Context: an optimization exercise on an open-source flow, tuned for small area and few clock cycles. The choices shown serve that exercise and are no tape-out recipe.
The RTL was checked by simulation tests, not by an equivalence proof against the original design.
Some runs may be left out. An edit can pass the tests and still lose a function that they never use.
The clock port is modelled as an ideal driver; clocking choices that lean on that would not hold on a real chip.
Power figures rest on the tool's default switching activity, not on a simulated workload.

[flow/run.sh]
#!/bin/bash
# synth_recipe.tcl (not shown) runs the flow's synth.tcl, then flattens the netlist and writes it again
# the make line also repeats each setting of config.mk as NAME=value (left out here)
make -C /OpenROAD-flow-scripts/flow DESIGN_CONFIG=/design/flow/config.mk WORK_HOME=/design/flow/orfs CLKGATE_MAP_FILE= SYNTH_SCRIPT=/design/flow/synth_recipe.tcl finish
[flow/config.mk]
export PLATFORM = sky130hd
export DESIGN_NAME = rwt_tag_insert
export DESIGN_NICKNAME = rwt_tag_insert
export VERILOG_FILES = /design/flow/design.v
export SDC_FILE = /design/flow/constraint.sdc
export NUM_CORES = 4
export LEC_CHECK = 0
export CAP_MARGIN = 20
export CORE_MARGIN = 2
export CORE_UTILIZATION = 40
export PLACE_DENSITY = 0.6
export SLEW_MARGIN = 20
[flow/constraint.sdc]
create_clock -name core_clock -period 4.0 [get_ports {clk}]
set_input_delay 0.8000 -clock core_clock [delete_from_list [all_inputs] [get_ports {clk}]]
set_output_delay 0.8000 -clock core_clock [all_outputs]
set_load 0.01 [all_outputs]
[flow/design.v]
`timescale 1ns/100ps
module util_axis_fifo #(
  parameter DATA_WIDTH = 64,
  parameter ASYNC_CLK = 0,
  parameter ADDRESS_WIDTH = 4,
  parameter M_AXIS_REGISTERED = 1
)(
  input                       m_axis_aclk,
  input                       m_axis_aresetn,
  input                       m_axis_ready,
  output                      m_axis_valid,
  output [DATA_WIDTH-1:0]     m_axis_data,
  output                      m_axis_empty,
  output [ADDRESS_WIDTH:0]    m_axis_level,
  input                       s_axis_aclk,
  input                       s_axis_aresetn,
  output                      s_axis_ready,
  input                       s_axis_valid,
  input [DATA_WIDTH-1:0]      s_axis_data,
  output                      s_axis_full,
  output [ADDRESS_WIDTH:0]    s_axis_room);
  localparam DEPTH = 1 << ADDRESS_WIDTH;
  reg [DATA_WIDTH-1:0]  mem [0:DEPTH-1];
  reg [ADDRESS_WIDTH:0] waddr;
  reg [ADDRESS_WIDTH:0] raddr;
  wire [ADDRESS_WIDTH:0] count;
  wire                  mem_full;
  wire                  mem_empty;
  wire                  wr;
  wire                  rd;
  assign count = waddr - raddr;
  assign mem_full = (count == DEPTH);
  assign mem_empty = (count == 0);
  assign s_axis_ready = ~mem_full;
  assign s_axis_full = mem_full;
  assign s_axis_room = DEPTH - count;
  assign wr = s_axis_valid & ~mem_full;
  always @(posedge s_axis_aclk)
    if (wr)
      mem[waddr[ADDRESS_WIDTH-1:0]] <= s_axis_data;
  generate
    if (M_AXIS_REGISTERED == 1) begin : g_reg
      reg                  out_valid;
      reg [DATA_WIDTH-1:0] out_data;
      assign rd = ~mem_empty & (~out_valid | m_axis_ready);
      always @(posedge m_axis_aclk) begin
        if (m_axis_aresetn == 1'b0) begin
          out_valid <= 1'b0;
        end else if (~out_valid | m_axis_ready) begin
          out_valid <= ~mem_empty;
        end
      end
      always @(posedge m_axis_aclk)
        if (rd)
          out_data <= mem[raddr[ADDRESS_WIDTH-1:0]];
      assign m_axis_valid = out_valid;
      assign m_axis_data = out_data;
      assign m_axis_empty = ~out_valid;
      assign m_axis_level = count + out_valid;
    end else begin : g_noreg
      assign rd = ~mem_empty & m_axis_ready;
      assign m_axis_valid = ~mem_empty;
      assign m_axis_data = mem[raddr[ADDRESS_WIDTH-1:0]];
      assign m_axis_empty = mem_empty;
      assign m_axis_level = count;
    end
  endgenerate
  always @(posedge s_axis_aclk) begin
    if (s_axis_aresetn == 1'b0) begin
      waddr <= 'd0;
      raddr <= 'd0;
    end else begin
      if (wr)
        waddr <= waddr + 1'b1;
      if (rd)
        raddr <= raddr + 1'b1;
    end
  end
endmodule
module rwt_tag_insert_escape #(
  parameter DWIDTH = 64)
(
  input               clk,
  input               aresetn,
  input [DWIDTH-1:0]  tag_escape,
  output reg          s_axi_ready,
  input               s_axi_valid,
  input               s_axi_escape,
  input [DWIDTH-1:0]  s_axi_data,
  input               s_axi_last,
  input               m_axi_ready,
  output              m_axi_valid,
  output [DWIDTH-1:0] m_axi_data,
  output              m_axi_last
);
  localparam ST_PASS = 3'b001;
  localparam ST_ESCAPE = 3'b010;
  localparam ST_SEND_DATA = 3'b100;
  reg [2:0]           state;
  wire                fifo_ready;
  wire                fifo_valid;
  reg [DWIDTH-1:0]    fifo_data;
  reg                 fifo_last;
  assign fifo_valid = s_axi_valid;
  always @(*)
  begin
    if (state == ST_PASS) begin
      if (s_axi_escape) begin
        fifo_data <= tag_escape;
        fifo_last <= 1'b0;
        s_axi_ready <= 1'b0;
      end else begin
        fifo_data <= s_axi_data;
        fifo_last <= s_axi_last;
        s_axi_ready <= fifo_ready;
      end
    end else if (state == ST_ESCAPE) begin
      fifo_data <= tag_escape;
      fifo_last <= 1'b0;
      s_axi_ready <= 1'b0;
    end else if (state == ST_SEND_DATA) begin
      fifo_data <= s_axi_data;
      fifo_last <= s_axi_last;
      s_axi_ready <= fifo_ready;
    end else begin
      fifo_data <= 'd0;
      fifo_last <= 1'b0;
      s_axi_ready <= 1'b0;
    end
  end
  always @(posedge clk)
  begin
    if (aresetn == 1'b0) begin
      state <= ST_PASS;
    end else begin
      case(state)
        ST_PASS :
          if (s_axi_valid) begin
            if (s_axi_escape) begin
              if (fifo_ready) begin
                state <= ST_SEND_DATA;
              end else begin
                state <= ST_ESCAPE;
              end
            end
          end
        ST_ESCAPE :
          if (fifo_ready) begin
            state <= ST_SEND_DATA;
          end
        ST_SEND_DATA :
          if (fifo_ready) begin
            state <= ST_PASS;
          end
      endcase
    end
  end
  util_axis_fifo #(
    .DATA_WIDTH(DWIDTH+1),
    .ASYNC_CLK(0),
    .ADDRESS_WIDTH(2),
    .M_AXIS_REGISTERED(1))
  sync_fifo (
    .s_axis_aclk(clk),
    .s_axis_aresetn(aresetn),
    .s_axis_ready(fifo_ready),
    .s_axis_valid(fifo_valid),
    .s_axis_data({fifo_data, fifo_last}),
    .s_axis_full(),
    .s_axis_room(),
    .m_axis_aclk(clk),
    .m_axis_aresetn(aresetn),
    .m_axis_ready(m_axi_ready),
    .m_axis_valid(m_axi_valid),
    .m_axis_data({m_axi_data, m_axi_last}),
    .m_axis_empty(),
    .m_axis_level());
endmodule
`timescale 1ns/100ps
module rwt_tag_insert #(
  parameter DWIDTH = 64,
  parameter TYPE_WIDTH = 7
)(
  input                  clk,
  input                  aresetn,
  input                  use_tags,
  input [DWIDTH-1:0]     tag_escape,
  output                 s_axi_ready,
  input                  s_axi_valid,
  input [DWIDTH-1:0]     s_axi_data,
  input                  s_axi_tag_valid,
  input [TYPE_WIDTH-1:0] s_axi_tag_type,
  input                  s_axi_last,
  input                  m_axi_ready,
  output                 m_axi_valid,
  output [DWIDTH-1:0]    m_axi_data,
  output                 m_axi_last);
  localparam MORE_FLAG = DWIDTH - 1;
  localparam TAG_WIDTH = DWIDTH - 1 - TYPE_WIDTH;
  reg                    send_reg;
  reg                    store_reg;
  reg                    reg_valid;
  reg                    reg_tagged;
  reg                    reg_last;
  reg [TYPE_WIDTH-1:0]   reg_tag_type;
  reg [DWIDTH-1:0]       reg_data;
  wire                   s_ready;
  wire                   escape_ready;
  reg                    escape_valid;
  reg                    escape_flag;
  reg [DWIDTH-1:0]       escape_data;
  reg                    escape_last;
  reg                    escape_first_tag;
  assign s_axi_ready = s_ready;
  assign s_ready = ~reg_valid || ~escape_valid || escape_ready;
  always @(*)
  begin
    send_reg <= 1'b0;
    store_reg <= 1'b0;
    if (~escape_valid || escape_ready) begin
      send_reg <= reg_valid & ~reg_tagged;
    end
    if (s_ready && s_axi_valid) begin
      store_reg <= 1'b1;
      send_reg <= reg_valid;
    end
  end
  always @(posedge clk)
  begin
    if (aresetn == 1'b0) begin
      reg_valid <= 1'b0;
      reg_tagged <= 1'b0;
      reg_last <= 1'b0;
      reg_tag_type <= 'd0;
      reg_data <= 'd0;
    end else begin
      if (store_reg) begin
        reg_valid <= 1'b1;
        reg_tagged <= use_tags & s_axi_tag_valid;
        reg_last <= s_axi_last;
        reg_tag_type <= s_axi_tag_type;
        reg_data <= s_axi_data;
      end else if (send_reg) begin
        reg_valid <= 1'b0;
      end
    end
  end
  always @(posedge clk)
  begin
    if (aresetn == 1'b0) begin
      escape_valid <= 1'b0;
      escape_data <= 'd0;
      escape_last <= 1'b0;
      escape_flag <= 1'b0;
      escape_first_tag <= 1'b1;
    end else begin
      if (escape_ready) begin
        escape_valid <= 1'b0;
      end
      if (send_reg) begin
        escape_valid <= 1'b1;
        if (~reg_tagged) begin
          if (use_tags && (reg_data == tag_escape)) begin
            escape_flag <= 1'b1;
            escape_data <= 'd0;
          end else begin
            escape_flag <= 1'b0;
            escape_data <= reg_data;
          end
          escape_last <= reg_last;
          escape_first_tag <= 1'b1;
        end else begin
          if (s_axi_tag_valid) begin
            escape_data[MORE_FLAG] <= 1'b1;
            escape_last <= 1'b0;
          end else begin
            escape_data[MORE_FLAG] <= 1'b0;
            escape_last <= reg_last;
          end
          escape_flag <= escape_first_tag;
          escape_first_tag <= 1'b0;
          escape_data[TAG_WIDTH +: TYPE_WIDTH] <= reg_tag_type;
          escape_data[0 +: TAG_WIDTH] <= reg_data[0 +: TAG_WIDTH];
        end
      end
    end
  end
  rwt_tag_insert_escape #(
    .DWIDTH(DWIDTH))
  insert_escape (
    .clk(clk),
    .aresetn(aresetn),
    .tag_escape(tag_escape),
    .s_axi_ready(escape_ready),
    .s_axi_valid(escape_valid),
    .s_axi_escape(escape_flag),
    .s_axi_data(escape_data),
    .s_axi_last(escape_last),
    .m_axi_ready(m_axi_ready),
    .m_axi_valid(m_axi_valid),
    .m_axi_data(m_axi_data),
    .m_axi_last(m_axi_last));
endmodule
**Run 1: cell sizes after repair**

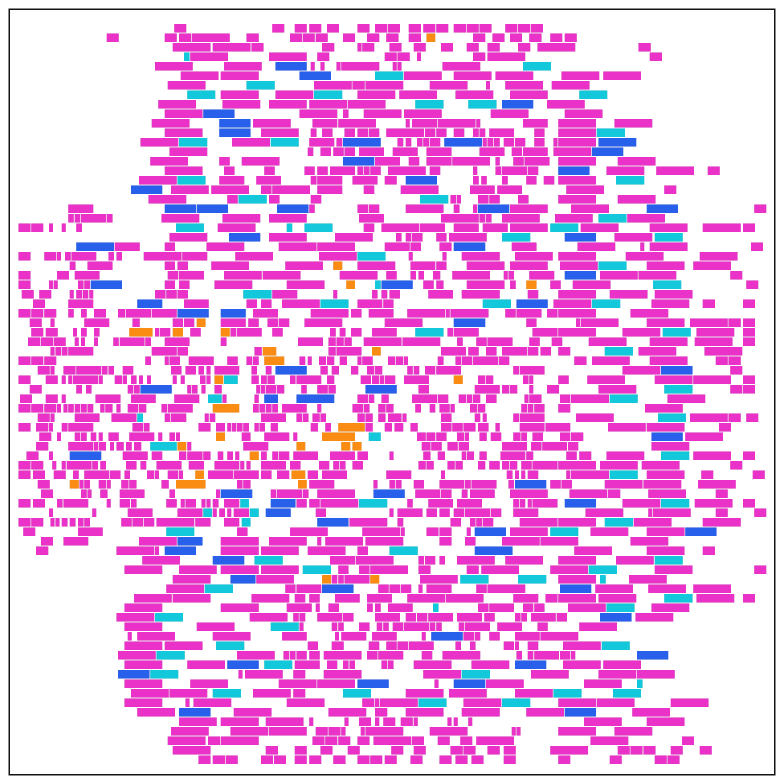
colour	size	cells	share
cyan	drive 2	80	5.4%
orange	drive 3 to 4	29	2.0%
magenta	drive 1 or less	1295	88%
blue	drive 6 and up	65	4.4%

**Run 1: the clock tree on the layout**

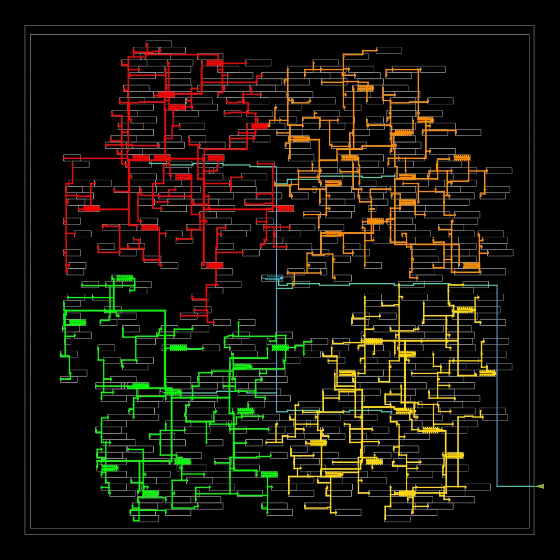
Seq cells: 477
CTS HTree Levels: 2
cts bufs inserted: 49

**Run 1: signal wires on met1**

Cells faint in the background.
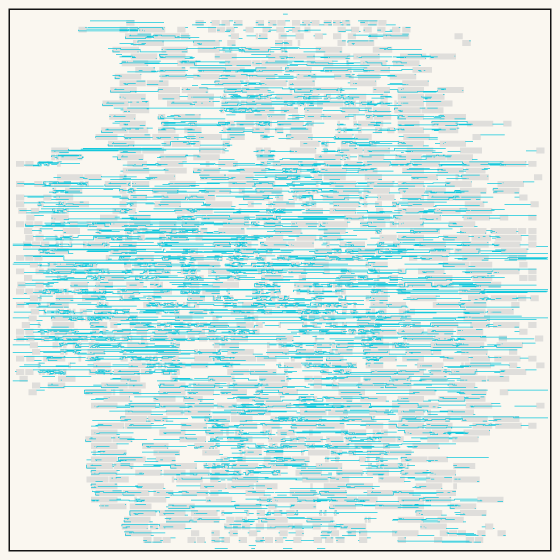
nets with wire on the layer	1470
share of all routed wire	45%
wire length on this layer	21.6 mm
longest straight run	83.3 um
main direction	horizontal

**Run 1: clock nets**

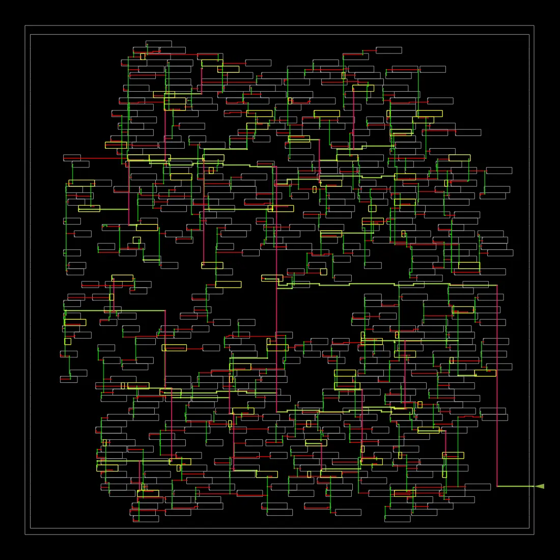
Clock group: 4.63 mW
# clock sinks: 477
Worst-Skew Late Latency: 580 ps
clock skew: 13.5 ps

==> results.sh, run 1 <==
export IMPL_status="no timing/DRC/antenna violations"
export IMPL_syn_inst=1229
export IMPL_grt_pass1_vias=11200
export IMPL_cts_hold_buf=0
export IMPL_worst_slew_pin_slew_ps=944
export IMPL_yosys_warnings=3
export IMPL_leakage_nw=7.82
export IMPL_hpwlAfterDp_um=31700
export IMPL_area_growth_syn_to_layout_pct=24.1
export IMPL_globalRouteOverflowTotal=0
export IMPL_critPathArrivalTime_ps=2910
export IMPL_hold_viol_final=0
export IMPL_combPwrFrac_pct=22.1
export IMPL_path_delay_family="simple AND/OR/NAND/NOR gates"
export IMPL_swShare_pct=26.6
export IMPL_internal_power_mw=10.4
export IMPL_tns_ps=0
export IMPL_fin_cells=2072
export IMPL_synthArstFlopShare_pct=0
export IMPL_postRouteAntennaNets=0
export IMPL_slowest_stage="clkdlybuf4s50_1"
export IMPL_core_sq_mm=0.0455
export IMPL_hold_path_depth=2
export IMPL_placed_area_sq_mm=0.0212
export IMPL_fin_crit_sh_pct=92.7
export IMPL_max_stage_delay_ps=540
export IMPL_start_util_pct=40.6
export IMPL_pre_cts_ws_ps=379
export IMPL_path_buf_inv=2
export IMPL_post_drt_wl_per_cell_um=23.2
export IMPL_ios=209
export IMPL_avgViaCountPerCell=5.42
export IMPL_die_w_um=219
export IMPL_drt_total_wl_um=48000
export IMPL_final_common_cell="edfxtp_1"
export IMPL_p_per_area_mw_per_mm2=617
export IMPL_worstHoldPathType="reg -> reg"
export IMPL_grt_max_degree=83
export IMPL_p_switching_mw=3.75
export IMPL_syn_nets=1378
export IMPL_multi_input_area_sq_mm=0.00528
export IMPL_io_buffer_count=208
export IMPL_max_freq_mhz=270
export IMPL_fin_ws_ps=291
export IMPL_rsz0062_at_grt="false"
export IMPL_drcViolationCount=0
export IMPL_setup_viol_count_final=0
export IMPL_reg2regPathDepth=9
export IMPL_cp_cell_sequence="inv_1, ha_1, nor2b_1, xnor2_1, nand2_1, nand2_1, nand3_1, clkdlybuf4s50_1"
export IMPL_track_usage_pct=20.1
export IMPL_grt_pass1_wl_um=70700
export IMPL_cp_max_fo=9
export IMPL_crit_top_cell="nand2_1"
export IMPL_fin_crit_ps=3710
export IMPL_worst_path_stages=8
export IMPL_syn_area_sq_mm=0.0184
export IMPL_critPathCaptureType="output port"
export IMPL_drt_iter0_markers=932
export IMPL_vias=11200
export IMPL_crit_type="reg -> out"
export IMPL_clk_path_buf_depth=3
export IMPL_start_kind="flop"
export IMPL_yosys_most_used_dff="edfxtp_1"
export IMPL_root_buffer="clkbuf_16"
export IMPL_final_net_count=1580
export IMPL_antenna_found_initial=5
export IMPL_cp_data_required_time_ps=3200
export IMPL_maxSlewViolCount=0
export IMPL_drt_first_pass_iters=5
export IMPL_drive_gt1_share_pct=11.8
export IMPL_fp_dieH_um=219
export IMPL_clkPwrFrac_pct=32.8
export IMPL_cts_resized_gates=0
export IMPL_cap_violations=0
export IMPL_whs_ps=465
export IMPL_relSlewSlack_pct=37.0
export IMPL_fillCellCount=3914
export IMPL_die_area_sq_mm=0.0478
export IMPL_final_cell_mix="edfxtp_1, clkdlybuf4s50_1, dfxtp_1"
Testbench counts for the RTL of run 1, summed over its fixed seeds: cycles 29,211.
[run 1: per-stage QoR]
step | power [mW] | util, %
finish | 14.1 | 50.3
global route | 14.7 | 50.3
CTS | 14.3 | 50.3
detailed placement | 9.68 | 46.7
global placement | 9.63 | 46.7
floorplan | 8.09 | -
[run 1: power groups by stage]
stage / logic [mW] / registers (mW) / clock network, mW
after floorplan: 1.44 / 6.65 / 0
after global placement: 3.17 / 6.46 / 0
after detailed placement: 3.20 / 6.48 / 0
after CTS: 3.21 / 6.38 / 4.70
after global routing: 3.36 / 6.43 / 4.88
final: 3.12 / 6.37 / 4.63
[run 1: final timing paths]
check                                    from              to  slack, ps
max          insert_escape.sync_fifo.waddr[0]     s_axi_ready        290
min                               escape_last     escape_last        470
max reg2reg  insert_escape.sync_fifo.waddr[0]  escape_data[8]       1190
min reg2reg                       escape_last     escape_last        470
[run 1: area by class of cell]
type | count | area share (%)
antenna | 3 | 0.0328
timing repair buffer | 231 | 10.2
inverter | 21 | 0.344
tap | 600 | 3.28
clock inverter | 25 | 1.21
multi-input combinational | 651 | 23.1
sequential | 477 | 56.0
clock buffer | 64 | 5.88
[run 1: flip-flops by register name (all words and copies together) (netlist names), 3 cells and up]
register and count:
insert_escape.sync_fifo.waddr 3, insert_escape.state 3, escape_data 64, reg_tag_type 7, reg_data 64, insert_escape.sync_fifo.g_reg.out_data 65
insert_escape.sync_fifo.mem 260, insert_escape.sync_fifo.raddr 3
[run 1: Yosys cell counts (2+ instances only)]
library cell,count,area (sq um)
a2111oi_0,2,17.5
a21oi_1,11,55.1
a22o_1,120,1050
a31oi_1,8,50.1
and2_1,4,25.0
and3_1,6,37.5
buf_1,17,63.8
buf_2,8,40.0
buf_6,4,45.0
clkbuf_1,50,188
dfxtp_1,152,3040
edfxtp_1,325,9760
ha_1,7,87.6
inv_1,21,78.8
mux4_2,65,1460
nand2_1,86,323
nand2b_1,20,125
nand3_1,79,395
nand4_1,6,37.5
nand4b_1,2,17.5
nor2_1,21,78.8
nor2b_1,11,68.8
nor3_1,11,55.1
nor4_1,17,106
nor4b_1,4,35.0
o2111ai_1,5,43.8
o211ai_1,2,15.0
o21ai_0,81,405
o22ai_1,7,43.8
or4_1,2,15.0
xnor2_1,11,96.3
xor2_1,45,394
[run 1: tightest hold or removal path, delay by kind of cell, from the launching register on]
family / cells / cell delay (ps)
AND/OR/NAND/NOR: 1 / 50
AO/OA/AOI/OAI: 1 / 50
flip-flops: 1 / 310
[run 1: layer usage]
layer,vias up,track usage [%],share of wire [%],routed length [um]
met1,5659,28.4,45,21600
met4,2,6.01,2.1,1020
met5,-,0,0.027,13
met2,330,31.9,48,22800
met3,66,3.59,5.3,2520
li1,5163,-,-,-
[run 1: kinds of logic (layout without fill, tap and decap cells)]
group / count (synthesis) / in the layout / share of synthesized area [%]
XOR/XNOR: 56 / 56 / 2.66
buffers and inverters: 101 / 341 / 2.29
adder cells (fa/ha/maj): 7 / 7 / 0.475
AND/OR/NAND/NOR: 276 / 276 / 7.56
multiplexers: 65 / 65 / 7.94
other: 0 / 3 / 0
flip-flops: 477 / 477 / 69.4
AO/OA/AOI/OAI: 247 / 247 / 9.67
**Run 1: sequential cells grouped by signal name**

The bar under the picture is 50 um long.
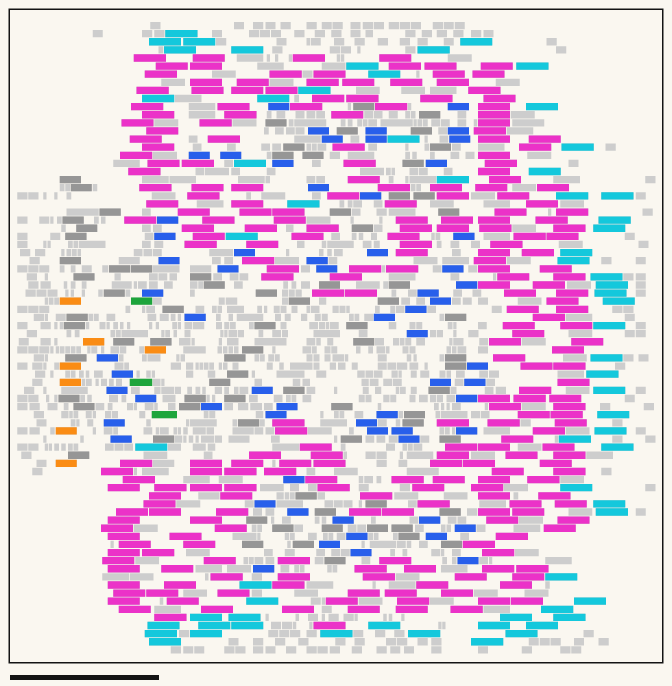

==> run 2: changes to the inputs <==
==> flow/design.v (replaced) <==
`timescale 1ns/100ps
module rwt_tag_insert #(
  parameter DWIDTH = 64,
  parameter TYPE_WIDTH = 7
)(
  input                  clk,
  input                  aresetn,
  input                  use_tags,
  input [DWIDTH-1:0]     tag_escape,
  output                 s_axi_ready,
  input                  s_axi_valid,
  input [DWIDTH-1:0]     s_axi_data,
  input                  s_axi_tag_valid,
  input [TYPE_WIDTH-1:0] s_axi_tag_type,
  input                  s_axi_last,
  input                  m_axi_ready,
  output                 m_axi_valid,
  output [DWIDTH-1:0]    m_axi_data,
  output                 m_axi_last);
  localparam TAG_WIDTH = DWIDTH - 1 - TYPE_WIDTH;
  reg [1:0]        q_v;       
  reg [1:0]        q_t;       
  reg [1:0]        q_x;       
  reg [1:0]        q_p;       
  reg [1:0]        q_l;       
  reg [DWIDTH-1:0] q_d0;
  reg [DWIDTH-1:0] q_d1;
  reg              rp;        
  reg              wp;        
  reg              prev_tag;  
  wire h_v = rp ? q_v[1] : q_v[0];
  wire h_t = rp ? q_t[1] : q_t[0];
  wire h_x = rp ? q_x[1] : q_x[0];
  wire h_p = rp ? q_p[1] : q_p[0];
  wire h_l = rp ? q_l[1] : q_l[0];
  wire [DWIDTH-1:0] h_d = rp ? q_d1 : q_d0;
  wire n_v = rp ? q_v[0] : q_v[1];
  wire n_t = rp ? q_t[0] : q_t[1];
  wire out_valid = h_v & (~h_t | n_v);
  wire take_out = out_valid & m_axi_ready;
  wire deq = take_out & ~h_p;
  wire w_v = wp ? q_v[1] : q_v[0];
  wire in_ready = ~w_v | deq;
  wire take_in = s_axi_valid & in_ready;
  wire in_t = use_tags & s_axi_tag_valid;
  wire in_x = use_tags & ~s_axi_tag_valid & (s_axi_data == tag_escape);
  wire [DWIDTH-1:0] in_d = in_t ?
    {s_axi_data[DWIDTH-1], s_axi_tag_type, s_axi_data[TAG_WIDTH-1:0]} : s_axi_data;
  reg [DWIDTH-1:0] o_d;
  reg              o_l;
  always @(*) begin
    if (h_p) begin
      o_d = tag_escape;
      o_l = 1'b0;
    end else if (h_x) begin
      o_d = {DWIDTH{1'b0}};
      o_l = h_l;
    end else if (h_t) begin
      o_d = {n_t, h_d[DWIDTH-2:0]};
      o_l = h_l & ~n_t;
    end else begin
      o_d = h_d;
      o_l = h_l;
    end
  end
  assign s_axi_ready = in_ready;
  assign m_axi_valid = out_valid;
  assign m_axi_data = o_d;
  assign m_axi_last = o_l;
  always @(posedge clk) begin
    if (take_in & ~wp)
      q_d0 <= in_d;
    if (take_in & wp)
      q_d1 <= in_d;
  end
  always @(posedge clk) begin
    if (aresetn == 1'b0) begin
      q_v <= 2'b00;
      rp <= 1'b0;
      wp <= 1'b0;
      prev_tag <= 1'b0;
    end else begin
      if (take_out) begin
        if (h_p) begin
          q_p[rp] <= 1'b0;
        end else begin
          q_v[rp] <= 1'b0;
          rp <= ~rp;
        end
      end
      if (take_in) begin
        q_v[wp] <= 1'b1;
        q_t[wp] <= in_t;
        q_x[wp] <= in_x;
        q_p[wp] <= in_x | (in_t & ~prev_tag);
        q_l[wp] <= s_axi_last;
        wp <= ~wp;
        prev_tag <= in_t;
      end
    end
  end
endmodule
**Run 2: sequential cells grouped by signal name**

The bar under the picture is 50 um long.
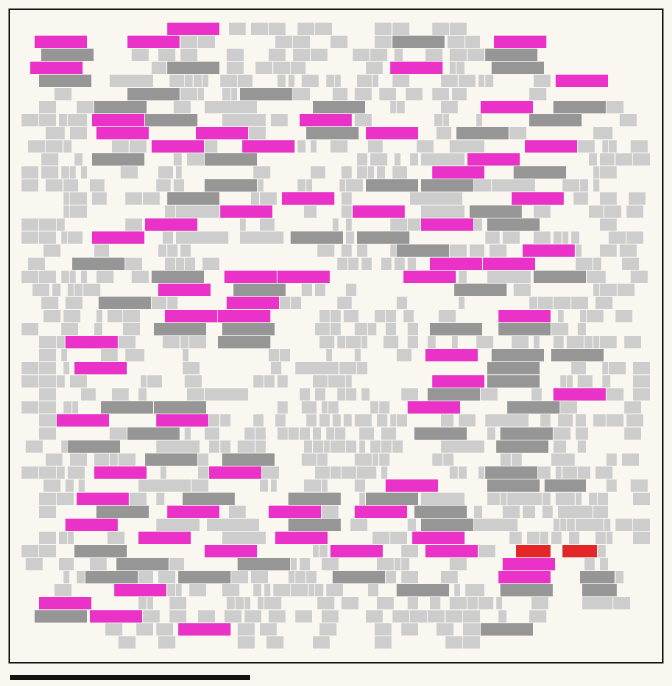
colour	name in the netlist	sequential cells
red	q_v	2
magenta	q_d0	64
not coloured	75

**Run 2: cell sizes after repair**

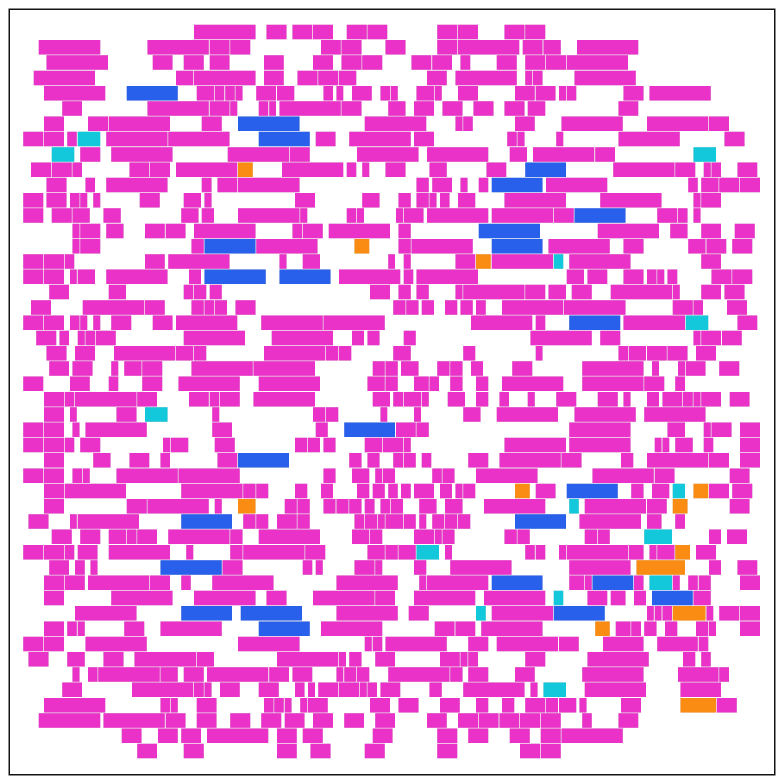
colour	size	cells	share
cyan	drive 2	14	1.8%
magenta	drive 1 or less	747	94%
orange	drive 3 to 4	12	1.5%
blue	drive 6 and up	25	3.1%

**Run 2: signal wires on met1**

Cells faint in the background.
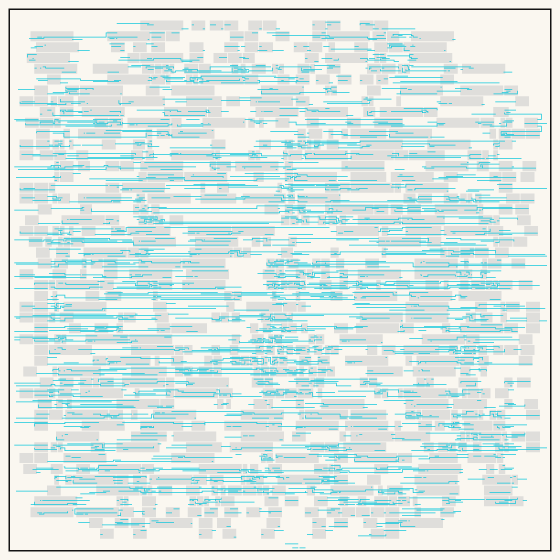
main direction	horizontal
wire length on this layer	9460 um
share of all routed wire	44%
nets with wire on the layer	833

==> results.sh, run 2 <==
export IMPL_syn_nets=713
export IMPL_fin_ws_ps=270
export IMPL_cts_sinks=141
export IMPL_insertion_delay_ps=420
export IMPL_clk_path_buf_depth=2
export IMPL_h_tree_depth=4
export IMPL_critPathCaptureType="output port"
export IMPL_synth_seq_cells=141
export IMPL_synth_top_cells_by_count="edfxtp_1, mux2i_1, nand2_1"
export IMPL_hpwlAfterDp_um=16100
export IMPL_leakage_nw=3.33
export IMPL_track_usage_pct=23.8
export IMPL_synth_edf_count=136
export IMPL_gp_congestion=0.918
export IMPL_worst_ir_drop_vdd_mv=0.270
export IMPL_grt_pass1_wl_um=31900
export IMPL_syn_area_sq_mm=0.00695
export IMPL_ys_seq_area_share_pct=60.2
export IMPL_r2r_setup_slack_ps=1180
export IMPL_startpoint="rp"
export IMPL_reg2reg_from="rp"
export IMPL_fin_crit_sh_pct=93.3
export IMPL_relSlewSlack_pct=47.1
export IMPL_worst_slew_pin_slew_ps=793
export IMPL_core_sq_mm=0.0171
export IMPL_die_area_sq_mm=0.0184
export IMPL_cts_hold_buf=0
export IMPL_max_freq_mhz=268
export IMPL_cp_max_fo=40
export IMPL_post_drt_wl_per_cell_um=21.2
export IMPL_drt_iter0_markers=329
export IMPL_cts_resized_gates=0
export IMPL_ios=209
export IMPL_pre_cts_ws_ps=702
export IMPL_numCtsBuffers=17
export IMPL_seq_power_share_pct=41.3
export IMPL_syn_area_per_cell_sq_um=12.2
export IMPL_min_from="wp"
export IMPL_drt_first_pass_iters=5
export IMPL_yosys_most_used_dff="edfxtp_1"
export IMPL_tns_ps=0
export IMPL_p_switching_mw=1.02
export IMPL_fp_dieH_um=136
export IMPL_root_buffer="clkbuf_16"
export IMPL_fin_crit_ps=3730
export IMPL_reg2regPathDepth=6
export IMPL_die_w_um=136
export IMPL_grt_max_degree=64
export IMPL_yosys_warnings=1
export IMPL_start_kind="flop"
export IMPL_post_cts_buffers=0
export IMPL_cts_tree="built"
export IMPL_rows=48
export IMPL_setup_viol_count_final=0
export IMPL_synthArstFlopShare_pct=0
export IMPL_globalRouteOverflowTotal=0
export IMPL_yosys_area_top_type="edfxtp_1"
export IMPL_drive_gt1_share_pct=6.39
export IMPL_maxSlewViolCount=0
export IMPL_antenna_found_initial=2
export IMPL_clkPwrFrac_pct=39.5
export IMPL_area_growth_syn_to_layout_pct=43.7
export IMPL_final_common_cell="clkdlybuf4s50_1"
export IMPL_p_per_area_mw_per_mm2=424
export IMPL_synth_area_leaders="edfxtp_1, mux2i_1, xor2_1"
export IMPL_cap_violations=0
export IMPL_worstHoldPathType="reg -> reg"
export IMPL_drt_total_wl_um=21700
export IMPL_start_util_pct=40.6
export IMPL_final_cell_mix="clkdlybuf4s50_1, edfxtp_1, mux2i_1"
export IMPL_internal_power_mw=3.22
export IMPL_hold_end="wp"
export IMPL_max_stage_delay_ps=660
export IMPL_grt_pass1_vias=5593
export IMPL_hold_viol_final=0
export IMPL_syn_inst=571
export IMPL_swShare_pct=24.0
export IMPL_synth_top_area_share_pct=58.7
export IMPL_rsz0062_at_grt="false"
export IMPL_crit_top_cell="buf_4"
export IMPL_fin_skew_ps=8.59
export IMPL_combPwrFrac_pct=19.1
export IMPL_slowest_stage="buf_4"
export IMPL_hold_path_depth=2
export IMPL_cp_cell_sequence="buf_4, buf_4, mux2i_1, o21ai_1, clkdlybuf4s50_1"
export IMPL_status="no timing/DRC/antenna violations"
export IMPL_critPathArrivalTime_ps=2930
export IMPL_postRouteAntennaNets=0
export IMPL_avgViaCountPerCell=5.38
export IMPL_synth_most_common_cell="edfxtp_1"
export IMPL_cp_data_required_time_ps=3200
export IMPL_final_net_count=928
export IMPL_io_buffer_count=208
export IMPL_fillCellCount=1442
export IMPL_timing_rr_end="q_d1[3]"
export IMPL_vias=5514
export IMPL_drcViolationCount=0
export IMPL_clk_pin_slew_ps=60
export IMPL_synth_distinct_cells=43
export IMPL_crit_type="reg -> out"
Testbench counts for the RTL of run 2, summed over its fixed seeds: cycles 29,194.
[run 2: cell count changes after synthesis, moves of 70 or more]
cell      change
dfxtp_1     -147
a22o_1      -118
nand3_1      -70
o21ai_0      -79
edfxtp_1    -189
[run 2: power groups by stage]
stage / combinational [mW] / clock [mW] / sequential (mW)
5_1_grt: 0.869 / 1.76 / 1.76
2_1_floorplan: 0.333 / 0 / 1.78
6_report: 0.811 / 1.67 / 1.75
3_5_place_dp: 0.808 / 0 / 1.78
3_3_place_gp: 0.802 / 0 / 1.78
4_1_cts: 0.812 / 1.70 / 1.75
[run 2: worst max-delay path by stage]
stage | to | slack (ps) | depth (start not counted)
floorplan | flop | 520 | 4
global placement | m_axi_data[49] | 730 | 5
detailed placement | m_axi_data[19] | 700 | 5
CTS | m_axi_data[51] | 250 | 6
global route | m_axi_data[12] | 100 | 5
finish | m_axi_data[9] | 270 | 5
[run 2: kinds of logic after synthesis]
family / share of synthesized area, %
AOI/OAI and AO/OA: 8.66
and+or+nand+nor: 13.7
buffers and inverters: 1.96
DFF: 60.2
muxes: 10.7
xor gates and xnor gates: 4.79
[run 2: critical path: cells and delay by family (launching register included)]
| kind | cells | cell delay [ps] |
|---|---|---|
| AOI/OAI and AO/OA | 1 | 210 |
| DFF | 1 | 340 |
| buffers and inverters | 3 | 1730 |
| muxes | 1 | 170 |
[run 2: layout make-up]
class	count	area [sq um]	area share, %
Antenna cell	2	5.00	0.0501
Clock buffer	18	429	4.30
Clock inverter	13	198	1.98
Inverter	14	52.6	0.526
Multi-Input combinational cell	395	2650	26.5
Sequential cell	141	4190	41.9
Tap cell	225	282	2.82
Timing Repair Buffer	217	2190	21.9
[run 2: metrics by stage]
| step | instance area (sq um) | hold WS, ps | cells | total power, mW | util [%] |
|---|---|---|---|---|---|
| 3_3_place_gp | 9340 | 569 | 991 | 2.58 | 54.6 |
| 3_5_place_dp | 9340 | 578 | 991 | 2.59 | 54.6 |
| 5_1_grt | 9990 | 630 | 1025 | 4.39 | 58.4 |
| 6_report | 9990 | 587 | 1025 | 4.24 | 58.4 |
| 2_1_floorplan | 6950 | 525 | 571 | 2.11 | - |
| 4_1_cts | 9960 | 587 | 1022 | 4.27 | 58.2 |
[run 2: per-layer routing]
layer  global-route usage, %  part of all wire, %
met5                       0                    0
met3                    6.00                  7.4
met1                    32.0                   44
met2                    37.0                   47
met4                    9.38                  2.2
**Run 2: clock nets**

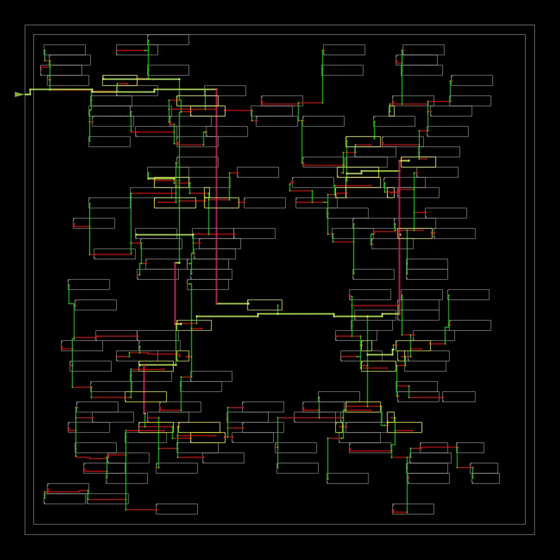

==> run 3: changes to the inputs <==
==> flow/design.v (replaced) <==
`timescale 1ns/100ps
module rwt_tag_insert #(
  parameter DWIDTH = 64,
  parameter TYPE_WIDTH = 7
)(
  input                  clk,
  input                  aresetn,
  input                  use_tags,
  input [DWIDTH-1:0]     tag_escape,
  output                 s_axi_ready,
  input                  s_axi_valid,
  input [DWIDTH-1:0]     s_axi_data,
  input                  s_axi_tag_valid,
  input [TYPE_WIDTH-1:0] s_axi_tag_type,
  input                  s_axi_last,
  input                  m_axi_ready,
  output                 m_axi_valid,
  output [DWIDTH-1:0]    m_axi_data,
  output                 m_axi_last);
  localparam TAG_WIDTH = DWIDTH - 1 - TYPE_WIDTH;
  reg              h_v;       
  reg              h_t;       
  reg              h_x;       
  reg              h_p;       
  reg              h_l;       
  reg [DWIDTH-1:0] h_d;
  reg              t_v;
  reg              t_t;
  reg              t_x;
  reg              t_p;
  reg              t_l;
  reg [DWIDTH-1:0] t_d;
  reg              prev_tag;  
  wire out_valid = h_v & (~h_t | t_v);
  wire take_out = out_valid & m_axi_ready;
  wire deq = take_out & ~h_p;
  wire in_ready = ~t_v | deq;
  wire take_in = s_axi_valid & in_ready;
  wire in_to_h = ~h_v | (deq & ~t_v);
  wire in_t = use_tags & s_axi_tag_valid;
  wire in_x = use_tags & ~s_axi_tag_valid & (s_axi_data == tag_escape);
  wire in_p = in_x | (in_t & ~prev_tag);
  wire [DWIDTH-1:0] in_d = in_t ?
    {s_axi_data[DWIDTH-1], s_axi_tag_type, s_axi_data[TAG_WIDTH-1:0]} : s_axi_data;
  reg [DWIDTH-1:0] o_d;
  reg              o_l;
  always @(*) begin
    if (h_p) begin
      o_d = tag_escape;
      o_l = 1'b0;
    end else if (h_x) begin
      o_d = {DWIDTH{1'b0}};
      o_l = h_l;
    end else if (h_t) begin
      o_d = {t_t, h_d[DWIDTH-2:0]};
      o_l = h_l & ~t_t;
    end else begin
      o_d = h_d;
      o_l = h_l;
    end
  end
  assign s_axi_ready = in_ready;
  assign m_axi_valid = out_valid;
  assign m_axi_data = o_d;
  assign m_axi_last = o_l;
  always @(posedge clk) begin
    if (deq & t_v)
      h_d <= t_d;
    else if (take_in & in_to_h)
      h_d <= in_d;
    if (take_in & ~in_to_h)
      t_d <= in_d;
  end
  always @(posedge clk) begin
    if (take_out & h_p)
      h_p <= 1'b0;
    if (deq & t_v) begin
      h_t <= t_t;
      h_x <= t_x;
      h_p <= t_p;
      h_l <= t_l;
    end else if (take_in & in_to_h) begin
      h_t <= in_t;
      h_x <= in_x;
      h_p <= in_p;
      h_l <= s_axi_last;
    end
    if (take_in & ~in_to_h) begin
      t_t <= in_t;
      t_x <= in_x;
      t_p <= in_p;
      t_l <= s_axi_last;
    end
  end
  always @(posedge clk) begin
    if (aresetn == 1'b0) begin
      h_v <= 1'b0;
      t_v <= 1'b0;
      prev_tag <= 1'b0;
    end else begin
      if (deq)
        h_v <= t_v | take_in;
      else if (take_in)
        h_v <= 1'b1;
      if (deq)
        t_v <= t_v & take_in;
      else if (take_in & h_v)
        t_v <= 1'b1;
      if (take_in)
        prev_tag <= in_t;
    end
  end
endmodule
==> flow/flow/run.sh (new file) <==
#!/bin/bash
# The standard layout (standard.sh: the ORFS flow with its standard synthesis), with two
# changes: the port buffers are the smallest buffer, and clock tree synthesis uses clkbuf_4
# buffers without dummy loads. Each ORFS step logs to orfs/logs/; make's output goes to make.log.
set -euo pipefail
bash standard.sh finish \
  "BUFFER_PORTS_ARGS=-buffer_cell sky130_fd_sc_hd__buf_1" \
  "CTS_ARGS=-sink_clustering_enable -repair_clock_nets -buf_list sky130_fd_sc_hd__clkbuf_4 -dont_use_dummy_load" \
  > make.log 2>&1
==> flow/standard.sh (new file) <==
#!/bin/bash
# synth_recipe.tcl (not shown) runs the flow's synth.tcl, then flattens the netlist and writes it again
# the make line also repeats each setting of config.mk as NAME=value (left out here)
make -C /OpenROAD-flow-scripts/flow DESIGN_CONFIG=/design/flow/config.mk WORK_HOME=/design/flow/orfs CLKGATE_MAP_FILE= SYNTH_SCRIPT=/design/flow/synth_recipe.tcl "${@:-finish}"
removed: flow/run.sh
**Run 3: clock nets**

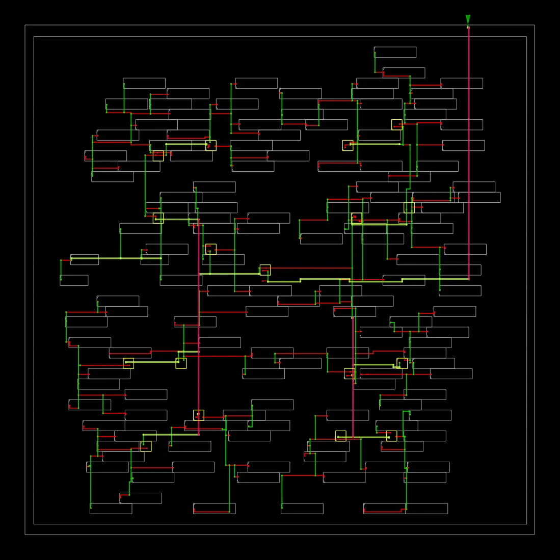
clock buf count: 17
Clock group: 625 uW
# clock sinks: 139

**Run 3: placement by cell class**

Fill, decap, tap and diode cells in grey.
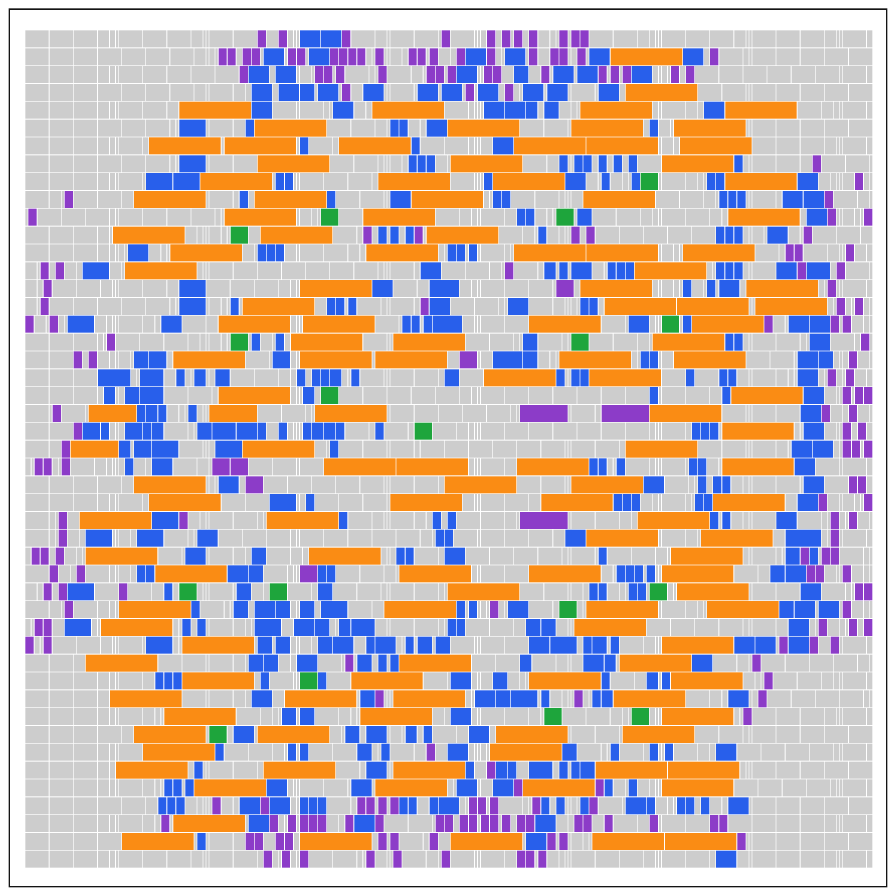
colour	class	cells	share of their area
green	cells driving clock nets	17	1.7%
blue	all other logic	404	32%
orange	flip-flops	139	54%
purple	other buffers and delay cells	217	12%

==> results.sh, run 3 <==
export IMPL_slowest_stage="nor2_4"
export IMPL_leakage_nw=2.88
export IMPL_drive_gt1_share_pct=7.08
export IMPL_yosys_warnings=1
export IMPL_tns_ps=0
export IMPL_ys_seq_area_share_pct=61.7
export IMPL_die_area_sq_mm=0.0179
export IMPL_status="no timing/DRC/antenna violations"
export IMPL_fin_skew_ps=29.3
export IMPL_synth_top_cells_by_count="nand2_1, edfxtp_1, a22o_1"
export IMPL_drt_first_pass_iters=5
export IMPL_h_tree_depth=4
export IMPL_vias=5221
export IMPL_synth_edf_count=136
export IMPL_post_cts_buffers=0
export IMPL_synth_area_leaders="edfxtp_1, nand2_1, a22o_1"
export IMPL_critPathCaptureType="output port"
export IMPL_io_buffer_count=208
export IMPL_grt_max_degree=60
export IMPL_start_util_pct=40.7
export IMPL_synth_top_area_share_pct=60.8
export IMPL_fillCellCount=1567
export IMPL_clk_pin_slew_ps=100
export IMPL_max_freq_mhz=309
export IMPL_cap_violations=0
export IMPL_area_growth_syn_to_layout_pct=17.7
export IMPL_globalRouteOverflowTotal=0
export IMPL_synthArstFlopShare_pct=0
export IMPL_timing_rr_end="h_d[17]"
export IMPL_hold_path_depth=1
export IMPL_syn_area_sq_mm=0.00672
export IMPL_seqCellArea_sq_mm=0.00414
export IMPL_relSlewSlack_pct=47.9
export IMPL_fin_crit_ps=3240
export IMPL_core_sq_mm=0.0165
export IMPL_fp_dieH_um=134
export IMPL_synth_seq_cells=139
export IMPL_max_stage_delay_ps=680
export IMPL_syn_inst=570
export IMPL_antenna_found_initial=1
export IMPL_hold_end="t_d[19]"
export IMPL_rsz0062_at_grt="false"
export IMPL_worst_ir_drop_vdd_mv=0.140
export IMPL_clk_path_buf_depth=2
export IMPL_yosys_area_top_type="edfxtp_1"
export IMPL_post_drt_wl_per_cell_um=19.1
export IMPL_crit_type="reg -> out"
export IMPL_final_common_cell="buf_1"
export IMPL_r2r_setup_slack_ps=1500
export IMPL_cts_hold_buf=0
export IMPL_multi_input_area_sq_mm=0.00241
export IMPL_hpwlAfterDp_um=14100
export IMPL_worstHoldPathType="in -> reg"
export IMPL_critPathArrivalTime_ps=2440
export IMPL_start_kind="flop"
export IMPL_cts_tree="built"
export IMPL_rows=47
export IMPL_whs_ps=474
export IMPL_drt_iter0_markers=524
export IMPL_avgViaCountPerCell=5.23
export IMPL_drt_total_wl_um=19000
export IMPL_worst_slew_pin_slew_ps=780
export IMPL_final_cell_mix="buf_1, nand2_1, edfxtp_1"
export IMPL_reg2reg_from="h_p"
export IMPL_reg2regPathDepth=6
export IMPL_grt_pass1_vias=5071
export IMPL_drcViolationCount=0
export IMPL_root_buffer="clkbuf_4"
export IMPL_die_w_um=134
export IMPL_setup_viol_count_final=0
export IMPL_syn_area_per_cell_sq_um=11.8
export IMPL_synth_most_common_cell="nand2_1"
export IMPL_postRouteAntennaNets=0
export IMPL_track_usage_pct=21.5
export IMPL_numCtsBuffers=17
export IMPL_maxSlewViolCount=0
export IMPL_cp_cell_sequence="nor2_4, buf_12, a22o_1, buf_1"
export IMPL_yosys_most_used_dff="edfxtp_1"
export IMPL_grt_pass1_wl_um=28600
export IMPL_min_from="s_axi_data[19]"
Testbench counts for the RTL of run 3, summed over its fixed seeds: cycles 29,194.
**Run 3: signal wires on met1**

Cells faint in the background.
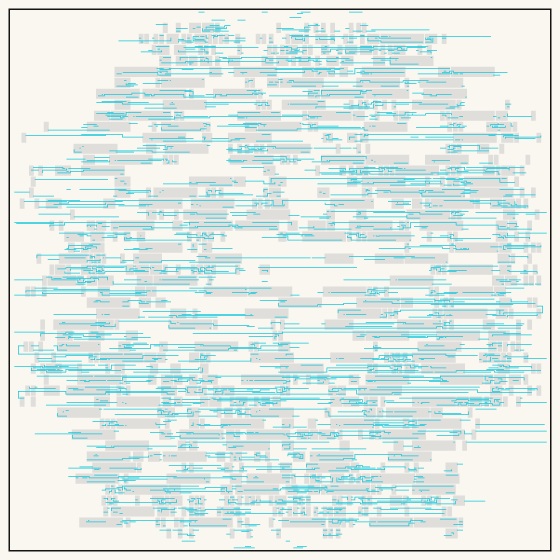
longest straight run	55.2 um
nets with wire on the layer	815
wire length on this layer	8100 um
share of all routed wire	43%
main direction	horizontal

## run 3: changes by cell type after synthesis, sizes merged, moves of 18 or more
cell,before,now
a22o,2,63
mux2i,66,1
nand2,65,175
nor2b,48,18
nor4,28,10
o21ai,60,12
## run 3: power breakdown
| group | internal (mW) | total (mW) | switching (mW) |
|---|---|---|---|
| logic | 0.188 | 0.510 | 0.322 |
| registers | 1.71 | 1.74 | 0.0334 |
| clock network | 0.194 | 0.625 | 0.431 |
| total | 2.09 | 2.88 | 0.787 |
## run 3: how the worst max path moves through the flow
stage	startpoint	endpoint	cells past startpoint
after floorplan	m_axi_ready	t_d[0]	4
after global placement	m_axi_ready	h_d[35]	7
after detailed placement	m_axi_ready	h_d[29]	7
after CTS	h_p	m_axi_data[11]	4
after global routing	h_p	m_axi_data[11]	4
final	h_p	m_axi_data[8]	4
## run 3: through the flow
stage	worst slack, ps	utilization, %	power, mW	cells	cell area (sq um)
after floorplan	568	-	2.05	570	6720
after global placement	1260	47.1	2.28	980	7780
after detailed placement	1150	47.1	2.29	980	7780
after CTS	714	47.8	2.91	997	7910
after global routing	571	47.9	3.01	998	7910
final	762	47.9	2.88	998	7910
## run 3: per-layer routing
metal | global-route usage, % | part of all wire [%] | routed length [um] | vias up
li1 | - | - | - | 2470
met1 | 28.8 | 43 | 8100 | 2494
met2 | 34.3 | 48 | 9110 | 228
met3 | 4.83 | 7.4 | 1410 | 29
met4 | 8.33 | 2.2 | 425 | 0
met5 | 0 | 0 | 0 | -
## run 3: worst max-delay path, delay by kind of cell, from the launching register on
kind | cells | cell delay (ps)
compound gates | 1 | 160
simple gates | 1 | 680
flops | 1 | 590
buf+inv | 2 | 440
## run 3: final cells by class
cell class	count	share of cell area [%]
inverters	16	0.759
repair buffers	217	11.2
flip-flops and latches	139	52.4
clock buffers	17	1.61
diodes	1	0.0316
well taps	220	3.48
multi-input cells	388	30.5
## run 3: cells by family (layout without fill, tap and decap cells)
family | after synthesis | in the layout | synth area share [%]
AO/OA/AOI/OAI | 93 | 93 | 11.6
other | 0 | 1 | 0
XOR/XNOR | 41 | 41 | 5.34
buffers and inverters | 43 | 250 | 2.76
multiplexers | 15 | 15 | 2.50
AND/OR/NAND/NOR | 239 | 239 | 16.2
flip-flops | 139 | 139 | 61.7
**Run 3: the clock tree on the layout**

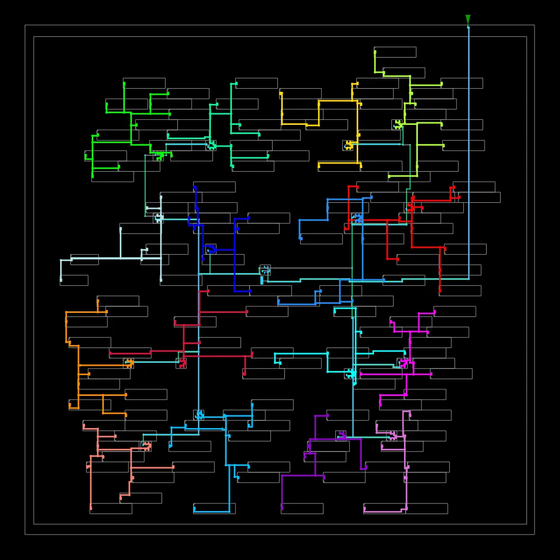

==> run 4: changes to the inputs <==
--- a/flow/design.v
+++ b/flow/design.v
@@ -63,11 +63,12 @@
   assign m_axi_valid = out_valid;
   assign m_axi_data = o_d;
   assign m_axi_last = o_l;
+  wire h_from_t = deq & t_v;
+  wire h_from_in = take_in & in_to_h & ~h_from_t;
+  wire h_hold = ~h_from_t & ~h_from_in;
   always @(posedge clk) begin
-    if (deq & t_v)
-      h_d <= t_d;
-    else if (take_in & in_to_h)
-      h_d <= in_d;
+    h_d <= ({DWIDTH{h_from_t}} & t_d) | ({DWIDTH{h_from_in}} & in_d) |
+           ({DWIDTH{h_hold}} & h_d);
     if (take_in & ~in_to_h)
       t_d <= in_d;
   end
**Run 4: the clock tree on the layout**

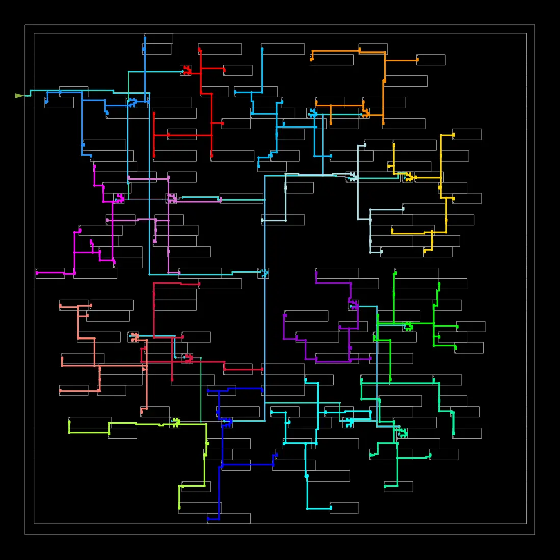
cts bufs inserted: 17
Seq cells: 139

**Run 4: placement by cell class**

Fill, decap, tap and diode cells in grey.
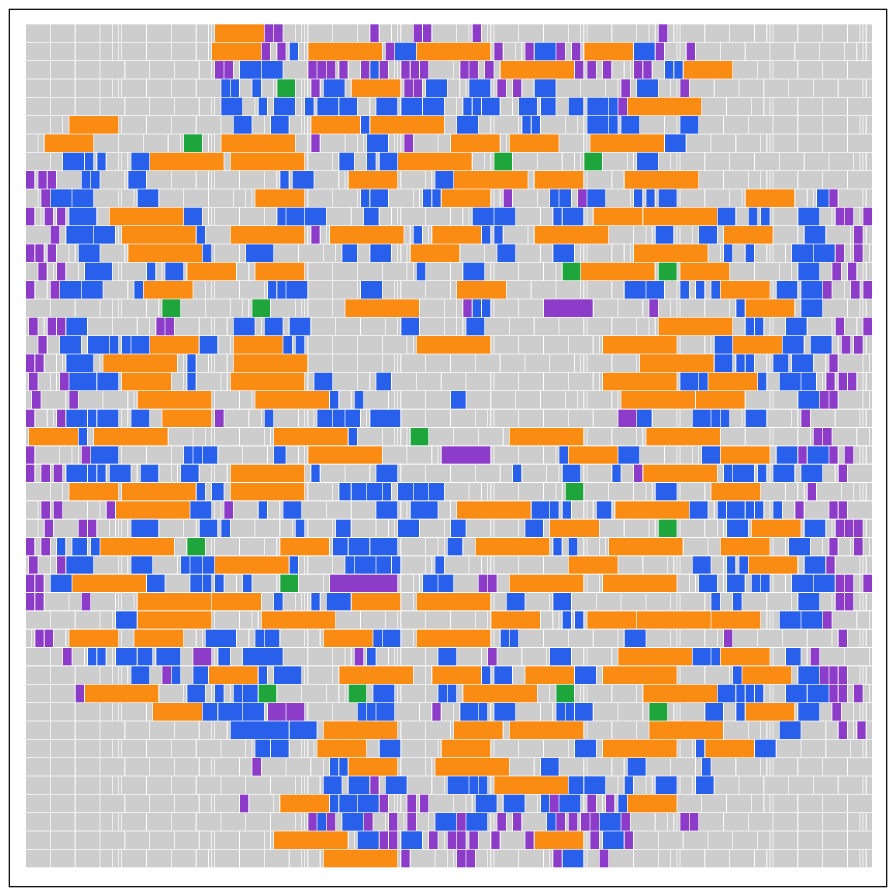
colour	class	cells	share of their area
blue	all other logic	404	37%
purple	other buffers and delay cells	215	12%
green	cells driving clock nets	17	1.8%
orange	flip-flops	139	49%

**Run 4: I/O nets highlighted**

The bar under the picture is 50 um long.
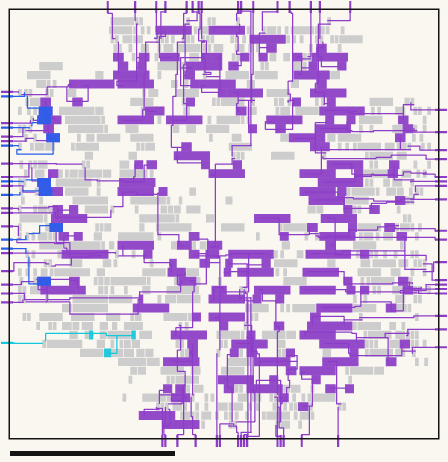
colour	port	bits	direction	end cells	wire
blue	s_axi_tag_type	7	input	7	108 um
cyan	s_axi_valid	1	input	3	47.8 um
purple	s_axi_data	64	input	192	2850 um

==> results.sh, run 4 <==
export IMPL_status="no timing/DRC/antenna violations"
export IMPL_fp_dieH_um=130
export IMPL_postRouteAntennaNets=0
export IMPL_path_delay_family="flip-flops"
export IMPL_rsz0062_at_grt="false"
export IMPL_hold_viol_final=0
export IMPL_avgViaCountPerCell=5.38
export IMPL_cts_sinks=139
export IMPL_vias=5329
export IMPL_rows=46
export IMPL_crit_type="reg -> out"
export IMPL_tns_ps=0
export IMPL_drt_total_wl_um=18900
export IMPL_clk_pin_slew_ps=120
export IMPL_cts_resized_gates=0
export IMPL_reg2reg_from="h_p"
export IMPL_antenna_found_initial=0
export IMPL_core_sq_mm=0.0157
export IMPL_synth_most_common_cell="nand2_1"
export IMPL_syn_area_sq_mm=0.00634
export IMPL_io_buffer_count=208
export IMPL_internal_power_mw=2.12
export IMPL_hold_path_depth=2
export IMPL_seq_power_share_pct=57.9
export IMPL_syn_area_per_cell_sq_um=11.0
export IMPL_synth_top_area_share_pct=34.1
export IMPL_gp_congestion=0.801
export IMPL_clk_path_buf_depth=2
export IMPL_worstHoldPathType="reg -> reg"
export IMPL_post_cts_buffers=0
export IMPL_placed_cells=973
export IMPL_ys_seq_area_share_pct=55.2
export IMPL_final_common_cell="buf_1"
export IMPL_max_freq_mhz=307
export IMPL_worst_slew_pin_slew_ps=794
export IMPL_globalRouteOverflowTotal=0
export IMPL_syn_nets=719
export IMPL_max_stage_delay_ps=680
export IMPL_p_switching_uw=919
export IMPL_drive_gt1_share_pct=5.42
export IMPL_yosys_warnings=1
export IMPL_synth_top_cells_by_count="nand2_1, edfxtp_1, dfxtp_1"
export IMPL_setup_viol_count_final=0
export IMPL_fin_cells=991
export IMPL_cp_cell_sequence="nor2_4, buf_12, a22o_1, buf_1"
export IMPL_cap_violations=0
export IMPL_relSlewSlack_pct=47.1
export IMPL_track_usage_pct=22.7
export IMPL_root_buffer="clkbuf_4"
export IMPL_r2r_setup_slack_ps=1440
export IMPL_h_tree_depth=4
export IMPL_path_buf_inv=2
export IMPL_fin_skew_ps=35.9
export IMPL_final_net_count=919
export IMPL_yosys_area_top_type="edfxtp_1"
export IMPL_cts_tree="built"
export IMPL_grt_pass1_wl_um=28500
export IMPL_fin_crit_ps=3260
export IMPL_hold_end="h_d[58]"
export IMPL_grt_pass1_vias=5092
export IMPL_die_area_sq_mm=0.0169
export IMPL_antenna_cells=0
export IMPL_insertion_delay_ps=550
export IMPL_cp_max_fo=45
export IMPL_critPathCaptureType="output port"
export IMPL_fin_crit_sh_pct=81.5
export IMPL_final_cell_mix="buf_1, nand2_1, edfxtp_1"
export IMPL_critPathArrivalTime_ps=2460
export IMPL_reg2regPathDepth=4
export IMPL_hpwlAfterDp_um=13600
export IMPL_leakage_nw=2.82
export IMPL_maxSlewViolCount=0
export IMPL_clkPwrFrac_pct=20.7
export IMPL_synth_area_leaders="edfxtp_1, dfxtp_1, a22o_1"
export IMPL_swShare_pct=30.3
export IMPL_drcViolationCount=0
export IMPL_die_w_um=130
export IMPL_area_growth_syn_to_layout_pct=17.1
export IMPL_start_kind="flop"
export IMPL_syn_inst=577
export IMPL_drt_iter0_markers=321
export IMPL_drt_first_pass_iters=5
export IMPL_post_drt_wl_per_cell_um=19.1
export IMPL_cp_data_required_time_ps=3200
export IMPL_synthArstFlopShare_pct=0
export IMPL_timing_rr_end="t_d[54]"
export IMPL_worst_ir_drop_vdd_mv=0.146
export IMPL_start_util_pct=40.4
export IMPL_postLayoutCoreUtil_pct=47.3
export IMPL_slowest_stage="edfxtp_1"
export IMPL_grt_max_degree=71
export IMPL_min_from="t_d[58]"
export IMPL_synth_distinct_cells=45
export IMPL_p_per_area_mw_per_mm2=409
export IMPL_yosys_most_used_dff="edfxtp_1"
export IMPL_synth_seq_cells=139
export IMPL_synth_edf_count=72
export IMPL_cts_hold_buf=0
export IMPL_combPwrFrac_pct=21.4
Testbench counts for the RTL of run 4, summed over its fixed seeds: cycles 29,194.
==> run 4: stage by stage <==
step	power (mW)	setup slack, ps	cell area, sq um	hold WS (ps)
detailed placement	2.43	1280	7270	433
global placement	2.42	1330	7270	430
finish	3.04	741	7430	446
global route	3.21	552	7430	415
floorplan	2.17	755	6340	422
CTS	3.06	691	7400	426
==> run 4: power by group through the flow <==
| stage | registers (mW) | clock network (mW) | logic (mW) |
|---|---|---|---|
| 6_report | 1.76 | 0.628 | 0.649 |
| 2_1_floorplan | 1.76 | 0 | 0.408 |
| 3_5_place_dp | 1.79 | 0 | 0.643 |
| 5_1_grt | 1.78 | 0.714 | 0.721 |
| 4_1_cts | 1.76 | 0.654 | 0.646 |
| 3_3_place_gp | 1.79 | 0 | 0.631 |
==> run 4: metal layers <==
| metal | share of wire (%) | track usage (%) | wire length (um) |
|---|---|---|---|
| met5 | 0 | 0 | 0 |
| met4 | 2.1 | 7.78 | 390 |
| met3 | 6.3 | 5.00 | 1180 |
| met2 | 45 | 34.8 | 8580 |
| met1 | 46 | 32.0 | 8730 |
==> run 4: logic make-up (layout without fill, tap and decap cells) <==
logic type	Yosys count	count (layout)	synth area share [%]
xor+xnor	54	54	7.46
buf+inv	45	243	3.85
fa+ha+maj	1	1	0.158
compound gates	146	146	18.6
mux	9	9	1.58
flops	139	139	55.2
simple gates	183	183	13.1
==> run 4: worst max path at each step <==
stage / start / to / slack, ps / depth (start not counted)
after floorplan: m_axi_ready / t_d[0] / 760 / 3
after global placement: h_p / h_d[23] / 1330 / 6
after detailed placement: h_p / h_d[17] / 1280 / 6
after CTS: h_p / m_axi_data[32] / 690 / 4
after global routing: h_p / m_axi_data[59] / 550 / 4
final: h_p / m_axi_data[58] / 740 / 4
==> run 4: cell type report <==
| cell class | count | area, sq um |
|---|---|---|
| fill | 1515 | 8290 |
| tap | 216 | 270 |
| multi-input combinational | 393 | 2610 |
| timing repair buffer | 215 | 878 |
| sequential | 139 | 3500 |
| inverter | 11 | 41.3 |
| clock buffer | 17 | 128 |
==> run 4: worst min-delay path, delay by kind of cell (launching register included) <==
family / cells / cell delay, ps
flip-flops: 1 / 330
AND/OR/NAND/NOR: 1 / 60
AO/OA/AOI/OAI: 1 / 80
**Run 4: signal wires on met1**

Cells faint in the background.
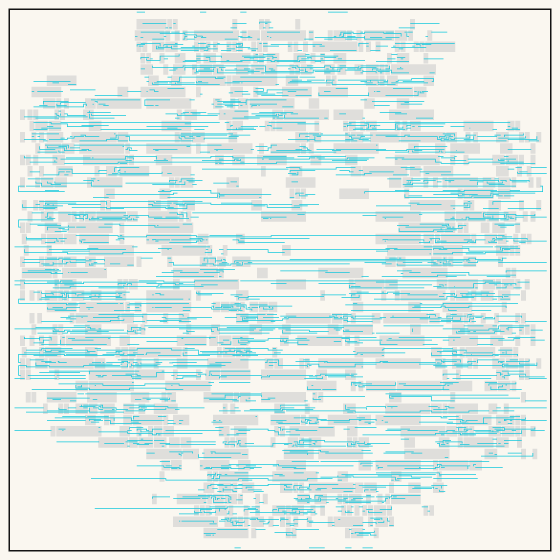

==> run 5: changes to the inputs <==
--- a/flow/design.v
+++ b/flow/design.v
@@ -34,9 +34,9 @@
   wire out_valid = h_v & (~h_t | t_v);
   wire take_out = out_valid & m_axi_ready;
   wire deq = take_out & ~h_p;
-  wire in_ready = ~t_v | deq;
+  wire move = t_v & (~h_v | deq);
+  wire in_ready = ~t_v | move;
   wire take_in = s_axi_valid & in_ready;
-  wire in_to_h = ~h_v | (deq & ~t_v);
   wire in_t = use_tags & s_axi_tag_valid;
   wire in_x = use_tags & ~s_axi_tag_valid & (s_axi_data == tag_escape);
   wire in_p = in_x | (in_t & ~prev_tag);
@@ -63,30 +63,22 @@
   assign m_axi_valid = out_valid;
   assign m_axi_data = o_d;
   assign m_axi_last = o_l;
-  wire h_from_t = deq & t_v;
-  wire h_from_in = take_in & in_to_h & ~h_from_t;
-  wire h_hold = ~h_from_t & ~h_from_in;
   always @(posedge clk) begin
-    h_d <= ({DWIDTH{h_from_t}} & t_d) | ({DWIDTH{h_from_in}} & in_d) |
-           ({DWIDTH{h_hold}} & h_d);
-    if (take_in & ~in_to_h)
+    if (move)
+      h_d <= t_d;
+    if (take_in)
       t_d <= in_d;
   end
   always @(posedge clk) begin
     if (take_out & h_p)
       h_p <= 1'b0;
-    if (deq & t_v) begin
+    if (move) begin
       h_t <= t_t;
       h_x <= t_x;
       h_p <= t_p;
       h_l <= t_l;
-    end else if (take_in & in_to_h) begin
-      h_t <= in_t;
-      h_x <= in_x;
-      h_p <= in_p;
-      h_l <= s_axi_last;
     end
-    if (take_in & ~in_to_h) begin
+    if (take_in) begin
       t_t <= in_t;
       t_x <= in_x;
       t_p <= in_p;
@@ -99,14 +91,14 @@
       t_v <= 1'b0;
       prev_tag <= 1'b0;
     end else begin
-      if (deq)
-        h_v <= t_v | take_in;
-      else if (take_in)
+      if (move)
         h_v <= 1'b1;
-      if (deq)
-        t_v <= t_v & take_in;
-      else if (take_in & h_v)
+      else if (deq)
+        h_v <= 1'b0;
+      if (take_in)
         t_v <= 1'b1;
+      else if (move)
+        t_v <= 1'b0;
       if (take_in)
         prev_tag <= in_t;
     end
**Run 5: signal wires on met1**

Cells faint in the background.
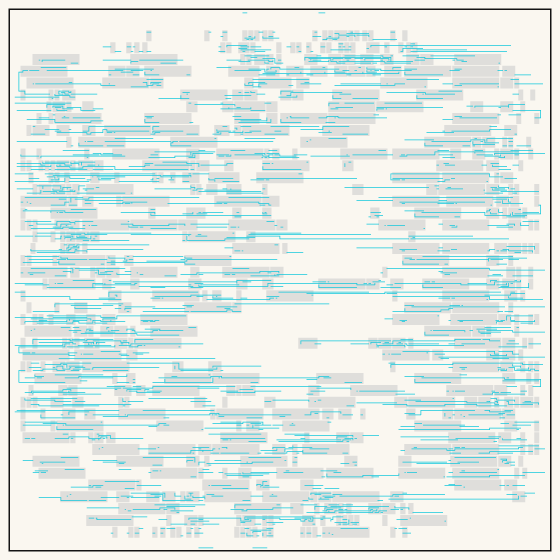
share of all routed wire	44%
longest straight run	35.9 um

**Run 5: I/O nets highlighted**

The bar under the picture is 20 um long.
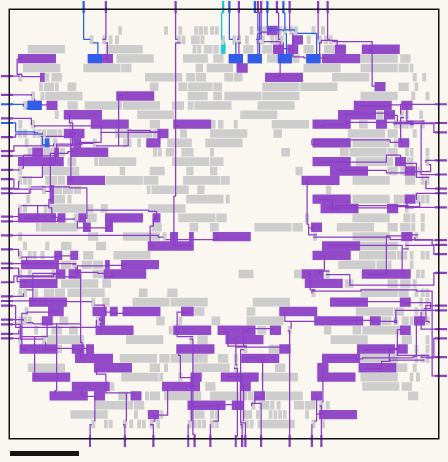
colour	port	bits	direction	end cells	wire
cyan	s_axi_valid	1	input	1	11.4 um
purple	s_axi_data	64	input	139	2240 um
blue	s_axi_tag_type	7	input	7	106 um

**Run 5: clock nets**

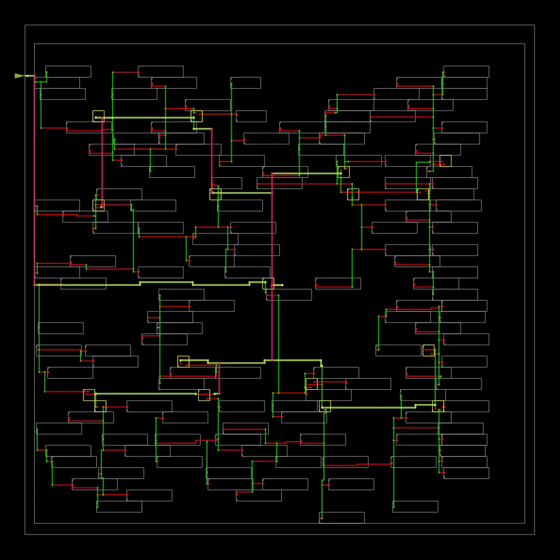
Clock group: 605 uW
Worst-Skew Late Latency: 530 ps
clock skew: 33.1 ps

==> results.sh, run 5 <==
export IMPL_status="no timing/DRC/antenna violations"
export IMPL_p_per_area_mw_per_mm2=385
export IMPL_final_common_cell="buf_1"
export IMPL_hold_end="h_d[28]"
export IMPL_synth_edf_count=136
export IMPL_critPathCaptureType="output port"
export IMPL_synth_seq_cells=139
export IMPL_cts_tree="built"
export IMPL_core_sq_mm=0.0140
export IMPL_crit_type="reg -> out"
export IMPL_tns_ps=0
export IMPL_grt_max_degree=69
export IMPL_max_freq_mhz=329
export IMPL_hold_viol_final=0
export IMPL_cts_sinks=139
export IMPL_max_stage_delay_ps=610
export IMPL_cts_resized_gates=0
export IMPL_rsz0062_at_grt="false"
export IMPL_leakage_nw=2.29
export IMPL_synthArstFlopShare_pct=0
export IMPL_critPathArrivalTime_ps=2240
export IMPL_globalRouteOverflowTotal=0
export IMPL_placed_cells=743
export IMPL_io_buffer_count=208
export IMPL_track_usage_pct=19.3
export IMPL_setup_viol_count_final=0
export IMPL_cp_max_fo=68
export IMPL_yosys_area_top_type="edfxtp_1"
export IMPL_fin_crit_sh_pct=76.1
export IMPL_cap_violations=0
export IMPL_grt_pass1_wl_um=22700
export IMPL_synth_area_leaders="edfxtp_1, a22o_1, xnor2_1"
export IMPL_reg2reg_from="h_p"
export IMPL_syn_area_per_cell_sq_um=16.0
export IMPL_die_w_um=124
export IMPL_r2r_setup_slack_ps=1590
export IMPL_post_cts_buffers=0
export IMPL_path_delay_family="buffers and inverters"
export IMPL_postRouteAntennaNets=0
export IMPL_drt_total_wl_um=14600
export IMPL_slowest_stage="buf_4"
export IMPL_start_util_pct=41.4
export IMPL_ys_seq_area_share_pct=71.6
export IMPL_drive_gt1_share_pct=6.90
export IMPL_worst_ir_drop_vdd_mv=0.240
export IMPL_numCtsBuffers=17
export IMPL_synth_top_area_share_pct=70.6
export IMPL_syn_nets=504
export IMPL_h_tree_depth=4
export IMPL_timing_rr_end="prev_tag"
export IMPL_start_kind="flop"
export IMPL_drt_iter0_markers=382
export IMPL_syn_area_sq_mm=0.00579
export IMPL_worst_slew_pin_slew_ps=794
export IMPL_final_cell_mix="buf_1, edfxtp_1, a22o_1"
export IMPL_root_buffer="clkbuf_4"
export IMPL_post_drt_wl_per_cell_um=19.2
export IMPL_drt_first_pass_iters=4
export IMPL_synth_distinct_cells=41
export IMPL_clk_pin_slew_ps=100
export IMPL_hold_path_depth=0
export IMPL_fin_cells=761
export IMPL_path_buf_inv=2
export IMPL_cp_cell_sequence="buf_4, nand2b_1, nand3_1, buf_1"
export IMPL_min_from="t_d[28]"
export IMPL_worstHoldPathType="reg -> reg"
export IMPL_clk_path_buf_depth=2
export IMPL_yosys_warnings=1
export IMPL_yosys_most_used_dff="edfxtp_1"
export IMPL_hpwlAfterDp_um=10600
export IMPL_synth_most_common_cell="edfxtp_1"
export IMPL_antenna_found_initial=1
export IMPL_cp_data_required_time_ps=3200
export IMPL_die_area_sq_mm=0.0154
export IMPL_fin_ws_ps=958
Testbench counts for the RTL of run 5, summed over its fixed seeds: cycles 29,200.
run 5: cells by family (layout without fill, tap and decap cells):
group	count (synthesis)	count (layout)	synth area share (%)
DFF	139	139	71.6
buffers and inverters	36	254	2.38
xor gates and xnor gates	42	42	6.36
other	0	1	0
AOI/OAI and AO/OA	91	91	13.3
and+or+nand+nor	47	47	4.95
muxes	7	7	1.34
run 5: worst reg2reg max path, delay by kind of cell (launching register included):
kind            cells  cell delay [ps]
simple gates        2              530
mux                 1              270
compound gates      1              230
buf+inv             2              850
flops               1              430
run 5: metrics by stage:
step / instance area, sq um / hold WS (ps)
global placement: 6820 / 401
finish: 6950 / 402
CTS: 6950 / 381
floorplan: 5800 / 400
global route: 6950 / 385
detailed placement: 6820 / 405
run 5: where the power goes:
part	total, mW	switching, mW	internal (mW)
clock network	0.605	0.411	0.194
logic	0.357	0.216	0.141
registers	1.72	0.0239	1.69
run 5: routing by layer:
| metal | part of all wire (%) | vias to the layer above | global-route usage [%] |
|---|---|---|---|
| met4 | 1.8 | 0 | 6.87 |
| met5 | 0 | - | 0 |
| met2 | 47 | 187 | 30.8 |
| li1 | - | 1864 | - |
| met3 | 7.2 | 18 | 5.80 |
| met1 | 44 | 1882 | 25.0 |
run 5: worst max path at each step:
stage                     start  cells past startpoint             end  slack (ps)
detailed placement          h_x                      4  m_axi_data[21]        1540
floorplan           m_axi_ready                      4        prev_tag         410
global placement            h_x                      4  m_axi_data[63]        1560
global route                h_p                      4     s_axi_ready         790
finish                      h_p                      4     s_axi_ready         960
CTS                         h_x                      4  m_axi_data[21]         940
run 5: area by class of cell:
type	instances	area (sq um)
Clock buffer	17	128
Tap cell	180	225
Sequential cell	139	4140
Timing Repair Buffer	215	833
Antenna cell	1	2.50
Fill cell	1267	7040
Multi-Input combinational cell	187	1540
Inverter	22	82.6
**Run 5: cell sizes after repair**

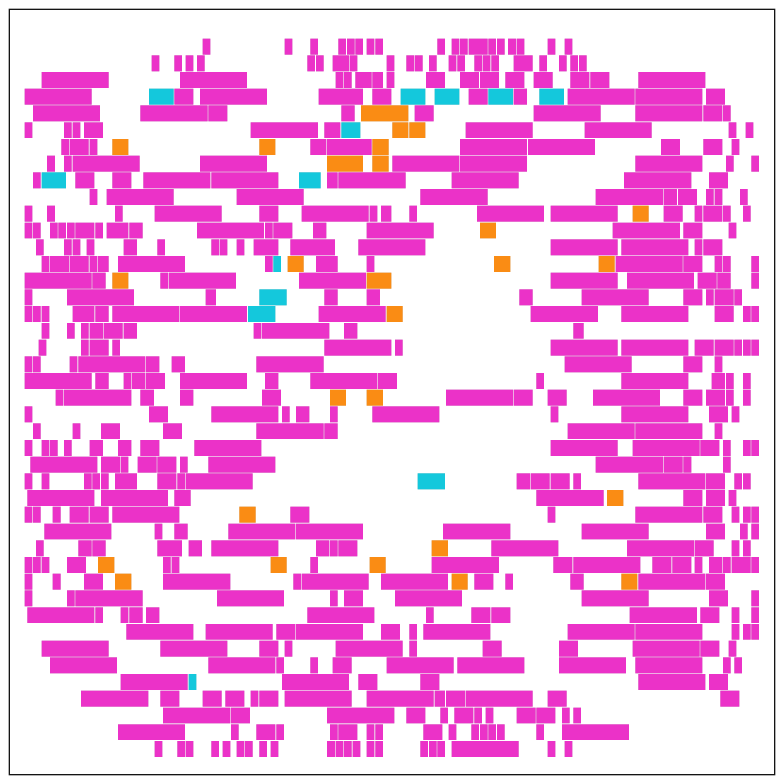

==> run 6: changes to the inputs <==
--- a/flow/design.v
+++ b/flow/design.v
@@ -27,7 +27,6 @@
   reg              t_v;
   reg              t_t;
   reg              t_x;
-  reg              t_p;
   reg              t_l;
   reg [DWIDTH-1:0] t_d;
   reg              prev_tag;  
@@ -39,7 +38,6 @@
   wire take_in = s_axi_valid & in_ready;
   wire in_t = use_tags & s_axi_tag_valid;
   wire in_x = use_tags & ~s_axi_tag_valid & (s_axi_data == tag_escape);
-  wire in_p = in_x | (in_t & ~prev_tag);
   wire [DWIDTH-1:0] in_d = in_t ?
     {s_axi_data[DWIDTH-1], s_axi_tag_type, s_axi_data[TAG_WIDTH-1:0]} : s_axi_data;
   reg [DWIDTH-1:0] o_d;
@@ -75,13 +73,12 @@
     if (move) begin
       h_t <= t_t;
       h_x <= t_x;
-      h_p <= t_p;
+      h_p <= t_x | (t_t & ~prev_tag);
       h_l <= t_l;
     end
     if (take_in) begin
       t_t <= in_t;
       t_x <= in_x;
-      t_p <= in_p;
       t_l <= s_axi_last;
     end
   end
@@ -99,8 +96,8 @@
         t_v <= 1'b1;
       else if (move)
         t_v <= 1'b0;
-      if (take_in)
-        prev_tag <= in_t;
+      if (move)
+        prev_tag <= t_t;
     end
   end
 endmodule
==> flow/flow/run.sh (replaced) <==
#!/bin/bash
# The standard layout (standard.sh: the ORFS flow with its standard synthesis), with these
# changes: the port buffers are the smallest buffer; clock tree synthesis uses clkbuf_4 buffers
# without dummy loads; and after CTS, flow/fixclk.tcl upsizes any leaf clock buffer that drives
# more than 10 clock pins. Each ORFS step logs to orfs/logs/; make's output goes to make.log.
set -euo pipefail
bash standard.sh finish \
  "BUFFER_PORTS_ARGS=-buffer_cell sky130_fd_sc_hd__buf_1" \
  "CTS_ARGS=-sink_clustering_enable -repair_clock_nets -buf_list sky130_fd_sc_hd__clkbuf_4 -dont_use_dummy_load" \
  "POST_CTS_TCL=$PWD/flow/fixclk.tcl" \
  > make.log 2>&1
==> flow/flow/fixclk.tcl (new file) <==
# Post-CTS hook: a clkbuf_4 leaf buffer that drives more than 10 clock pins is
# resized to clkbuf_8, so that every flip-flop clock pin keeps a sharp slew.
# Then the placement is legalised again.
set n_up 0
foreach inst [get_cells *] {
  if {[get_property $inst ref_name] ne "sky130_fd_sc_hd__clkbuf_4"} continue
  set net [get_nets -of_objects [get_pins [get_full_name $inst]/X]]
  set loads [llength [get_pins -of_objects $net -filter "direction==input"]]
  if {$loads > 10} {
    replace_cell $inst sky130_fd_sc_hd__clkbuf_8
    incr n_up
  }
}
puts "fixclk: resized $n_up clock buffers to clkbuf_8"
if {$n_up > 0} {
  detailed_placement
  check_placement -verbose
  estimate_parasitics -placement
}
**Run 6: cell sizes after repair**

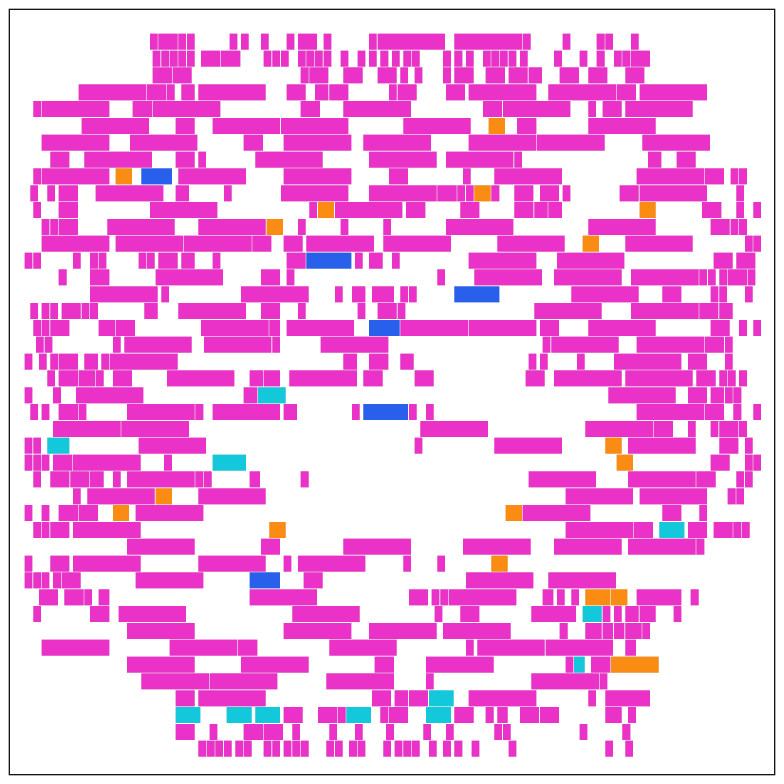
colour	size	cells	share
blue	drive 6 and up	6	1.0%
cyan	drive 2	12	2.1%
magenta	drive 1 or less	539	94%
orange	drive 3 to 4	17	3.0%

**Run 6: I/O nets highlighted**

The bar under the picture is 20 um long.
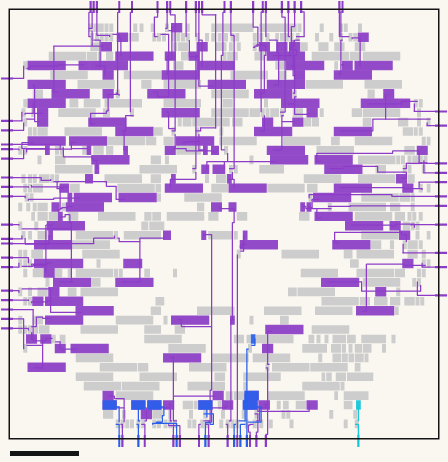
colour	port	bits	direction	end cells	wire
blue	s_axi_tag_type	7	input	7	118 um
cyan	s_axi_valid	1	input	1	9.00 um
purple	s_axi_data	64	input	133	2130 um

**Run 6: placement by cell class**

Fill, decap, tap and diode cells in grey.
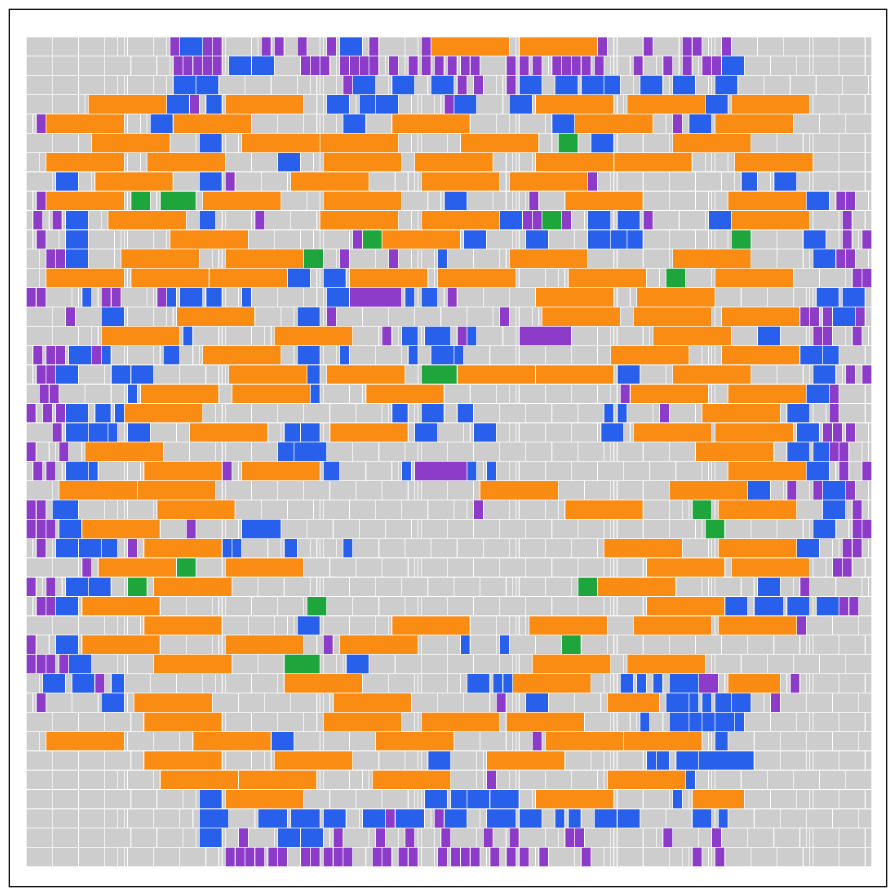
colour	class	cells	share of their area
purple	other buffers and delay cells	212	13%
blue	all other logic	207	23%
orange	flip-flops	138	62%
green	cells driving clock nets	17	2.2%

==> results.sh, run 6 <==
export IMPL_final_common_cell="buf_1"
export IMPL_synth_seq_cells=138
export IMPL_start_util_pct=41.0
export IMPL_synth_distinct_cells=31
export IMPL_drive_gt1_share_pct=6.10
export IMPL_yosys_area_top_type="edfxtp_1"
export IMPL_critPathCaptureType="output port"
export IMPL_die_area_sq_mm=0.0152
export IMPL_globalRouteOverflowTotal=0
export IMPL_post_drt_wl_per_cell_um=19.2
export IMPL_synth_top_cells_by_count="edfxtp_1, a22o_1, inv_1"
export IMPL_drt_iter0_markers=329
export IMPL_core_sq_mm=0.0139
export IMPL_area_growth_syn_to_layout_pct=20.9
export IMPL_postRouteAntennaNets=0
export IMPL_antenna_cells=0
export IMPL_tns_ps=0
export IMPL_final_net_count=718
export IMPL_synth_top_area_share_pct=71.0
export IMPL_leakage_nw=2.33
export IMPL_whs_ps=405
export IMPL_drcViolationCount=0
export IMPL_hpwlAfterDp_um=10400
export IMPL_fin_crit_sh_pct=73.4
export IMPL_fillCellCount=1256
export IMPL_cp_max_fo=40
export IMPL_track_usage_pct=18.6
export IMPL_grt_max_degree=69
export IMPL_critPathArrivalTime_ps=2140
export IMPL_antenna_found_initial=0
export IMPL_fin_ws_ps=1060
export IMPL_maxSlewViolCount=0
export IMPL_syn_nets=501
export IMPL_vias=3886
export IMPL_cp_data_required_time_ps=3200
export IMPL_ys_seq_area_share_pct=72.1
export IMPL_rsz0062_at_grt="false"
export IMPL_synth_area_leaders="edfxtp_1, a22o_1, xor2_1"
export IMPL_synthArstFlopShare_pct=0
export IMPL_io_buffer_count=208
export IMPL_worstHoldPathType="reg -> reg"
export IMPL_clk_pin_slew_ps=100
export IMPL_ios=209
export IMPL_gp_congestion=0.825
export IMPL_postLayoutCoreUtil_pct=49.5
export IMPL_yosys_most_used_dff="edfxtp_1"
export IMPL_worst_ir_drop_vdd_mv=0.302
export IMPL_drt_total_wl_um=14400
export IMPL_fin_skew_ps=28.6
export IMPL_syn_inst=359
export IMPL_cap_violations=0
export IMPL_crit_type="reg -> out"
export IMPL_status="no timing/DRC/antenna violations"
export IMPL_avgViaCountPerCell=5.15
export IMPL_grt_pass1_vias=3651
export IMPL_cts_tree="built"
export IMPL_syn_area_sq_mm=0.00571
export IMPL_fin_cells=754
export IMPL_relSlewSlack_pct=46.2
export IMPL_grt_pass1_wl_um=20300
export IMPL_die_w_um=123
export IMPL_setup_viol_count_final=0
export IMPL_insertion_delay_ps=410
export IMPL_p_per_area_mw_per_mm2=393
export IMPL_synth_most_common_cell="edfxtp_1"
export IMPL_placed_cells=737
export IMPL_cts_sinks=138
export IMPL_yosys_warnings=1
export IMPL_pre_cts_ws_ps=1200
export IMPL_max_freq_mhz=341
export IMPL_synth_edf_count=135
export IMPL_syn_area_per_cell_sq_um=15.9
export IMPL_rows=43
export IMPL_worst_slew_pin_slew_ps=800
export IMPL_drt_first_pass_iters=5
export IMPL_fp_dieH_um=123
export IMPL_hold_viol_final=0
export IMPL_fin_crit_ps=2940
export IMPL_start_kind="flop"
export IMPL_final_cell_mix="buf_1, edfxtp_1, a22o_1"
Testbench counts for the RTL of run 6, summed over its fixed seeds: cycles 29,200.
-- run 6: layout make-up --
type	count	area (sq um)	share of cell area [%]
multi-input combinational	179	1460	21.1
tap	180	225	3.26
clock buffer	17	146	2.12
timing repair buffer	212	848	12.3
sequential	138	4110	59.6
inverter	28	106	1.54
-- run 6: final timing paths --
kind               start             end  slack, ps  cells after the start
setup reg to reg     h_p         h_d[44]       1310                      6
setup / recovery     h_x  m_axi_data[18]       1060                      4
hold reg to reg   t_d[7]          h_d[7]        410                      0
hold / removal    t_d[7]          h_d[7]        410                      0
-- run 6: cell families (layout without fill, tap and decap cells) --
logic type	Yosys count	in the layout	share of synthesized area, %
AND/OR/NAND/NOR	35	35	3.29
AO/OA/AOI/OAI	93	93	13.7
buffers and inverters	42	257	2.76
XOR/XNOR	44	44	6.75
multiplexers	7	7	1.38
flip-flops	138	138	72.1
-- run 6: worst max-delay path: stages (launching register included) --
cell and delay (ps):
edfxtp_1 450, nor2_4 600, buf_12 300, a22o_1 150, buf_1 230
-- run 6: power breakdown --
part | total (mW) | internal [mW] | switching, mW
registers | 1.71 | 1.68 | 0.0264
logic | 0.358 | 0.140 | 0.218
clock network | 0.646 | 0.230 | 0.416
-- run 6: routing by layer --
metal	track usage, %	vias up	part of all wire [%]
met5	0	-	0
met4	5.18	0	0.90
met3	5.12	9	7.4
met2	28.7	172	47
met1	26.0	1864	44
li1	-	1841	-
-- run 6: metrics by stage --
| step | instance area, sq um | power, mW |
|---|---|---|
| floorplan | 5710 | 1.92 |
| global placement | 6750 | 2.09 |
| detailed placement | 6750 | 2.10 |
| global route | 6900 | 2.82 |
| finish | 6900 | 2.71 |

==> notes/layouts.md <==
Pictures saved along the way, in no particular order.

Placement by cell class.
Fill, decap, tap and diode cells in grey.
picture 1
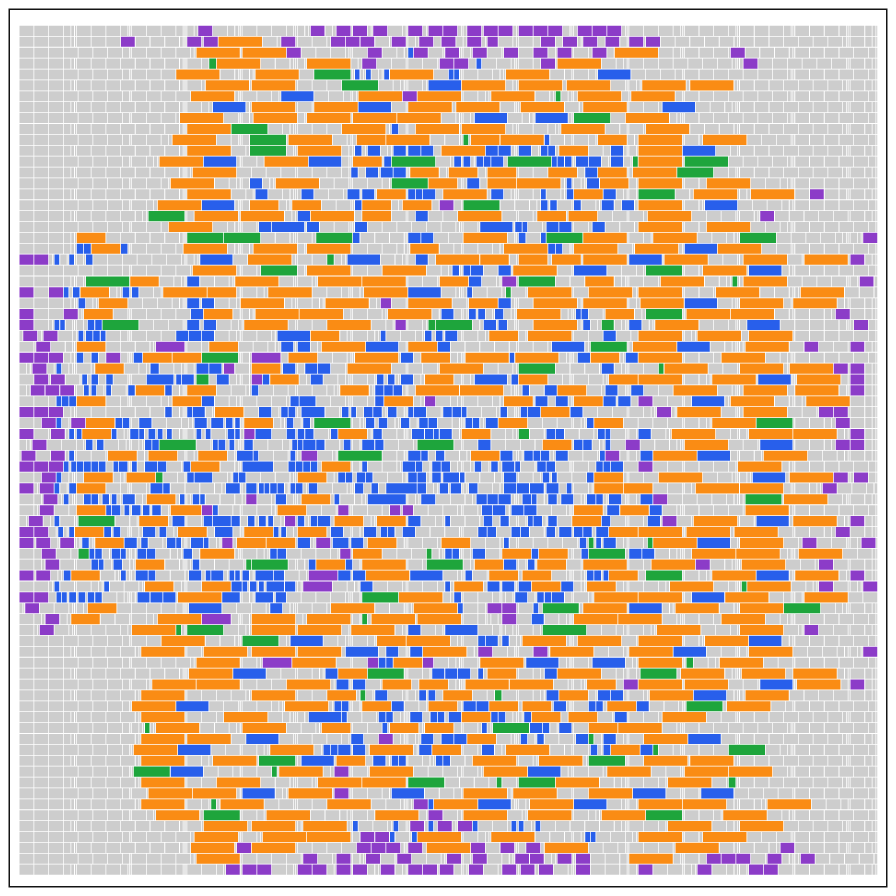
picture 2
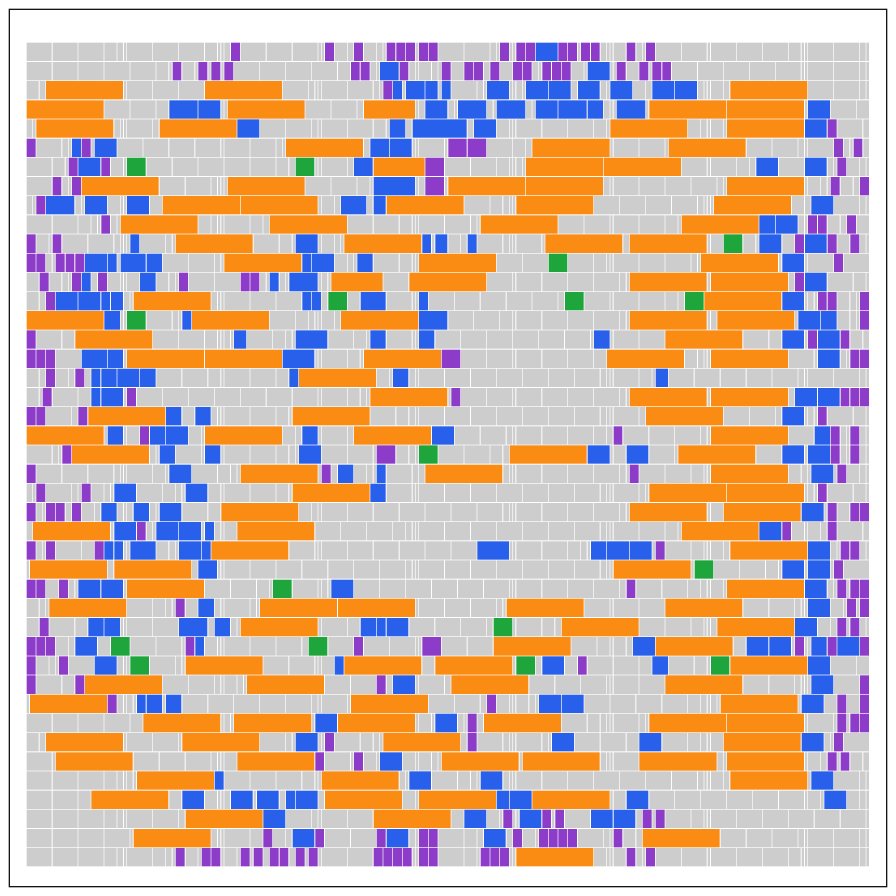
picture 3
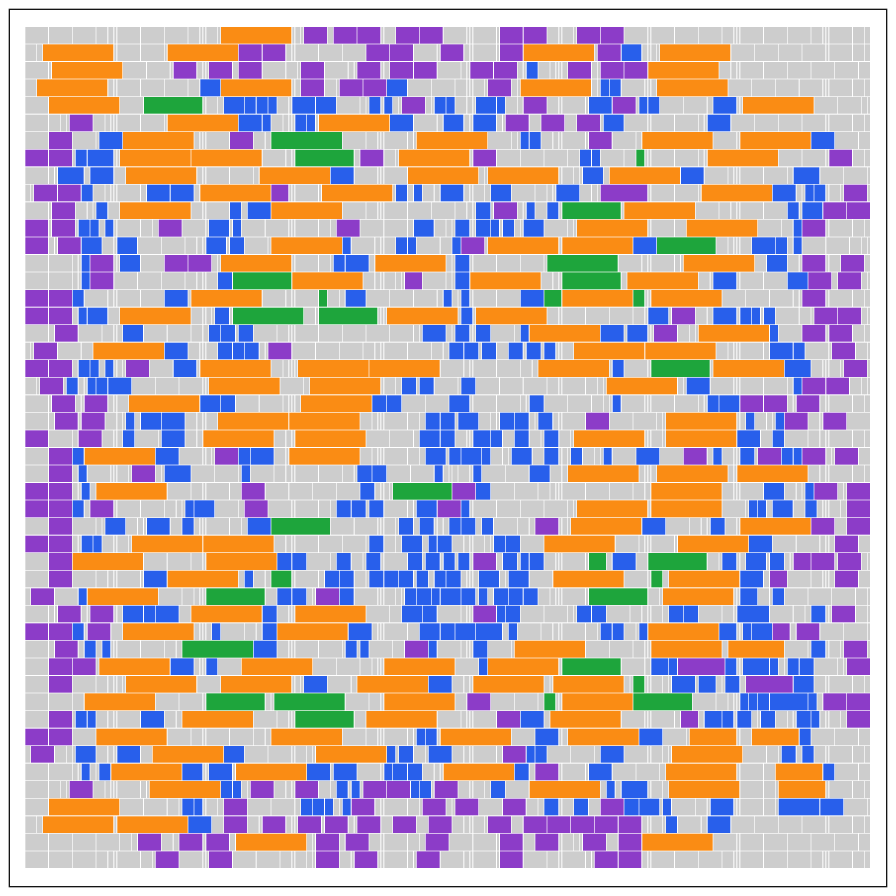
Of these, most cells: picture 1
Of these, most sequential cells: picture 1
- picture 3 = run 2
- picture 1 = run 1
- picture 2 = run 5

afterwards: timing with drivers on the ports:
In the flow no input, the clock included, has a driving cell. The finished layouts below were timed again as built, in two steps.
Step 1, drivers: a clkbuf_16 drives clk and a buf_2 each remaining input, both assumed.
Step 2 adds t to the input delays and takes it off the output delays; t is the mean of the earliest and latest rising clock arrival at the registers after step 1. Input paths then give back, and output paths get back, about the clock's delay inside the block.
a / b / c = no drivers / after step 1 / after step 2; a / b = the first two.
run	t (ns)	slack for setup (ns)	worst hold slack (ns)	worst setup path after step 2
run 1	0.629	0.291 / 0.235 / 0.355	0.465 / 0.465 / 0.465	input to register
run 2	0.454	0.270 / 0.228 / 0.682	0.587 / 0.587 / 0.587	register to output
run 3	0.568	0.762 / 0.726 / 1.161	0.474 / 0.468 / 0.496	input to register
run 4	0.567	0.741 / 0.707 / 1.274	0.446 / 0.446 / 0.446	register to output
run 5	0.549	0.958 / 0.920 / 1.469	0.402 / 0.402 / 0.402	register to output
run 6	0.431	1.064 / 1.028 / 1.250	0.405 / 0.405 / 0.405	input to register
After both steps setup and hold are still met in every run listed.
